What follows belongs to an exercise in optimizing a design on an open flow for small area; a production flow would make more cautious choices.
Only simulation tests tie the RTL to the original design; equivalence was not proved.
The series may have gaps, and a smaller design here may also do less where the tests do not look.

<file path="flow/run.sh">
#!/bin/bash
# Standard ORFS layout, with three changes:
#  1. after the standard synthesis, its combinational cells are re-mapped for area by
#     abc (flip-flops untouched: same instances, names and cell types);
#  2. ports are buffered with the smallest buffer (every port still gets one);
#  3. buffers left by synthesis are removed at floorplan (REMOVE_ABC_BUFFERS).
set -euo pipefail
F=$(cd "$(dirname "$0")" && pwd)
R=$PWD/orfs/results/$FLOW_PLATFORM/pacman_game/base
L=$PWD/orfs/logs/$FLOW_PLATFORM/pacman_game/base
LIB=$(ls $FLOW_HOME/platforms/$FLOW_PLATFORM/lib/sky130_fd_sc_hd__tt_025C_1v80.lib)
bash standard.sh synth > std_synth.log 2>&1
cp $R/1_2_yosys.v std_1_2_yosys.v
grep -o -- "-dont_use [A-Za-z0-9_]*" $L/1_2_yosys.log | sort -u > dont_use_args.txt
bash $F/resynth.ys.sh std_1_2_yosys.v resynth.v $F/abc_area.script dont_use_args.txt $LIB > resynth.log 2>&1
cp resynth.v $R/1_2_yosys.v
touch $R/1_2_yosys.v
bash standard.sh REMOVE_ABC_BUFFERS=1 "BUFFER_PORTS_ARGS=-buffer_cell sky130_fd_sc_hd__buf_1" finish > std_layout.log 2>&1
</file>
<file path="flow/abc_area.script">
strash
&get -n
&deepsyn -T 300
&put
dch -f
amap
topo
</file>
<file path="flow/resynth.ys.sh">
#!/bin/bash
# Re-maps the combinational cells of the standard synthesis netlist for area with abc.
# The flip-flop instances (names, cell types, connections) are left exactly as they are;
# the steps after abc are those of ORFS's synth.tcl (splitnets, tie cells, pass-through buffers).
# usage: resynth.ys.sh IN.v OUT.v ABCSCRIPT DONTUSE_ARGS_FILE LIB
IN=$1; OUT=$2; S=$3; DU=$4; LIB=$5
seq=$(grep -oE "sky130_fd_sc_hd__(df|edf|sdf|dl|sedf)[a-z0-9_]*" "$IN" | sort -u | tr '\n' ' ')
du=$(tr '\n' ' ' < "$DU")
yosys -p "read_liberty -ignore_miss_func $LIB; read_verilog $IN; blackbox $seq; hierarchy -top $FLOW_TOP; flatten; rename -hide w:_*_.*; opt_clean -purge; delete $seq; read_liberty -lib $LIB; hierarchy -top $FLOW_TOP; abc -script $S -liberty $LIB $du; setundef -zero; splitnets; opt_clean -purge; hilomap -singleton -hicell sky130_fd_sc_hd__conb_1 HI -locell sky130_fd_sc_hd__conb_1 LO; insbuf -buf sky130_fd_sc_hd__buf_4 A X; hierarchy -top $FLOW_TOP; check -assert -mapped; stat -liberty $LIB; write_verilog -noattr -nohex -nodec $OUT"
</file>
<file path="standard.sh">
#!/bin/bash
# synth_recipe.tcl (not shown) runs the flow's synth.tcl, then flattens the netlist and writes it again
# the make line also repeats each setting of config.mk as NAME=value (left out here)
make -C /OpenROAD-flow-scripts/flow DESIGN_CONFIG=/design/flow/config.mk WORK_HOME=/design/flow/orfs CLKGATE_MAP_FILE= SYNTH_SCRIPT=/design/flow/synth_recipe.tcl "${@:-finish}"
</file>
<file path="config.mk">
export PLATFORM = sky130hd
export DESIGN_NAME = pacman_game
export DESIGN_NICKNAME = pacman_game
export VERILOG_FILES = /design/flow/design.v
export SDC_FILE = /design/flow/constraint.sdc
export NUM_CORES = 4
export LEC_CHECK = 0
export CAP_MARGIN = 20
export CORE_MARGIN = 2
export CORE_UTILIZATION = 50
export CTS_BUF_LIST = sky130_fd_sc_hd__clkbuf_8
export CTS_CLUSTER_DIAMETER = 50
export CTS_CLUSTER_SIZE = 10
export GPL_TIMING_DRIVEN = 0
export SLEW_MARGIN = 20
</file>
<file path="constraint.sdc">
create_clock -name core_clock -period 25.0 [get_ports {clk}]
set_input_delay 5.0000 -clock core_clock [delete_from_list [all_inputs] [get_ports {clk}]]
set_output_delay 5.0000 -clock core_clock [all_outputs]
set_load 0.01 [all_outputs]
</file>
<file path="design.v">
module stepper #(parameter int W = 9) (
    input  logic [W-1:0] v,
    input  logic         en,
    input  logic         dn,
    output logic [W-1:0] q
);
    logic [W:0] c;
    assign c[0] = en;
    for (genvar i = 0; i < W; i++) begin : g_bit
        assign q[i] = v[i] ^ c[i];
        assign c[i+1] = c[i] & (v[i] ^ dn);
    end
endmodule
module cmp #(parameter int W = 9) (
    input  logic [W-1:0] a,
    input  logic [W-1:0] b,
    output logic         lt,
    output logic         gt
);
    logic [W:0] l, g;
    assign l[0] = 1'b0;
    assign g[0] = 1'b0;
    for (genvar i = 0; i < W; i++) begin : g_bit
        assign l[i+1] = (a[i] ^ b[i]) ? b[i] : l[i];
        assign g[i+1] = (a[i] ^ b[i]) ? a[i] : g[i];
    end
    assign lt = l[W];
    assign gt = g[W];
endmodule
module sub #(parameter int W = 10) (
    input  logic [W-1:0] a,
    input  logic [W-1:0] b,
    output logic [W-1:0] d
);
    logic [W:0] c;
    assign c[0] = 1'b1;
    for (genvar i = 0; i < W; i++) begin : g_bit
        assign d[i] = a[i] ^ ~b[i] ^ c[i];
        assign c[i+1] = (a[i] & ~b[i]) | (a[i] & c[i]) | (~b[i] & c[i]);
    end
endmodule
module cmpc #(parameter int W = 10) (
    input  logic [W-1:0] a,
    input  logic [W-1:0] b,
    input  logic         cin,
    output logic         gt
);
    logic [W:0] g;
    assign g[0] = cin;
    for (genvar i = 0; i < W; i++) begin : g_bit
        assign g[i+1] = (a[i] ^ b[i]) ? a[i] : g[i];
    end
    assign gt = g[W];
endmodule
module pacman (
    input  logic       clk,
    input  logic       reset,
    input  logic       frame_en,
    input  logic       home,         
    input  logic [7:0] keycode,
    output logic [9:0] x,
    output logic [9:0] y,
    output logic [2:0] mn            
);
    logic [8:0] X, Y;
    logic [2:0] m, l, ln;
    pac_maze u_maze (.X(X), .Y({1'b0, Y}), .m(m), .l(l), .ph(1'b0), .eat(1'b0), .mn(mn));
    always_comb begin
        ln = l;
        case (keycode)
            8'h1A: ln = 3'b111;
            8'h16: ln = 3'b110;
            8'h04: ln = 3'b101;
            8'h07: ln = 3'b100;
            default: ;
        endcase
    end
    logic [8:0] Xs, Ys;
    stepper #(9) u_sx (.v(X), .en(frame_en & mn[2] & !mn[1]), .dn(mn[0]), .q(Xs));
    stepper #(9) u_sy (.v(Y), .en(frame_en & mn[2] &  mn[1]), .dn(mn[0]), .q(Ys));
    always_ff @(posedge clk) begin
        if (reset || (frame_en && home)) begin
            X <= 9'd321;
            Y <= 9'd307;
            m <= 3'b000;
            l <= 3'b000;
        end else begin
            X <= Xs;
            Y <= Ys;
            if (frame_en) begin
                m <= mn;
                l <= ln;
            end
        end
    end
    assign x = {1'b0, X};
    assign y = {1'b0, Y};
endmodule
module pac_maze(input logic [8:0] X, input logic [9:0] Y, input logic [2:0] m, input logic [2:0] l, input logic ph, input logic eat, output logic [2:0] mn);
    logic yr, xc, rh, ch;
    logic [3:0] k;
    assign yr = (Y[2:0] == 3'd3);
    assign xc = (X[2:0] == 3'd4);
    assign rh = (Y == 10'd131) | (Y == 10'd163) | (Y == 10'd187) | (Y == 10'd211) | (Y == 10'd235) | (Y == 10'd259) | (Y == 10'd283) | (Y == 10'd307) | (Y == 10'd331) | (Y == 10'd355);
    assign ch = (X == 9'd220) | (X == 9'd236) | (X == 9'd260) | (X == 9'd284) | (X == 9'd308) | (X == 9'd332) | (X == 9'd356) | (X == 9'd380) | (X == 9'd404) | (X == 9'd420);
    assign k[0] = (~ch) |
        (~rh) |
        (~X[8] & Y[5]) |
        (X[4] & ~X[5] & ~X[6] & ~Y[3] & ~Y[4]) |
        (X[5] & ~Y[4] & ~Y[5] & ~Y[8]) |
        (X[5] & ~X[6] & ~Y[5] & ~Y[7]) |
        (X[4] & Y[3] & Y[4] & ~Y[8]) |
        (~X[3] & ~X[4] & ~X[7] & Y[5] & ~Y[7]) |
        (X[3] & X[4] & X[8] & Y[6] & ~Y[7]) |
        (~X[3] & X[6] & ~Y[4] & Y[7]) |
        (~X[4] & ~X[8] & Y[4]) |
        (X[3] & ~X[6] & ~Y[3] & ~Y[6]) |
        (~X[6] & ~Y[5] & ~Y[6] & ~Y[8]) |
        (~X[3] & X[6] & Y[4] & Y[6]) |
        (~X[3] & Y[3] & ~Y[4] & Y[5]) |
        (~X[6] & X[7] & Y[4] & ~Y[5]) |
        (X[3] & ~X[4] & ~Y[4] & ~Y[6] & Y[8]);
    assign k[1] = (X[5] & ~X[6] & Y[3] & ~Y[5] & rh & ch) |
        (~X[5] & X[6] & Y[3] & ~Y[7] & rh & ch) |
        (X[3] & X[5] & ~Y[3] & Y[4] & rh & ch) |
        (~X[3] & ~X[5] & ~Y[3] & Y[4] & rh & ch) |
        (~X[5] & ~X[8] & ~Y[4] & Y[7] & rh & ch) |
        (X[4] & X[5] & Y[3] & Y[5] & rh & ch) |
        (~X[4] & ~X[5] & Y[3] & ~Y[8] & rh & ch) |
        (~X[5] & ~X[6] & ~Y[3] & ~Y[5] & Y[8] & rh & ch) |
        (~X[4] & ~X[6] & X[7] & ~Y[3] & Y[7] & rh & ch) |
        (X[2] & X[5] & X[6] & ~Y[4] & ~Y[6] & ~Y[7] & rh) |
        (~X[5] & ~X[6] & Y[6] & Y[7] & rh & ch) |
        (~X[4] & X[5] & Y[6] & ~Y[8] & rh & ch) |
        (~X[5] & X[6] & ~Y[5] & ~Y[6] & Y[7] & rh & ch) |
        (X[5] & ~X[6] & ~Y[5] & ~Y[6] & Y[7] & rh & ch);
    assign k[2] = (~ch) |
        (~rh) |
        (X[7] & ~Y[5] & ~Y[6]) |
        (~X[4] & ~X[8] & Y[5]) |
        (~X[5] & X[6] & ~Y[4] & ~Y[5]) |
        (~X[3] & X[4] & X[7] & Y[5]) |
        (X[5] & ~X[6] & ~Y[5] & ~Y[7]) |
        (~X[5] & X[6] & ~X[7] & Y[3]) |
        (X[3] & ~X[6] & ~Y[3] & Y[6]) |
        (~X[4] & X[5] & ~Y[5] & Y[7]) |
        (~X[3] & ~X[5] & ~Y[3] & ~Y[4] & Y[5]) |
        (X[4] & ~X[6] & ~Y[5] & ~Y[6] & ~Y[8]) |
        (X[5] & X[6] & ~Y[3] & ~Y[4] & Y[6]) |
        (~X[3] & X[4] & Y[3] & Y[7]) |
        (~X[4] & ~X[5] & Y[4] & ~Y[5] & ~Y[7]) |
        (X[4] & X[6] & Y[4] & ~Y[5] & ~Y[7]) |
        (X[3] & X[5] & ~Y[3] & Y[5] & ~Y[8]);
    assign k[3] = (~X[5] & ~X[8] & Y[5] & Y[8] & xc & rh) |
        (X[4] & X[6] & ~X[7] & ~Y[5] & Y[6] & rh & ch) |
        (~X[4] & X[7] & X[8] & ~Y[3] & ~Y[7] & rh & ch) |
        (~X[5] & ~X[6] & ~X[7] & Y[3] & Y[6] & ~Y[7] & xc & rh) |
        (X[3] & X[4] & ~X[5] & Y[3] & ~Y[6] & Y[7] & rh & ch) |
        (~X[4] & X[5] & X[8] & Y[3] & Y[5] & ~Y[6] & rh & ch) |
        (~X[4] & ~X[6] & Y[4] & Y[6] & rh & ch) |
        (~X[4] & ~X[5] & ~X[6] & ~Y[3] & ~Y[5] & Y[8] & rh) |
        (X[4] & X[5] & X[6] & ~Y[4] & ~Y[6] & Y[8] & rh) |
        (~X[3] & X[6] & Y[3] & Y[6] & ~Y[7] & yr & ch);
    assign mn[0] = (~k[0] & ~k[1] & l[0]) |
        (~k[0] & ~k[2] & ~k[3] & l[0]) |
        (~k[1] & ~k[3] & ~m[1] & l[0] & ~l[1]) |
        (k[1] & k[3] & m[0]) |
        (k[0] & m[0] & m[1] & l[0] & ~l[1]) |
        (k[0] & k[1] & ~k[2] & l[0] & l[1]) |
        (~k[1] & k[3] & l[0] & l[1]) |
        (~k[1] & k[2] & m[0] & l[0]) |
        (k[0] & k[1] & k[2] & l[0] & ~l[1]) |
        (~k[0] & k[1] & ~k[2] & m[0] & ~l[1]) |
        (~k[0] & ~k[2] & m[0] & ~m[1] & l[1]) |
        (~k[1] & ~m[0] & m[1] & l[0] & l[1]) |
        (~k[1] & m[0] & ~m[1] & l[0] & l[1]) |
        (k[0] & k[2] & m[0] & ~m[1] & l[1]) |
        (k[0] & ~k[1] & k[2] & m[0] & m[1] & ~l[1]);
    assign mn[1] = (k[1] & ~k[2] & l[1]) |
        (~k[0] & ~k[1] & l[0] & l[1]) |
        (k[0] & ~k[1] & k[2] & m[1]) |
        (~k[0] & k[2] & ~l[0] & l[1]) |
        (k[1] & k[3]) |
        (k[0] & ~k[2] & ~k[3] & ~l[0] & l[1]) |
        (k[3] & l[0] & l[1]) |
        (k[1] & ~l[0] & l[1]) |
        (k[0] & k[1] & ~k[2] & m[1] & l[0]) |
        (~k[0] & k[1] & ~k[2] & m[1] & ~l[0]);
    assign mn[2] = (~k[1] & ~k[3] & ~l[1] & l[2]) |
        (k[1] & ~k[2] & m[1]) |
        (~k[1] & k[2] & m[2]) |
        (~k[0] & ~k[2] & l[0]) |
        (k[1] & ~l[0] & l[1]) |
        (~k[2] & ~k[3] & ~m[1] & m[2] & l[1]) |
        (k[0] & ~k[2] & ~l[0] & ~l[1]) |
        (~k[0] & k[2] & ~l[0]) |
        (k[3] & l[0] & l[1]) |
        (k[0] & k[2] & l[0] & ~l[1]) |
        (k[0] & ~k[2] & ~k[3] & ~l[0]) |
        (k[1] & ~k[2] & l[1]);
endmodule
module clyde (
    input  logic       clk,
    input  logic       reset,
    input  logic       frame_en,
    input  logic       over,         
    input  logic       hit,          
    input  logic       eat_time,
    input  logic       pac_home,     
    input  logic [8:0] pacX,
    input  logic [8:0] pacY,
    output logic [9:0] x,
    output logic [9:0] y
);
    logic [8:0] X;
    logic [9:0] Y;
    logic [2:0] m, l, ln, mn;
    logic [1:0] slow;
    clyde_maze u_maze (.X(X), .Y(Y), .m(m), .l(l), .ph(pac_home), .eat(eat_time), .mn(mn));
    logic [10:0] dy;             
    logic [8:0]  dx;             
    logic sy, sx, zy, zx, vert;
    logic [9:0]  ay;             
    logic [7:0]  ax;             
    sub #(11) u_dy (.a({1'b0, Y}), .b({2'b00, pacY}), .d(dy));
    sub #(9)  u_dx (.a(X), .b(pacX), .d(dx));
    assign sy = dy[10];
    assign sx = dx[8];
    assign zy = (dy == 11'd0);
    assign zx = (dx == 9'd0);
    assign ay = dy[9:0] ^ {10{sy}};
    stepper #(8) u_ax (.v(dx[7:0] ^ {8{sx}}), .en(sx), .dn(1'b0), .q(ax));
    cmpc #(10) u_cv (.a(ay), .b({2'b00, ax}), .cin(sy), .gt(vert));
    always_comb begin
        ln = l;
        if (!zy && !zx) ln = vert ? {2'b11, !sy} : {2'b10, !sx};
    end
    logic step;
    logic [8:0] Xs;
    logic [9:0] Ys;
    assign step = frame_en & (slow != 2'd0) & mn[2];
    stepper #(9) u_sx (.v(X), .en(step & !mn[1]), .dn(mn[0]), .q(Xs));
    stepper #(10) u_sy (.v(Y), .en(step &  mn[1]), .dn(mn[0]), .q(Ys));
    always_ff @(posedge clk) begin
        if (reset || (frame_en && over)) begin
            X <= 9'd336;
            Y <= 10'd235;
            m <= 3'b000;
            l <= 3'b000;
            slow <= 2'd0;
        end else if (frame_en && hit) begin
            X <= 9'd336;
            Y <= 10'd235;
            m <= 3'b000;
            l <= 3'b000;
        end else begin
            X <= Xs;
            Y <= Ys;
            if (frame_en) begin
                if (slow == 2'd0) slow <= 2'd1;
                else begin
                    slow <= (slow == 2'd1) ? 2'd2 : 2'd0;
                    m <= mn;
                    l <= ln;
                end
            end
        end
    end
    assign x = {1'b0, X};
    assign y = Y;
endmodule
module clyde_maze(input logic [8:0] X, input logic [9:0] Y, input logic [2:0] m, input logic [2:0] l, input logic ph, input logic eat, output logic [2:0] mn);
    logic yr, xc, rh, ch;
    logic [3:0] k;
    assign yr = (Y[2:0] == 3'd3);
    assign xc = (X[2:0] == 3'd4);
    assign rh = (Y == 10'd131) | (Y == 10'd163) | (Y == 10'd187) | (Y == 10'd211) | (Y == 10'd235) | (Y == 10'd259) | (Y == 10'd283) | (Y == 10'd307) | (Y == 10'd331) | (Y == 10'd355);
    assign ch = (X == 9'd220) | (X == 9'd236) | (X == 9'd260) | (X == 9'd284) | (X == 9'd308) | (X == 9'd332) | (X == 9'd356) | (X == 9'd380) | (X == 9'd404) | (X == 9'd420);
    assign k[0] = (X[5] & ~X[6] & Y[5] & ~Y[7] & rh & ch) |
        (~X[4] & X[8] & Y[3] & ~Y[6] & Y[7] & rh & ch) |
        (X[4] & ~X[8] & ~Y[5] & rh & ch) |
        (X[4] & ~X[6] & Y[6] & ~Y[8] & rh & ch) |
        (~X[4] & X[6] & Y[3] & Y[6] & ~Y[7] & rh & ch) |
        (X[3] & ~X[4] & ~X[7] & Y[4] & ~Y[6] & rh & ch) |
        (~X[3] & ~X[6] & Y[4] & Y[5] & ~Y[7] & rh & ch) |
        (~X[3] & ~X[5] & Y[3] & Y[6] & ~Y[7] & rh & ch) |
        (~X[0] & ~X[1] & ~X[2] & ~X[3] & ~X[4] & ~X[5] & Y[6] & ~Y[8] & rh) |
        (X[4] & ~Y[4] & Y[6] & ~Y[8] & rh & ch) |
        (X[4] & X[5] & Y[5] & ~Y[6] & Y[8] & rh & ch) |
        (~X[4] & X[5] & ~Y[4] & ~Y[6] & ~Y[7] & rh & ch) |
        (X[3] & ~X[6] & ~Y[3] & ~Y[5] & Y[8] & rh & ch) |
        (~X[5] & X[6] & ~Y[5] & ~Y[6] & Y[7] & rh & ch) |
        (X[3] & ~X[4] & X[8] & Y[6] & ~Y[7] & rh & ch);
    assign k[1] = (~rh) |
        (~Y[6] & ~ch) |
        (~Y[7] & ~ch) |
        (X[1]) |
        (X[0]) |
        (X[2] & ~X[3] & Y[6]) |
        (X[3] & ~ch) |
        (X[5] & Y[4] & ~Y[8]) |
        (~X[6] & ~Y[4] & ~Y[5]) |
        (~X[4] & Y[5] & Y[8]) |
        (X[3] & ~X[5] & ~Y[3] & Y[8]) |
        (~X[4] & ~X[8]) |
        (~X[3] & X[4] & ~X[6] & Y[3]) |
        (X[4] & X[8] & ~Y[4] & ~Y[7]) |
        (X[5] & ~Y[5] & ~Y[8]) |
        (X[5] & ~X[6] & Y[8]) |
        (~X[4] & Y[5] & Y[6]) |
        (X[4] & X[6] & Y[4] & Y[7]) |
        (X[5] & ~xc) |
        (X[4] & Y[3] & ~Y[6] & Y[7]) |
        (~X[5] & ~X[6] & X[7] & ~Y[4]);
    assign k[2] = (~X[5] & ~X[8] & xc & rh) |
        (X[4] & ~X[6] & ~X[7] & Y[3] & rh & ch) |
        (X[5] & ~X[6] & ~Y[4] & Y[7] & rh & ch) |
        (~X[4] & X[6] & X[8] & Y[4] & ~Y[5] & rh & ch) |
        (~X[5] & X[6] & ~Y[6] & Y[7] & rh & ch) |
        (X[5] & Y[3] & ~Y[4] & Y[7] & rh & ch) |
        (X[5] & ~X[6] & Y[3] & ~Y[5] & rh & ch) |
        (X[4] & X[6] & Y[4] & Y[5] & rh & ch) |
        (~X[3] & ~X[5] & ~Y[3] & Y[4] & ~Y[6] & rh & ch) |
        (X[3] & X[8] & ~Y[4] & ~Y[5] & Y[6] & rh & ch) |
        (~X[8] & ~Y[3] & ~Y[6] & Y[8] & rh & ch) |
        (X[3] & ~X[6] & Y[4] & ~Y[5] & rh & ch) |
        (X[3] & ~X[6] & ~Y[5] & ~Y[7] & rh & ch) |
        (~X[6] & Y[3] & Y[5] & Y[6] & rh & ch);
    assign k[3] = (~X[5] & ~X[8] & rh & ch) |
        (X[5] & X[7] & X[8] & xc & rh) |
        (~X[7] & ~Y[5] & Y[6] & ~Y[7] & rh & ch) |
        (~X[3] & X[6] & Y[5] & ~Y[6] & rh & ch) |
        (X[4] & ~X[5] & ~Y[3] & Y[4] & rh & ch) |
        (~X[6] & ~X[7] & Y[3] & Y[5] & ~Y[6] & rh & ch) |
        (~X[4] & X[5] & ~Y[3] & Y[4] & rh & ch) |
        (~X[5] & X[6] & Y[3] & ~Y[6] & rh & ch) |
        (~X[4] & ~X[5] & ~Y[5] & ~Y[6] & ~Y[8] & rh & ch) |
        (X[4] & X[5] & ~Y[4] & ~Y[5] & ~Y[8] & rh & ch) |
        (X[5] & ~X[6] & Y[3] & rh & ch) |
        (X[3] & ~X[6] & Y[5] & ~Y[6] & rh & ch) |
        (~X[3] & X[6] & ~Y[3] & ~Y[6] & Y[8] & rh & ch) |
        (~X[0] & ~X[1] & ~X[2] & ~X[3] & ~X[4] & Y[5] & Y[6] & ~Y[8] & rh);
    assign mn[0] = (k[0] & k[1] & k[3]) |
        (~k[0] & k[2] & l[0] & l[1]) |
        (~k[0] & ~k[1] & ~k[3] & m[2] & l[0]) |
        (~k[2] & k[3] & l[0] & ~l[1]) |
        (k[0] & ~k[1] & ~k[2] & ~k[3] & ~l[0]) |
        (~k[1] & k[2] & ~k[3] & l[0]) |
        (~k[0] & k[1] & ~k[2] & ~k[3] & m[0]) |
        (k[0] & k[1] & l[0] & l[1]) |
        (k[2] & k[3] & ~m[0] & ~m[1] & ~l[1]) |
        (k[1] & m[0] & m[1] & l[0]) |
        (k[0] & ~k[2] & k[3] & l[0]) |
        (k[0] & k[1] & ~k[2] & l[0]) |
        (~k[0] & ~k[1] & k[2] & m[1] & l[0]) |
        (~m[2] & ~ph & ~eat) |
        (k[0] & k[1] & m[0] & l[0]) |
        (~k[0] & m[0] & ~m[1] & l[0] & l[1]) |
        (k[0] & k[1] & ~k[2] & m[1] & l[1]) |
        (k[0] & k[2] & ~m[0] & ~m[1] & ~l[1]) |
        (k[0] & k[1] & ~k[2] & m[0] & l[1]) |
        (k[0] & ~k[2] & k[3] & m[0] & ~l[1]) |
        (k[1] & k[2] & k[3] & m[0] & m[1] & ~l[1]) |
        (~k[1] & k[2] & ~k[3] & m[0] & m[1] & ~l[1]) |
        (~k[1] & k[2] & ~k[3] & m[0] & ~m[1] & l[1]);
    assign mn[1] = (k[0] & k[2] & ~k[3] & l[1]) |
        (~k[1] & k[3] & ~l[0] & l[1]) |
        (k[0] & k[1] & k[3] & m[0]) |
        (~m[0] & m[1] & l[0] & l[1]) |
        (k[1] & k[2] & ~k[3] & l[0]) |
        (~k[0] & k[1] & ~k[2] & ~k[3] & m[1]) |
        (~k[0] & ~k[1] & ~k[2] & ~k[3] & m[2] & l[1]) |
        (~k[0] & ~k[1] & k[2] & l[0] & l[1]) |
        (k[0] & k[1] & l[0] & l[1]) |
        (k[1] & k[2] & ~k[3] & l[1]) |
        (k[0] & ~k[1] & k[2] & ~k[3] & ~l[0]) |
        (k[0] & ~k[1] & ~k[2] & k[3] & ~l[0]) |
        (~k[0] & ~k[2] & k[3] & ~l[0] & l[1]) |
        (k[0] & ~k[2] & k[3] & l[0] & l[1]) |
        (m[1] & ~l[2]) |
        (k[1] & m[0] & m[1] & ~l[0] & l[1]) |
        (k[2] & k[3] & ~m[0] & ~m[1] & ~l[0] & l[1]) |
        (k[1] & k[2] & m[0] & ~m[1] & l[0] & l[1]);
    assign mn[2] = (m[2]) |
        (~ph & ~eat);
endmodule
module stinky (
    input  logic       clk,
    input  logic       reset,
    input  logic       frame_en,
    input  logic       over,         
    input  logic       hit,          
    input  logic       eat_time,
    input  logic       pac_home,     
    input  logic [8:0] pacX,
    input  logic [8:0] pacY,
    output logic [9:0] x,
    output logic [9:0] y
);
    logic [8:0] X;
    logic [8:0] Y;
    logic [2:0] m, l, ln, mn;
    logic [1:0] slow;
    stinky_maze u_maze (.X(X), .Y({1'b0, Y}), .m(m), .l(l), .ph(pac_home), .eat(eat_time), .mn(mn));
    logic ylt, ygt, xlt, xgt;    
    cmp #(9) u_cy (.a(pacY), .b(Y), .lt(ylt), .gt(ygt));
    cmp #(9) u_cx (.a(pacX), .b(X), .lt(xlt), .gt(xgt));
    always_comb begin
        ln = l;
        if (ylt)       ln = {2'b11, !eat_time};
        else if (ygt)  ln = {2'b11, eat_time};
        else if (xgt)  ln = {2'b10, eat_time};
        else if (xlt)  ln = {2'b10, !eat_time};
    end
    logic step;
    logic [8:0] Xs;
    logic [8:0] Ys;
    assign step = frame_en & (slow != 2'd0) & mn[2];
    stepper #(9) u_sx (.v(X), .en(step & !mn[1]), .dn(mn[0]), .q(Xs));
    stepper #(9) u_sy (.v(Y), .en(step &  mn[1]), .dn(mn[0]), .q(Ys));
    always_ff @(posedge clk) begin
        if (reset || (frame_en && over)) begin
            X <= 9'd304;
            Y <= 9'd235;
            m <= 3'b000;
            l <= 3'b000;
            slow <= 2'd0;
        end else if (frame_en && hit) begin
            X <= 9'd304;
            Y <= 9'd235;
            m <= 3'b000;
            l <= 3'b000;
        end else begin
            X <= Xs;
            Y <= Ys;
            if (frame_en) begin
                if (slow == 2'd0) slow <= 2'd1;
                else begin
                    slow <= (slow == 2'd1) ? 2'd2 : 2'd0;
                    m <= mn;
                    l <= ln;
                end
            end
        end
    end
    assign x = {1'b0, X};
    assign y = {1'b0, Y};
endmodule
module stinky_maze(input logic [8:0] X, input logic [9:0] Y, input logic [2:0] m, input logic [2:0] l, input logic ph, input logic eat, output logic [2:0] mn);
    logic yr, xc, rh, ch;
    logic [3:0] k;
    assign yr = (Y[2:0] == 3'd3);
    assign xc = (X[2:0] == 3'd4);
    assign rh = (Y == 10'd131) | (Y == 10'd163) | (Y == 10'd187) | (Y == 10'd211) | (Y == 10'd235) | (Y == 10'd259) | (Y == 10'd283) | (Y == 10'd307) | (Y == 10'd331) | (Y == 10'd355);
    assign ch = (X == 9'd220) | (X == 9'd236) | (X == 9'd260) | (X == 9'd284) | (X == 9'd308) | (X == 9'd332) | (X == 9'd356) | (X == 9'd380) | (X == 9'd404) | (X == 9'd420);
    assign k[0] = (X[6] & Y[5] & ~Y[6] & ~Y[7] & rh & ch) |
        (X[5] & ~X[6] & Y[3] & ~Y[7] & rh & ch) |
        (X[3] & X[4] & X[8] & Y[3] & ~Y[4] & rh & ch) |
        (X[5] & ~X[6] & ~Y[5] & Y[7] & rh & ch) |
        (~X[6] & ~X[7] & Y[4] & ~Y[6] & Y[7] & rh & ch) |
        (~X[5] & X[6] & Y[5] & ~Y[7] & rh & ch) |
        (~X[3] & X[4] & X[5] & Y[5] & Y[8] & rh & ch) |
        (X[3] & X[4] & ~X[5] & Y[4] & Y[5] & rh & ch) |
        (~X[0] & ~X[1] & ~X[2] & ~X[3] & ~X[4] & ~X[5] & Y[6] & ~Y[8] & rh) |
        (X[5] & ~X[8] & Y[3] & Y[6] & rh & ch) |
        (~X[3] & X[6] & ~Y[3] & Y[4] & rh & ch) |
        (~X[3] & X[6] & ~Y[3] & ~Y[5] & Y[8] & rh & ch) |
        (X[5] & X[7] & X[8] & ~Y[3] & Y[7] & rh & ch) |
        (X[4] & ~X[6] & Y[3] & ~Y[4] & ~Y[7] & rh & ch);
    assign k[1] = (~X[4] & ~X[5] & Y[3] & Y[8] & rh & ch) |
        (~X[4] & X[5] & X[8] & Y[4] & Y[5] & rh & ch) |
        (X[4] & ~X[8] & ~Y[5] & rh & ch) |
        (X[4] & ~X[5] & ~X[6] & ~Y[3] & Y[4] & rh & ch) |
        (~X[4] & ~X[5] & ~Y[4] & ~Y[5] & Y[7] & rh & ch) |
        (X[4] & X[6] & ~X[7] & ~Y[4] & ~Y[6] & ~Y[8] & rh & ch) |
        (~X[3] & ~X[4] & ~X[7] & ~Y[3] & Y[5] & ~Y[8] & rh & ch) |
        (~X[0] & ~X[1] & ~X[2] & ~X[3] & ~X[4] & ~X[5] & Y[6] & ~Y[8] & rh) |
        (~X[5] & X[6] & X[8] & Y[3] & rh & ch) |
        (X[4] & X[6] & Y[4] & ~Y[5] & ~Y[6] & rh & ch) |
        (X[5] & X[7] & X[8] & ~Y[3] & Y[6] & rh & ch) |
        (~X[4] & ~X[7] & Y[3] & Y[6] & ~Y[7] & rh & ch) |
        (X[3] & ~X[6] & ~Y[3] & Y[5] & ~Y[6] & rh & ch) |
        (~X[0] & ~X[1] & ~X[3] & X[5] & ~X[6] & ~Y[4] & Y[6] & Y[7] & ~ch);
    assign k[2] = (~xc & ~rh) |
        (~X[4] & X[6] & ~X[7] & ~Y[3] & Y[5] & ~Y[6] & rh & ch) |
        (X[4] & ~X[6] & ~X[7] & ~Y[3] & Y[5] & ~Y[6] & rh & ch) |
        (X[3] & ~X[4] & ~X[5] & ~Y[3] & Y[6] & rh & ch) |
        (X[4] & X[5] & ~X[6] & ~Y[3] & Y[6] & rh & ch) |
        (X[3] & ~X[6] & Y[4] & ~Y[7] & rh & ch) |
        (~X[4] & ~X[8] & Y[3] & Y[6] & rh & ch) |
        (~X[3] & X[4] & ~X[5] & Y[3] & ~Y[4] & rh & ch) |
        (~X[4] & X[5] & ~X[7] & Y[4] & Y[8] & rh & ch) |
        (X[3] & X[5] & X[8] & ~Y[5] & ~Y[6] & ~Y[8] & rh & ch) |
        (~X[4] & ~X[6] & ~X[7] & ~Y[5] & ~Y[6] & ~Y[8] & rh & ch);
    assign k[3] = (xc & ~rh) |
        (~Y[6] & ~ch) |
        (~Y[7] & ~ch) |
        (X[0] & Y[4]) |
        (X[5] & X[6] & ~ch) |
        (~X[5] & ~X[6] & ~ch) |
        (X[1] & Y[4]) |
        (X[7] & Y[4]) |
        (~X[4] & X[5] & ~Y[3] & Y[6]) |
        (X[4] & ~X[5] & ~Y[5] & ~Y[8]) |
        (X[5] & ~X[6] & ~Y[4] & ~Y[5]) |
        (X[3] & ~X[4] & ~Y[5] & ~Y[6]) |
        (~X[5] & ~X[6] & ~Y[3] & Y[6]) |
        (~X[7] & Y[3] & ~Y[4] & Y[8]) |
        (~X[3] & X[4] & Y[3] & Y[4]) |
        (X[4] & X[6] & ~Y[3] & Y[6]) |
        (~X[5] & X[6] & Y[3] & rh) |
        (~X[3] & X[6] & ~Y[5] & Y[7] & xc) |
        (X[3] & ~Y[5] & ~xc) |
        (~X[6] & Y[4] & ~xc) |
        (X[5] & ~X[8] & ~Y[3]) |
        (~X[3] & X[4] & ~X[5] & ~Y[8]) |
        (~X[4] & X[5] & Y[4] & Y[7]) |
        (X[3] & ~X[6] & Y[4] & Y[7]) |
        (~X[4] & ~X[6] & ~Y[4] & ~Y[7]) |
        (X[3] & X[6] & ~Y[3] & ~Y[5] & ~Y[7]);
    assign mn[0] = (~k[1] & k[2] & l[0]) |
        (k[1] & ~k[2] & ~k[3] & m[2] & l[0]) |
        (k[1] & k[3] & ~m[0]) |
        (~k[1] & m[0] & m[1] & l[0]) |
        (k[2] & l[0] & ~l[1]) |
        (k[0] & ~k[1] & ~k[3] & l[0]) |
        (~k[0] & ~k[1] & k[3] & m[0]) |
        (k[0] & m[0] & l[0] & l[1]) |
        (~k[1] & k[2] & m[0] & l[1]) |
        (k[0] & k[3] & l[0] & l[1]) |
        (k[0] & ~k[1] & m[0] & m[1] & ~l[1]) |
        (k[0] & k[3] & ~m[0] & ~m[1] & ~l[1]) |
        (~k[3] & m[0] & ~m[1] & l[0] & l[1]) |
        (~k[1] & k[2] & m[0] & m[1]) |
        (~k[1] & ~m[2] & l[0] & l[1]) |
        (k[0] & k[2] & ~m[0] & m[1] & l[1]) |
        (~k[3] & ~m[0] & m[1] & l[0] & l[1]);
    assign mn[1] = (~k[0] & ~k[1] & k[3] & m[1]) |
        (~k[0] & ~k[2] & ~k[3] & m[0] & l[1]) |
        (k[0] & ~k[1] & ~k[2] & ~k[3] & l[1]) |
        (~k[1] & k[2] & l[0] & l[1]) |
        (k[1] & k[2] & ~l[0] & l[1]) |
        (k[0] & k[1] & k[3]) |
        (~m[0] & m[1] & l[0] & l[1]) |
        (~k[1] & k[2] & m[0] & m[1]) |
        (~k[0] & k[1] & ~k[2] & ~k[3] & m[2] & l[1]) |
        (~k[1] & ~m[2] & l[1]) |
        (~k[0] & ~k[1] & ~k[2] & m[1] & l[0]) |
        (k[3] & m[0] & m[1] & ~l[0] & l[1]) |
        (k[0] & ~k[1] & ~k[2] & ~k[3] & m[1] & ~l[0]) |
        (~k[1] & ~k[2] & ~k[3] & m[1] & l[1]) |
        (k[1] & k[3] & ~m[0] & l[0] & l[1]) |
        (~k[0] & k[1] & m[0] & ~l[0] & l[1]) |
        (k[0] & k[3] & m[0] & ~m[1] & l[0] & l[1]) |
        (k[0] & k[3] & ~m[0] & ~m[1] & ~l[0] & l[1]);
    assign mn[2] = (m[1]) |
        (k[1] & m[2]) |
        (k[3]) |
        (k[2]) |
        (~k[1] & l[1]) |
        (~k[0] & ~k[1] & ~l[0]) |
        (k[0] & l[0]) |
        (k[1] & ~ph & ~eat) |
        (~m[0] & m[2] & l[0]);
endmodule
module tinky (
    input  logic       clk,
    input  logic       reset,
    input  logic       frame_en,
    input  logic       over,         
    input  logic       hit,          
    input  logic       eat_time,
    input  logic       pac_home,     
    input  logic [8:0] pacX,
    input  logic [8:0] pacY,
    output logic [9:0] x,
    output logic [9:0] y
);
    logic [8:0] X;
    logic [9:0] Y;
    logic [2:0] m, l, ln, mn;
    logic [1:0] slow;
    tinky_maze u_maze (.X(X), .Y(Y), .m(m), .l(l), .ph(pac_home), .eat(eat_time), .mn(mn));
    logic ylt, ygt, xlt, xgt;    
    cmp #(10) u_cy (.a({1'b0, pacY}), .b(Y), .lt(ylt), .gt(ygt));
    cmp #(9) u_cx (.a(pacX), .b(X), .lt(xlt), .gt(xgt));
    always_comb begin
        ln = l;
        if (xgt)       ln = {2'b10, eat_time};
        else if (xlt)  ln = {2'b10, !eat_time};
        else if (ylt)  ln = {2'b11, !eat_time};
        else if (ygt)  ln = 3'b110;
    end
    logic step;
    logic [8:0] Xs;
    logic [9:0] Ys;
    assign step = frame_en & (slow != 2'd0) & mn[2];
    stepper #(9) u_sx (.v(X), .en(step & !mn[1]), .dn(mn[0]), .q(Xs));
    stepper #(10) u_sy (.v(Y), .en(step &  mn[1]), .dn(mn[0]), .q(Ys));
    always_ff @(posedge clk) begin
        if (reset || (frame_en && over)) begin
            X <= 9'd320;
            Y <= 10'd235;
            m <= 3'b000;
            l <= 3'b000;
            slow <= 2'd0;
        end else if (frame_en && hit) begin
            X <= 9'd320;
            Y <= 10'd235;
            m <= 3'b000;
            l <= 3'b000;
        end else begin
            X <= Xs;
            Y <= Ys;
            if (frame_en) begin
                if (slow == 2'd0) slow <= 2'd1;
                else begin
                    slow <= (slow == 2'd1) ? 2'd2 : 2'd0;
                    m <= mn;
                    l <= ln;
                end
            end
        end
    end
    assign x = {1'b0, X};
    assign y = Y;
endmodule
module tinky_maze(input logic [8:0] X, input logic [9:0] Y, input logic [2:0] m, input logic [2:0] l, input logic ph, input logic eat, output logic [2:0] mn);
    logic yr, xc, rh, ch;
    logic [3:0] k;
    assign yr = (Y[2:0] == 3'd3);
    assign xc = (X[2:0] == 3'd4);
    assign rh = (Y == 10'd131) | (Y == 10'd163) | (Y == 10'd187) | (Y == 10'd211) | (Y == 10'd235) | (Y == 10'd259) | (Y == 10'd283) | (Y == 10'd307) | (Y == 10'd331) | (Y == 10'd355);
    assign ch = (X == 9'd220) | (X == 9'd236) | (X == 9'd260) | (X == 9'd284) | (X == 9'd308) | (X == 9'd332) | (X == 9'd356) | (X == 9'd380) | (X == 9'd404) | (X == 9'd420);
    assign k[0] = (~X[4] & X[8] & Y[3] & Y[7] & rh & ch) |
        (~X[5] & X[6] & Y[3] & ~Y[5] & rh & ch) |
        (~X[4] & X[5] & ~X[6] & Y[5] & rh & ch) |
        (X[5] & X[6] & X[8] & Y[4] & Y[5] & rh & ch) |
        (X[4] & ~X[5] & ~X[6] & ~Y[3] & Y[4] & rh & ch) |
        (X[3] & X[4] & ~X[5] & ~Y[4] & Y[5] & ~Y[8] & rh & ch) |
        (~X[4] & ~X[7] & Y[3] & ~Y[4] & rh & ch) |
        (~X[4] & ~X[5] & ~Y[4] & ~Y[5] & Y[7] & rh & ch) |
        (X[4] & X[6] & ~Y[5] & ~Y[6] & Y[7] & rh & ch) |
        (~X[0] & ~X[1] & ~X[2] & ~X[3] & ~X[4] & ~X[5] & Y[6] & ~Y[8] & rh) |
        (Y[3] & ~Y[4] & ~Y[8] & rh & ch) |
        (~X[3] & X[6] & Y[5] & ~Y[6] & rh & ch) |
        (~X[4] & X[5] & ~Y[3] & ~Y[5] & ~Y[7] & rh & ch);
    assign k[1] = (Y[3] & Y[5] & Y[6] & rh & ch) |
        (X[4] & X[6] & X[8] & Y[4] & ~Y[6] & rh & ch) |
        (~X[3] & ~X[5] & ~X[7] & Y[5] & ~Y[6] & rh & ch) |
        (X[4] & X[6] & ~Y[3] & Y[5] & ~Y[8] & rh & ch) |
        (~X[5] & X[6] & Y[5] & Y[6] & ~Y[8] & rh) |
        (~X[4] & ~X[6] & ~X[7] & Y[4] & Y[8] & rh & ch) |
        (~X[4] & ~X[6] & ~Y[4] & Y[5] & ~Y[6] & rh & ch) |
        (~X[3] & X[6] & ~Y[3] & ~Y[5] & ~Y[7] & rh & ch) |
        (X[3] & ~X[6] & ~Y[3] & ~Y[5] & Y[8] & rh & ch);
    assign k[2] = (Y[2] & Y[7] & ~Y[8] & ~Y[9]) |
        (~Y[6] & ~Y[7] & Y[8] & ~Y[9] & ~rh) |
        (~Y[5] & ~Y[7] & Y[8] & ~Y[9] & ~rh) |
        (Y[6] & Y[7] & ~Y[8] & ~Y[9] & ~rh) |
        (Y[4] & Y[7] & ~Y[8] & ~Y[9] & ~rh) |
        (X[3] & X[4] & Y[5] & Y[7] & ch) |
        (Y[3] & Y[7] & ~Y[8] & ~Y[9] & ~rh) |
        (X[4] & X[5] & Y[3] & ch) |
        (~X[4] & ~X[6] & ~Y[4] & ~Y[8] & ch) |
        (Y[5] & Y[7] & ~Y[8] & ~Y[9] & ~rh) |
        (~Y[2] & ~Y[3] & ~Y[4] & ~Y[7] & Y[8] & ~Y[9] & ~yr) |
        (X[4] & ~X[8] & Y[5] & ch) |
        (X[5] & ~X[6] & Y[3] & ~Y[5] & ch) |
        (~X[3] & X[6] & Y[6] & ~Y[8] & ch) |
        (X[4] & X[5] & ~Y[4] & ~Y[5] & Y[7] & ch) |
        (~X[4] & X[5] & X[6] & Y[4] & Y[5] & ~Y[7] & ch) |
        (X[3] & ~X[6] & Y[3] & ~Y[4] & ch) |
        (X[3] & ~X[6] & Y[4] & Y[5] & ch) |
        (~X[3] & ~X[4] & ~Y[4] & Y[5] & Y[7] & ch) |
        (~X[4] & ~X[6] & Y[4] & ~Y[5] & ~Y[6] & ch) |
        (~X[0] & ~X[1] & ~X[3] & ~X[4] & ~X[5] & Y[4] & Y[6] & ~xc & rh);
    assign k[3] = (~X[3] & X[5] & Y[4] & ~Y[5] & rh & ch) |
        (~X[5] & ~X[8] & Y[5] & rh & ch) |
        (X[4] & X[5] & Y[4] & Y[5] & rh & ch) |
        (X[4] & X[8] & Y[3] & ~Y[4] & Y[6] & Y[8] & yr & ch) |
        (X[3] & ~X[4] & X[8] & ~Y[3] & Y[5] & rh & ch) |
        (~X[4] & Y[5] & Y[6] & Y[7] & rh & ch) |
        (X[3] & ~X[6] & Y[3] & Y[4] & rh & ch) |
        (X[2] & X[5] & ~X[6] & X[7] & ~Y[5] & rh) |
        (~X[3] & X[4] & X[5] & Y[7] & rh & ch) |
        (~X[3] & ~X[4] & ~X[5] & Y[4] & Y[5] & rh & ch) |
        (~X[8] & ~Y[3] & Y[4] & rh & ch) |
        (X[5] & ~X[8] & Y[3] & Y[6] & yr & ch) |
        (X[3] & ~X[6] & ~Y[5] & ~Y[7] & rh & ch) |
        (~X[3] & X[4] & X[5] & Y[6] & rh & ch) |
        (~X[5] & X[6] & ~Y[3] & Y[6] & rh & ch) |
        (~X[3] & X[6] & ~Y[5] & ~Y[6] & Y[8] & rh & ch) |
        (~X[0] & ~X[1] & ~X[2] & ~X[3] & ~X[4] & ~X[5] & Y[4] & Y[6] & rh);
    assign mn[0] = (k[1] & k[2] & ~k[3] & l[0]) |
        (~k[1] & k[3] & l[0] & ~l[1]) |
        (~k[2] & k[3] & l[0] & l[1]) |
        (k[0] & ~k[1] & ~k[2] & ~m[0]) |
        (~k[0] & ~k[2] & ~k[3] & m[0]) |
        (~k[1] & k[3] & m[0] & ~m[1] & l[1]) |
        (k[1] & k[3] & m[0] & m[1] & l[0]) |
        (k[0] & k[2] & ~k[3] & l[0] & ~l[1]) |
        (k[1] & ~k[2] & ~k[3] & ~ph & ~eat) |
        (~k[2] & k[3] & ~m[1] & l[0]) |
        (k[1] & k[2] & l[0] & l[1]) |
        (k[0] & ~k[1] & k[3] & m[0] & l[1]) |
        (k[1] & ~k[2] & ~k[3] & m[0] & ph) |
        (~k[0] & k[2] & k[3] & ~m[0] & m[1] & l[1]) |
        (k[0] & ~k[2] & k[3] & l[0]) |
        (~k[0] & k[2] & ~k[3] & l[0] & l[1]) |
        (k[1] & k[3] & ~m[0] & ~m[1] & ~l[1]) |
        (~k[0] & ~k[1] & ~k[3] & m[0] & ~l[1]) |
        (k[2] & m[0] & ~m[1] & l[0] & l[1]) |
        (k[0] & ~k[2] & k[3] & m[0] & ~l[1]) |
        (k[0] & k[1] & k[2] & ~k[3] & m[0] & ~l[1]);
    assign mn[1] = (k[1] & k[2] & l[1]) |
        (~k[0] & ~k[1] & ~k[3] & m[1]) |
        (k[1] & k[3] & l[1]) |
        (~k[0] & k[2] & l[1]) |
        (k[0] & ~k[1] & ~k[2] & l[1]) |
        (k[2] & k[3] & m[1] & l[1]) |
        (~k[0] & k[3] & l[0] & l[1]) |
        (k[2] & ~k[3] & ~l[0] & l[1]) |
        (k[1] & ~k[2] & ~k[3] & m[1] & ph) |
        (k[1] & ~k[2] & ~k[3] & ~ph & ~eat) |
        (k[0] & ~k[2] & k[3] & ~l[0]) |
        (~k[0] & k[1] & ~k[2] & l[0]) |
        (k[1] & k[2] & k[3] & l[0]) |
        (k[0] & k[1] & k[2] & ~k[3] & ~l[0]) |
        (k[0] & ~k[1] & ~k[2] & m[0] & l[0]) |
        (k[0] & ~k[1] & ~k[2] & ~m[0] & ~l[0]) |
        (~k[0] & ~k[1] & m[0] & m[1] & ~l[0]) |
        (~k[0] & ~k[1] & k[2] & ~m[0] & m[1] & l[0]) |
        (~k[0] & k[2] & k[3] & ~m[0] & ~m[1] & ~l[0]) |
        (~k[0] & ~k[1] & k[2] & m[0] & ~m[1] & l[0]);
    assign mn[2] = (~m[1] & m[2]) |
        (k[2] & ~l[1]) |
        (k[1] & k[3]) |
        (~k[0] & ~k[3]) |
        (k[3] & l[0]) |
        (k[2] & ~l[0]) |
        (k[0] & ~k[1] & ~k[2]) |
        (k[1] & m[2] & ph) |
        (k[1] & ~ph & ~eat) |
        (k[3] & ~l[1]) |
        (k[1] & k[2]);
endmodule
module collision (
    input  logic [8:0] pac_x,
    input  logic [8:0] pac_y,
    input  logic [8:0] clyde_x,
    input  logic [9:0] clyde_y,
    input  logic [8:0] stinky_x,
    input  logic [8:0] stinky_y,
    input  logic [8:0] tinky_x,
    input  logic [9:0] tinky_y,
    input  logic       eat_time,
    output logic [3:0] collide
);
    logic hc, hs, ht;
    assign hc = (pac_x[8:3] == clyde_x[8:3])  && ({1'b0, pac_y[8:3]} == clyde_y[9:3]);
    assign hs = (pac_x[8:3] == stinky_x[8:3]) && (pac_y[8:3] == stinky_y[8:3]);
    assign ht = (pac_x[8:3] == tinky_x[8:3])  && ({1'b0, pac_y[8:3]} == tinky_y[9:3]);
    always_comb begin
        if (eat_time) collide = hc ? 4'b1000 : hs ? 4'b0100 : ht ? 4'b0010 : 4'b0000;
        else          collide = {3'b000, hc | hs | ht};
    end
endmodule
module lives (
    input  logic       clk,
    input  logic       reset,
    input  logic       en,
    input  logic       touch,        
    output logic [3:0] livesout,
    output logic       lost
);
    logic [1:0] n;
    logic stop;
    always_ff @(posedge clk) begin
        if (reset) begin
            n <= 2'd3;
            lost <= 1'b0;
            stop <= 1'b0;
        end else if (en) begin
            if (n == 2'd0) lost <= 1'b1;
            else if (touch && !stop) begin
                n <= n - 2'd1;
                stop <= 1'b1;
            end else stop <= 1'b0;
        end
    end
    assign livesout = {2'b00, n};
endmodule
module scorereg (
    input  logic        clk,
    input  logic        reset,
    input  logic        scoreUpdate,
    output logic [11:0] scoreout,
    output logic [3:0]  cien,
    output logic [3:0]  diez,
    output logic [3:0]  uno,
    output logic        won
);
    logic [11:0] nxt;
    logic wrap, c1, c2;
    assign {wrap, nxt} = {1'b0, scoreout} + {12'd0, scoreUpdate};
    assign c1 = scoreUpdate & uno[3] & uno[0];
    assign c2 = c1 & diez[3] & diez[0];
    always_ff @(posedge clk) begin
        if (reset || wrap) begin
            uno <= 4'd0; diez <= 4'd0; cien <= 4'd0;
        end else begin
            uno <= c1 ? 4'd0 : uno + {3'd0, scoreUpdate};
            diez <= c2 ? 4'd0 : diez + {3'd0, c1};
            cien <= cien + {3'd0, c2};
        end
        if (reset) begin
            scoreout <= 12'd0;
            won <= 1'b0;
        end else begin
            scoreout <= nxt;
            if (scoreUpdate && scoreout[11:1] == 11'h0ef) won <= 1'b1;
        end
    end
endmodule
module eat_counter (
    input  logic clk,
    input  logic reset,
    input  logic en,
    output logic eat_time,
    output logic white
);
    localparam logic [1:0] IDLE = 2'd0, RUNNING = 2'd1, DONE = 2'd2;
    logic [1:0]  state;
    logic [10:0] counter;
    logic run;
    assign run = (state == RUNNING);
    always_ff @(posedge clk) begin
        if (reset) counter <= 11'd0;
        else counter <= en ? 11'd0 : counter + {10'd0, run};
    end
    always_ff @(posedge clk) begin
        if (reset) begin
            state <= IDLE;
            eat_time <= 1'b0;
            white <= 1'b0;
        end else begin
            case (state)
                IDLE: if (en) state <= RUNNING;
                RUNNING: begin
                    eat_time <= 1'b1;
                    white <= (counter >= 11'd1300 && counter <= 11'd1400) ||
                             (counter >= 11'd1500 && counter <= 11'd1600) ||
                             (counter >= 11'd1700 && counter <= 11'd1800) ||
                             (counter >= 11'd1900 && counter <= 11'd2000);
                    if (!en && counter == 11'd2000) state <= DONE;
                end
                default: if (!en) begin
                    state <= IDLE;
                    eat_time <= 1'b0;
                    white <= 1'b0;
                end
            endcase
        end
    end
endmodule
module pacman_fsm (
    input  logic       clk,
    input  logic       reset,
    input  logic [2:0] mn,           
    input  logic       won,
    output logic       tick,
    output logic [3:0] pac_code
);
    localparam logic [3:0] CIRCLE = 4'd0, UP_CLOSE = 4'd1, UP_OPEN = 4'd2,
        RIGHT_CLOSE = 4'd3, RIGHT_OPEN = 4'd4, DOWN_CLOSE = 4'd5, DOWN_OPEN = 4'd6,
        LEFT_CLOSE = 4'd7, LEFT_OPEN = 4'd8;
    logic [4:0] counter;
    logic [3:0] state, nxt;
    logic opened;
    assign tick = (counter == 5'd20);
    assign opened = (state == UP_OPEN) || (state == DOWN_OPEN) ||
                    (state == LEFT_OPEN) || (state == RIGHT_OPEN);
    always_comb begin
        if (won || !mn[2]) nxt = CIRCLE;
        else if (!mn[1] && mn[0])
            nxt = (opened || state == UP_CLOSE) ? LEFT_CLOSE : LEFT_OPEN;
        else if (!mn[1]) nxt = opened ? RIGHT_CLOSE : RIGHT_OPEN;
        else if (mn[0])  nxt = opened ? UP_CLOSE : UP_OPEN;
        else             nxt = opened ? DOWN_CLOSE : DOWN_OPEN;
    end
    always_ff @(posedge clk) begin
        if (reset) begin
            counter <= 5'd0;
            state <= CIRCLE;
            pac_code <= 4'd0;
        end else begin
            counter <= tick ? 5'd0 : counter + 5'd1;
            if (tick) state <= nxt;
            pac_code <= state;
        end
    end
endmodule
module ghost_fsm (
    input  logic       clk,
    input  logic       reset,
    input  logic       tick,
    output logic [1:0] ghost_code
);
    logic second, g0;
    always_ff @(posedge clk) begin
        if (reset) begin
            second <= 1'b0;
            g0 <= 1'b0;
        end else begin
            if (tick) second <= !second;
            g0 <= second;
        end
    end
    assign ghost_code = {1'b0, g0};
endmodule
module pacman_game (
    input  logic        clk,
    input  logic        reset,
    input  logic        frame_tick,
    input  logic [7:0]  keycode,
    input  logic        pellet,
    input  logic        power_pellet,
    output logic [9:0]  pac_x,
    output logic [9:0]  pac_y,
    output logic [9:0]  clyde_x,
    output logic [9:0]  clyde_y,
    output logic [9:0]  stinky_x,
    output logic [9:0]  stinky_y,
    output logic [9:0]  tinky_x,
    output logic [9:0]  tinky_y,
    output logic [3:0]  collide,
    output logic [3:0]  lives,
    output logic        lost,
    output logic        won,
    output logic [11:0] score,
    output logic [3:0]  score_hundreds,
    output logic [3:0]  score_tens,
    output logic [3:0]  score_ones,
    output logic        eat_time,
    output logic        white,
    output logic [3:0]  pac_code,
    output logic [1:0]  ghost_code
);
    logic [2:0] pac_mn;
    logic over, touch, tick, pac_home;
    assign pac_home = (pac_x == 10'd321) && (pac_y == 10'd307);
    assign over  = won | lost;
    assign touch = (collide == 4'b0001);
    pacman u_pacman (
        .clk(clk), .reset(reset), .frame_en(frame_tick), .home(over | touch),
        .keycode(keycode), .x(pac_x), .y(pac_y), .mn(pac_mn)
    );
    clyde u_clyde (
        .clk(clk), .reset(reset), .frame_en(frame_tick), .over(over),
        .hit(touch | collide[3]), .eat_time(eat_time), .pac_home(pac_home),
        .pacX(pac_x[8:0]), .pacY(pac_y[8:0]), .x(clyde_x), .y(clyde_y)
    );
    stinky u_stinky (
        .clk(clk), .reset(reset), .frame_en(frame_tick), .over(over),
        .hit(touch | collide[2]), .eat_time(eat_time), .pac_home(pac_home),
        .pacX(pac_x[8:0]), .pacY(pac_y[8:0]), .x(stinky_x), .y(stinky_y)
    );
    tinky u_tinky (
        .clk(clk), .reset(reset), .frame_en(frame_tick), .over(over),
        .hit(touch | collide[1]), .eat_time(eat_time), .pac_home(pac_home),
        .pacX(pac_x[8:0]), .pacY(pac_y[8:0]), .x(tinky_x), .y(tinky_y)
    );
    collision u_collision (
        .pac_x(pac_x[8:0]), .pac_y(pac_y[8:0]),
        .clyde_x(clyde_x[8:0]), .clyde_y(clyde_y),
        .stinky_x(stinky_x[8:0]), .stinky_y(stinky_y[8:0]),
        .tinky_x(tinky_x[8:0]), .tinky_y(tinky_y),
        .eat_time(eat_time), .collide(collide)
    );
    lives u_lives (
        .clk(clk), .reset(reset), .en(frame_tick), .touch(touch),
        .livesout(lives), .lost(lost)
    );
    scorereg u_score (
        .clk(clk), .reset(reset), .scoreUpdate(pellet), .scoreout(score),
        .cien(score_hundreds), .diez(score_tens), .uno(score_ones), .won(won)
    );
    eat_counter u_eat (
        .clk(clk), .reset(reset), .en(power_pellet),
        .eat_time(eat_time), .white(white)
    );
    pacman_fsm u_pac_anim (
        .clk(clk), .reset(reset), .mn(pac_mn), .won(won),
        .tick(tick), .pac_code(pac_code)
    );
    ghost_fsm u_ghost_anim (
        .clk(clk), .reset(reset), .tick(tick), .ghost_code(ghost_code)
    );
endmodule
</file>
Fig. 1: run 1, cell area per tile
The bar under the picture is 50 µm long. The die is cut into 16 by 16 equal tiles; black is low, pale yellow is high, 0 to 100% covered.
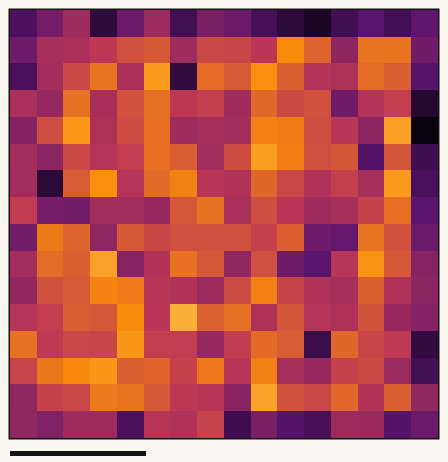
fullest tile	83%
mean over tiles	49%
tiles over 75% full	5.1%

Fig. 2: run 1, wiring heat map
The die is cut into 31 by 31 equal tiles; black is low, pale yellow is high, scaled to the fullest tile. Values are wire area over tile area, all layers added.
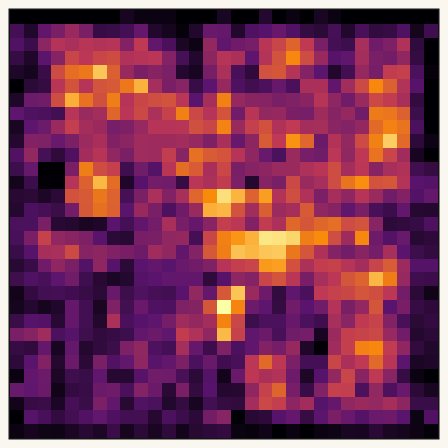
tiles over half the peak	20%
densest ninth of the die	center
nearly empty tiles	4.6%
emptiest ninth of the die	south-west
mean over tiles	0.27

==> flow_summary.toml, run 1 <==
[run_status]
outcome = "complete, no violations"

[cells_and_area]
multi_input_gates = 1310
multi_input_area_um2 = 7044
nets = 1882
regArea_um2 = 3223
areaGrowthSynthToFinish_pct = 7.196
clock_area_share_pct = 3.611
biggestCellCategory = "multi-input gates"
drive_gt1_share_pct = 2.072
seq-cell-share_pct = 25.70
nonClkBufAreaFrac_pct = 3.840
reg.largest.list = "u_score.scoreout x12, u_eat.counter x11"
nClkBuffers = 17
finalNonFillerCells = 2195

[place]
dpl.cell_count = 2163
numPortBuffers = 125
place_area_um2 = 12090
dp_hpwl_um = 29310

[route]
drtPass1Iterations = 6
top_layer = "met4"
viasPerCell = 6.285
wl_met3_um = 3681
drt_iter0_drc = 1543
drc = 0

[timing]
min_period_ns = 9.271
slew_headroom_pct = 33.27
rsz0062_at_grt = "false"
finalHoldWorstSlack_ns = 0.4518
fmax_ghz = 0.1079

[die]
start_util_pct = 51.37
num_rows = 55
die_w_um = 157.0
tap_cells = 313

[grt]
top_usage_layer = "met2"
use_met3_pct = 5.975
grtUsageMet1_pct = 43.83
grt_use_total_pct = 31.98
grt_max_degree = 26
grt_pass1_wl_um = 63720

[clocking]
post_cts_resized = 0
cts_tree = "yes"

[worst_setup_path]
worst_path_max_delay_cell = "dfxtp_1"
critical_path_required_ns = 20.00
crit_chain = "clkinv_1, nor2_1, nor3_1, a221oi_1, nor2_1, a221oi_1, o21ai_0, nor4_1, clkinv_1, and3_1, nor2_1, buf_1"
crit_cells = 12
crit_top_cell = "nor2_1"
setup.worst_path.end_class = "primary output"

[run]
maxCapViolations = 0

[yosys]
syn_inst = 1787
yosys_warnings = 10
syn_area_per_cell_um2 = 6.548

[hold_path]
holdPathEnd = "u_ghost_anim.g0"
Fig. 3: run 1, wires at chosen ports, followed through buffers
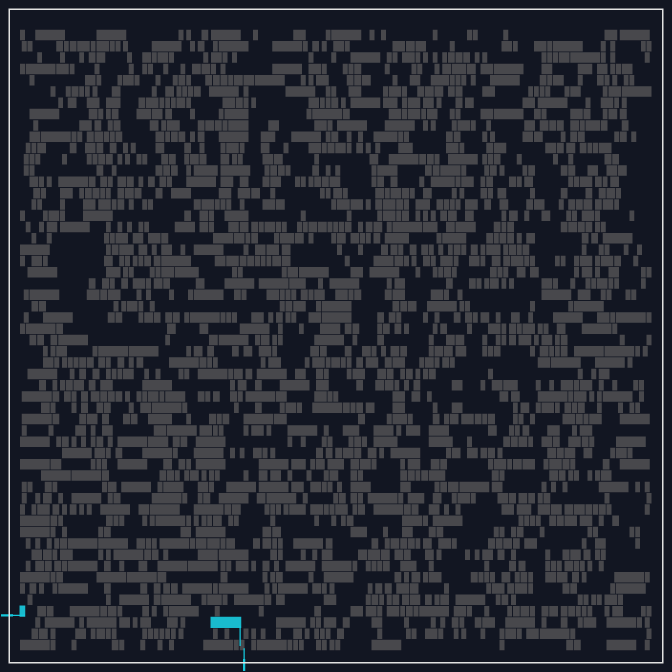
color	port	direction	edge	end cells	buffers	wire
cyan	`ghost_code`	output	1 south, 1 west	2	1	10.8 µm

Fig. 4: run 1, clock wiring as the flow saved it
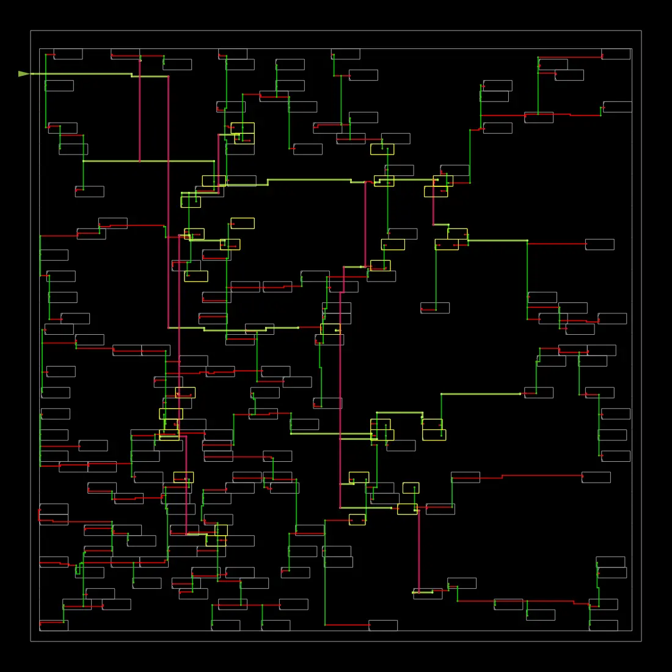
CTS buffer count: 17
sequential cell count: 161
clk_skew: 0.02593 ns

==> run 2: changes to the inputs <==
==> flow/abc_area.script (replaced) <==
strash
&get -n
&deepsyn -T 600
&put
dch -f
amap
mfs2 -a
strash
dch -f
amap
topo
--- a/config.mk
+++ b/config.mk
@@ -8,5 +8,5 @@
 export CAP_MARGIN = 20
 export CORE_MARGIN = 2
-export CORE_UTILIZATION = 50
+export CORE_UTILIZATION = 55
 export CTS_BUF_LIST = sky130_fd_sc_hd__clkbuf_8
 export CTS_CLUSTER_DIAMETER = 50
Fig. 5: run 2, wires at chosen ports, followed through buffers
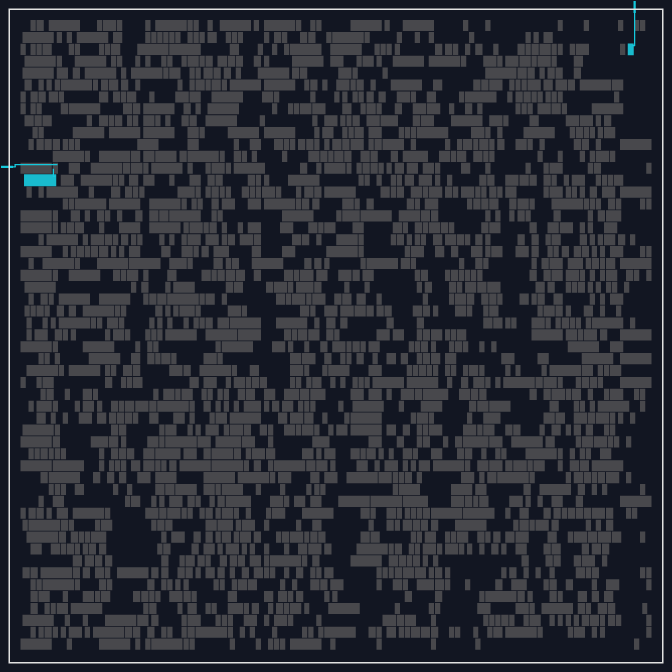
color	port	direction	edge	end cells	buffers	wire
cyan	`ghost_code`	output	1 west, 1 north	2	1	21.4 µm
Port-buffer cells: 125
io pins: 135

Fig. 6: run 2, gate-type map
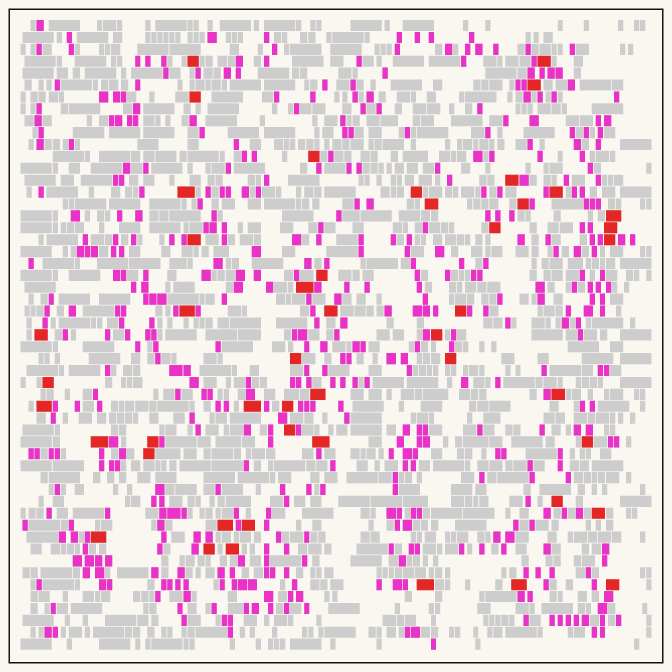
color	family	cells
magenta	NOR gates	483
red	AND-OR and OR-AND gates	47
Layout Cells excl Fill: 2119
most common library cell in the layout ignoring fill and taps: nor2_1
fraction of area in multi-input gates: 56.47%

==> flow_summary.toml, run 2 <==
[run_status]
outcome = "complete, no violations"

[yosys]
syn_inst = 1748
yosys_warnings = 10
syn_area_per_cell_um2 = 6.622

[die]
start_util_pct = 55.59
die-height_um = 149.1
num_rows = 53
die_w_um = 149.1
core_area_um2 = 20820
tap_cells = 275

[worst_setup_path]
crit_top_cell = "clkinv_1"
crit_cells = 7
r2r-start = "u_pacman.Y[3]"
crit_chain = "clkinv_1, a22oi_1, nand4_1, nor4_1, clkinv_1, and3_1, buf_1"
setup.worst_path.end_class = "primary output"
worstSetupPathType = "reg -> out"
cpPeakStageDelay_ns = 0.79
critical_path_required_ns = 20.00
path_delay_family = "simple AND/OR/NAND/NOR gates"
worst_path_max_delay_cell = "nor4_1"
critPathArrivalTime_ns = 4.06

[place]
pre_cts_slack_ns = 16.04
dp_hpwl_um = 28460
place_area_um2 = 11910
dpl.cell_count = 2087

[cells_and_area]
drive_gt1_share_pct = 1.952
seq-cell-share_pct = 26.12
regArea_um2 = 3223
biggestCellCategory = "multi-input gates"
nonClkBufAreaFrac_pct = 3.995
multi_input_area_um2 = 6968
layout_common_cells = "nor2_1 (359), clkinv_1 (236), dfxtp_1 (161), o21ai_0 (146), buf_1 (124)"
clock_area_share_pct = 3.448
seq_cell_count = 161
multi_input_gates = 1288
areaGrowthSynthToFinish_pct = 6.593
antenna_cells = 0
nets = 1844
nClkBuffers = 17
reg.largest.list = "u_score.scoreout x12, u_eat.counter x11"
top_register = "u_score.scoreout"

[clocking]
cts_tree = "yes"
post_cts_resized = 0
numCtsBuffers = 17
postCtsHoldBufs = 0
htreeDepth = 4

[grt]
grt_max_degree = 27
grt_use_total_pct = 34.18
antenna_found_initial = 0
top_usage_layer = "met2"
use_met3_pct = 6.330
grt_pass1_wl_um = 61870
grtUsageMet1_pct = 45.99

[timing]
slew_violations = 0
finalHoldViolCount = 0
final-setup-viol-count = 0
slew_headroom_pct = 27.66
fmax_ghz = 0.1103
min_period_ns = 9.064
min_period_over_period_pct = 36.26
finalHoldWorstSlack_ns = 0.4357
tns_ns = 0
rsz0062_at_grt = "false"
fin_ws_ns = 15.94

[route]
drc = 0
met2_length_um = 17270
drtPass1Iterations = 8
wl_per_cell_um = 18.27
top_layer = "met4"
viasPerCell = 6.429
drt_iter0_drc = 1402
wl_met3_um = 3620

[run]
maxCapViolations = 0

[hold_path]
holdPathEnd = "u_pac_anim.counter[0]"
worstHoldStart = "u_pac_anim.counter[0]"
Fig. 7: run 2, clock wiring as the flow saved it
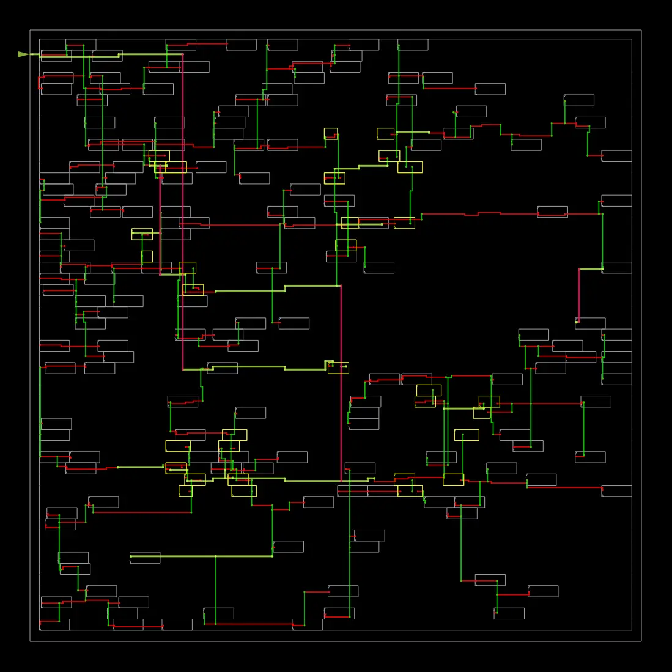
clk_skew: 0.02102 ns
TritonCTS Sinks: 161

==> run 3: changes to the inputs <==
--- a/config.mk
+++ b/config.mk
@@ -8,5 +8,5 @@
 export CAP_MARGIN = 20
 export CORE_MARGIN = 2
-export CORE_UTILIZATION = 55
+export CORE_UTILIZATION = 62
 export CTS_BUF_LIST = sky130_fd_sc_hd__clkbuf_8
 export CTS_CLUSTER_DIAMETER = 50
Fig. 8: run 3, cell area per tile
The bar under the picture is 50 µm long. The die is cut into 14 by 14 equal tiles; black is low, pale yellow is high, 0 to 100% covered.
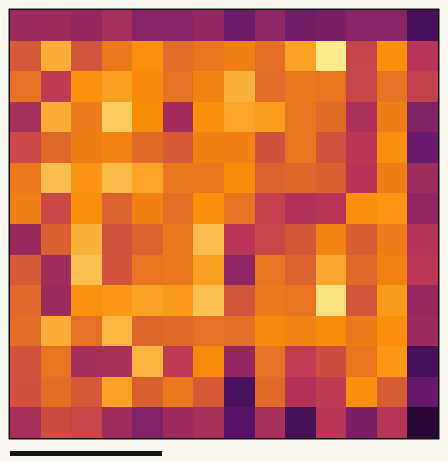
fullest tile	96%
tiles over 75% full	21%
mean over tiles	61%
Util after Layout: 67.84%
effective utilization at floorplan: 63.79%
core area: 18150 µm²

Fig. 9: run 3, wiring heat map
The die is cut into 28 by 28 equal tiles; black is low, pale yellow is high, scaled to the fullest tile. Values are wire area over tile area, all layers added.
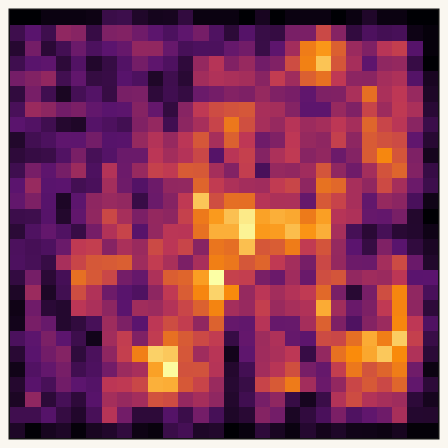
emptiest ninth of the die	north-west
mean over tiles	0.33
tiles over half the peak	24%
fullest tile	0.91
nearly empty tiles	2.0%
densest ninth of the die	center
via total after detailed routing: 13670
drt wl/cell: 18.12 µm

==> flow_summary.toml, run 3 <==
[run_status]
outcome = "complete, no violations"

[timing]
finalHoldWorstSlack_ns = 0.4422
rsz0062_at_grt = "false"
fmax_ghz = 0.1107
finalHoldViolCount = 0
fin_ws_ns = 15.97

[clocking]
cts_tree = "yes"
numCtsBuffers = 17
post_cts_resized = 0

[place]
numPortBuffers = 125
dp_hpwl_um = 27700

[worst_setup_path]
worst_path_max_delay_cell = "dfxtp_1"
path_delay_family = "simple AND/OR/NAND/NOR gates"
crit_top_cell = "nor2_1"
r2r-start = "u_clyde.X[5]"
critical_path_required_ns = 20.00

[grt]
grt_max_degree = 27
antenna_found_initial = 0
grtUsageMet1_pct = 48.35
grt_pass1_wl_um = 60710

[route]
drc = 0
met2_length_um = 17050
drtPass1Iterations = 6
wl_met3_um = 3974

[die]
tap_cells = 229

[cells_and_area]
nets = 1843
reg.largest.list = "u_score.scoreout x12, u_eat.counter x11"
areaGrowthSynthToFinish_pct = 6.355
drive_gt1_share_pct = 1.953
biggestCellCategory = "multi-input gates"
layout_common_cells = "nor2_1 (358), clkinv_1 (236), dfxtp_1 (161), o21ai_0 (146), buf_1 (124)"
nonClkBufAreaFrac_pct = 3.943
top_register = "u_score.scoreout"

[yosys]
syn_area_per_cell_um2 = 6.622
syn_inst = 1748

[run]
maxCapViolations = 0

[hold_path]
holdPathEnd = "u_ghost_anim.g0"
Fig. 10: run 3, wires at chosen ports, followed through buffers
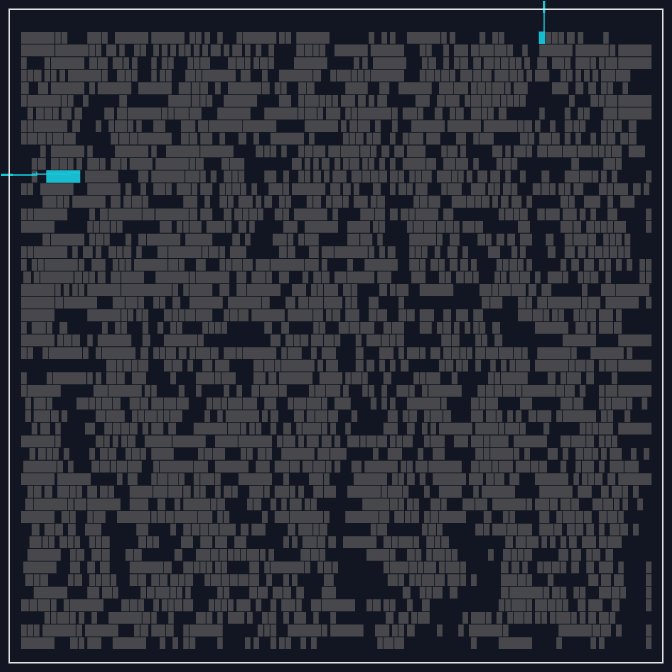
color	port	direction	edge	end cells	buffers	wire
cyan	`ghost_code`	output	1 west, 1 north	2	1	21.5 µm

afterwards: timing with drivers on the ports:
In the flow no input, the clock included, has a driving cell. The finished layouts below were timed again as built, in two steps. Step 1 sets driving cells, clkbuf_16 on the clock port and buf_2 on the other inputs (assumed; they add their load-dependent delay and slew). Step 2 moves the port delays by t, midway between the first and last clock arrival at a register: inputs arrive t later, outputs are due t later. That takes back most of the time a late clock gives input paths. Slacks: no drivers / after step 1 / after step 2; pairs: no drivers / after step 1.
| run | t (ns) | slack for setup (ns) | hold WS [ns] |
|---|---|---|---|
| run 1 | 0.534 | 15.729 / 15.683 / 15.891 | 0.452 / 0.452 / 0.452 |
| run 2 | 0.512 | 15.936 / 15.887 / 16.005 | 0.436 / 0.436 / 0.436 |
| run 3 | 0.532 | 15.968 / 15.925 / 15.974 | 0.442 / 0.442 / 0.442 |
After both steps every run listed still meets setup and hold.
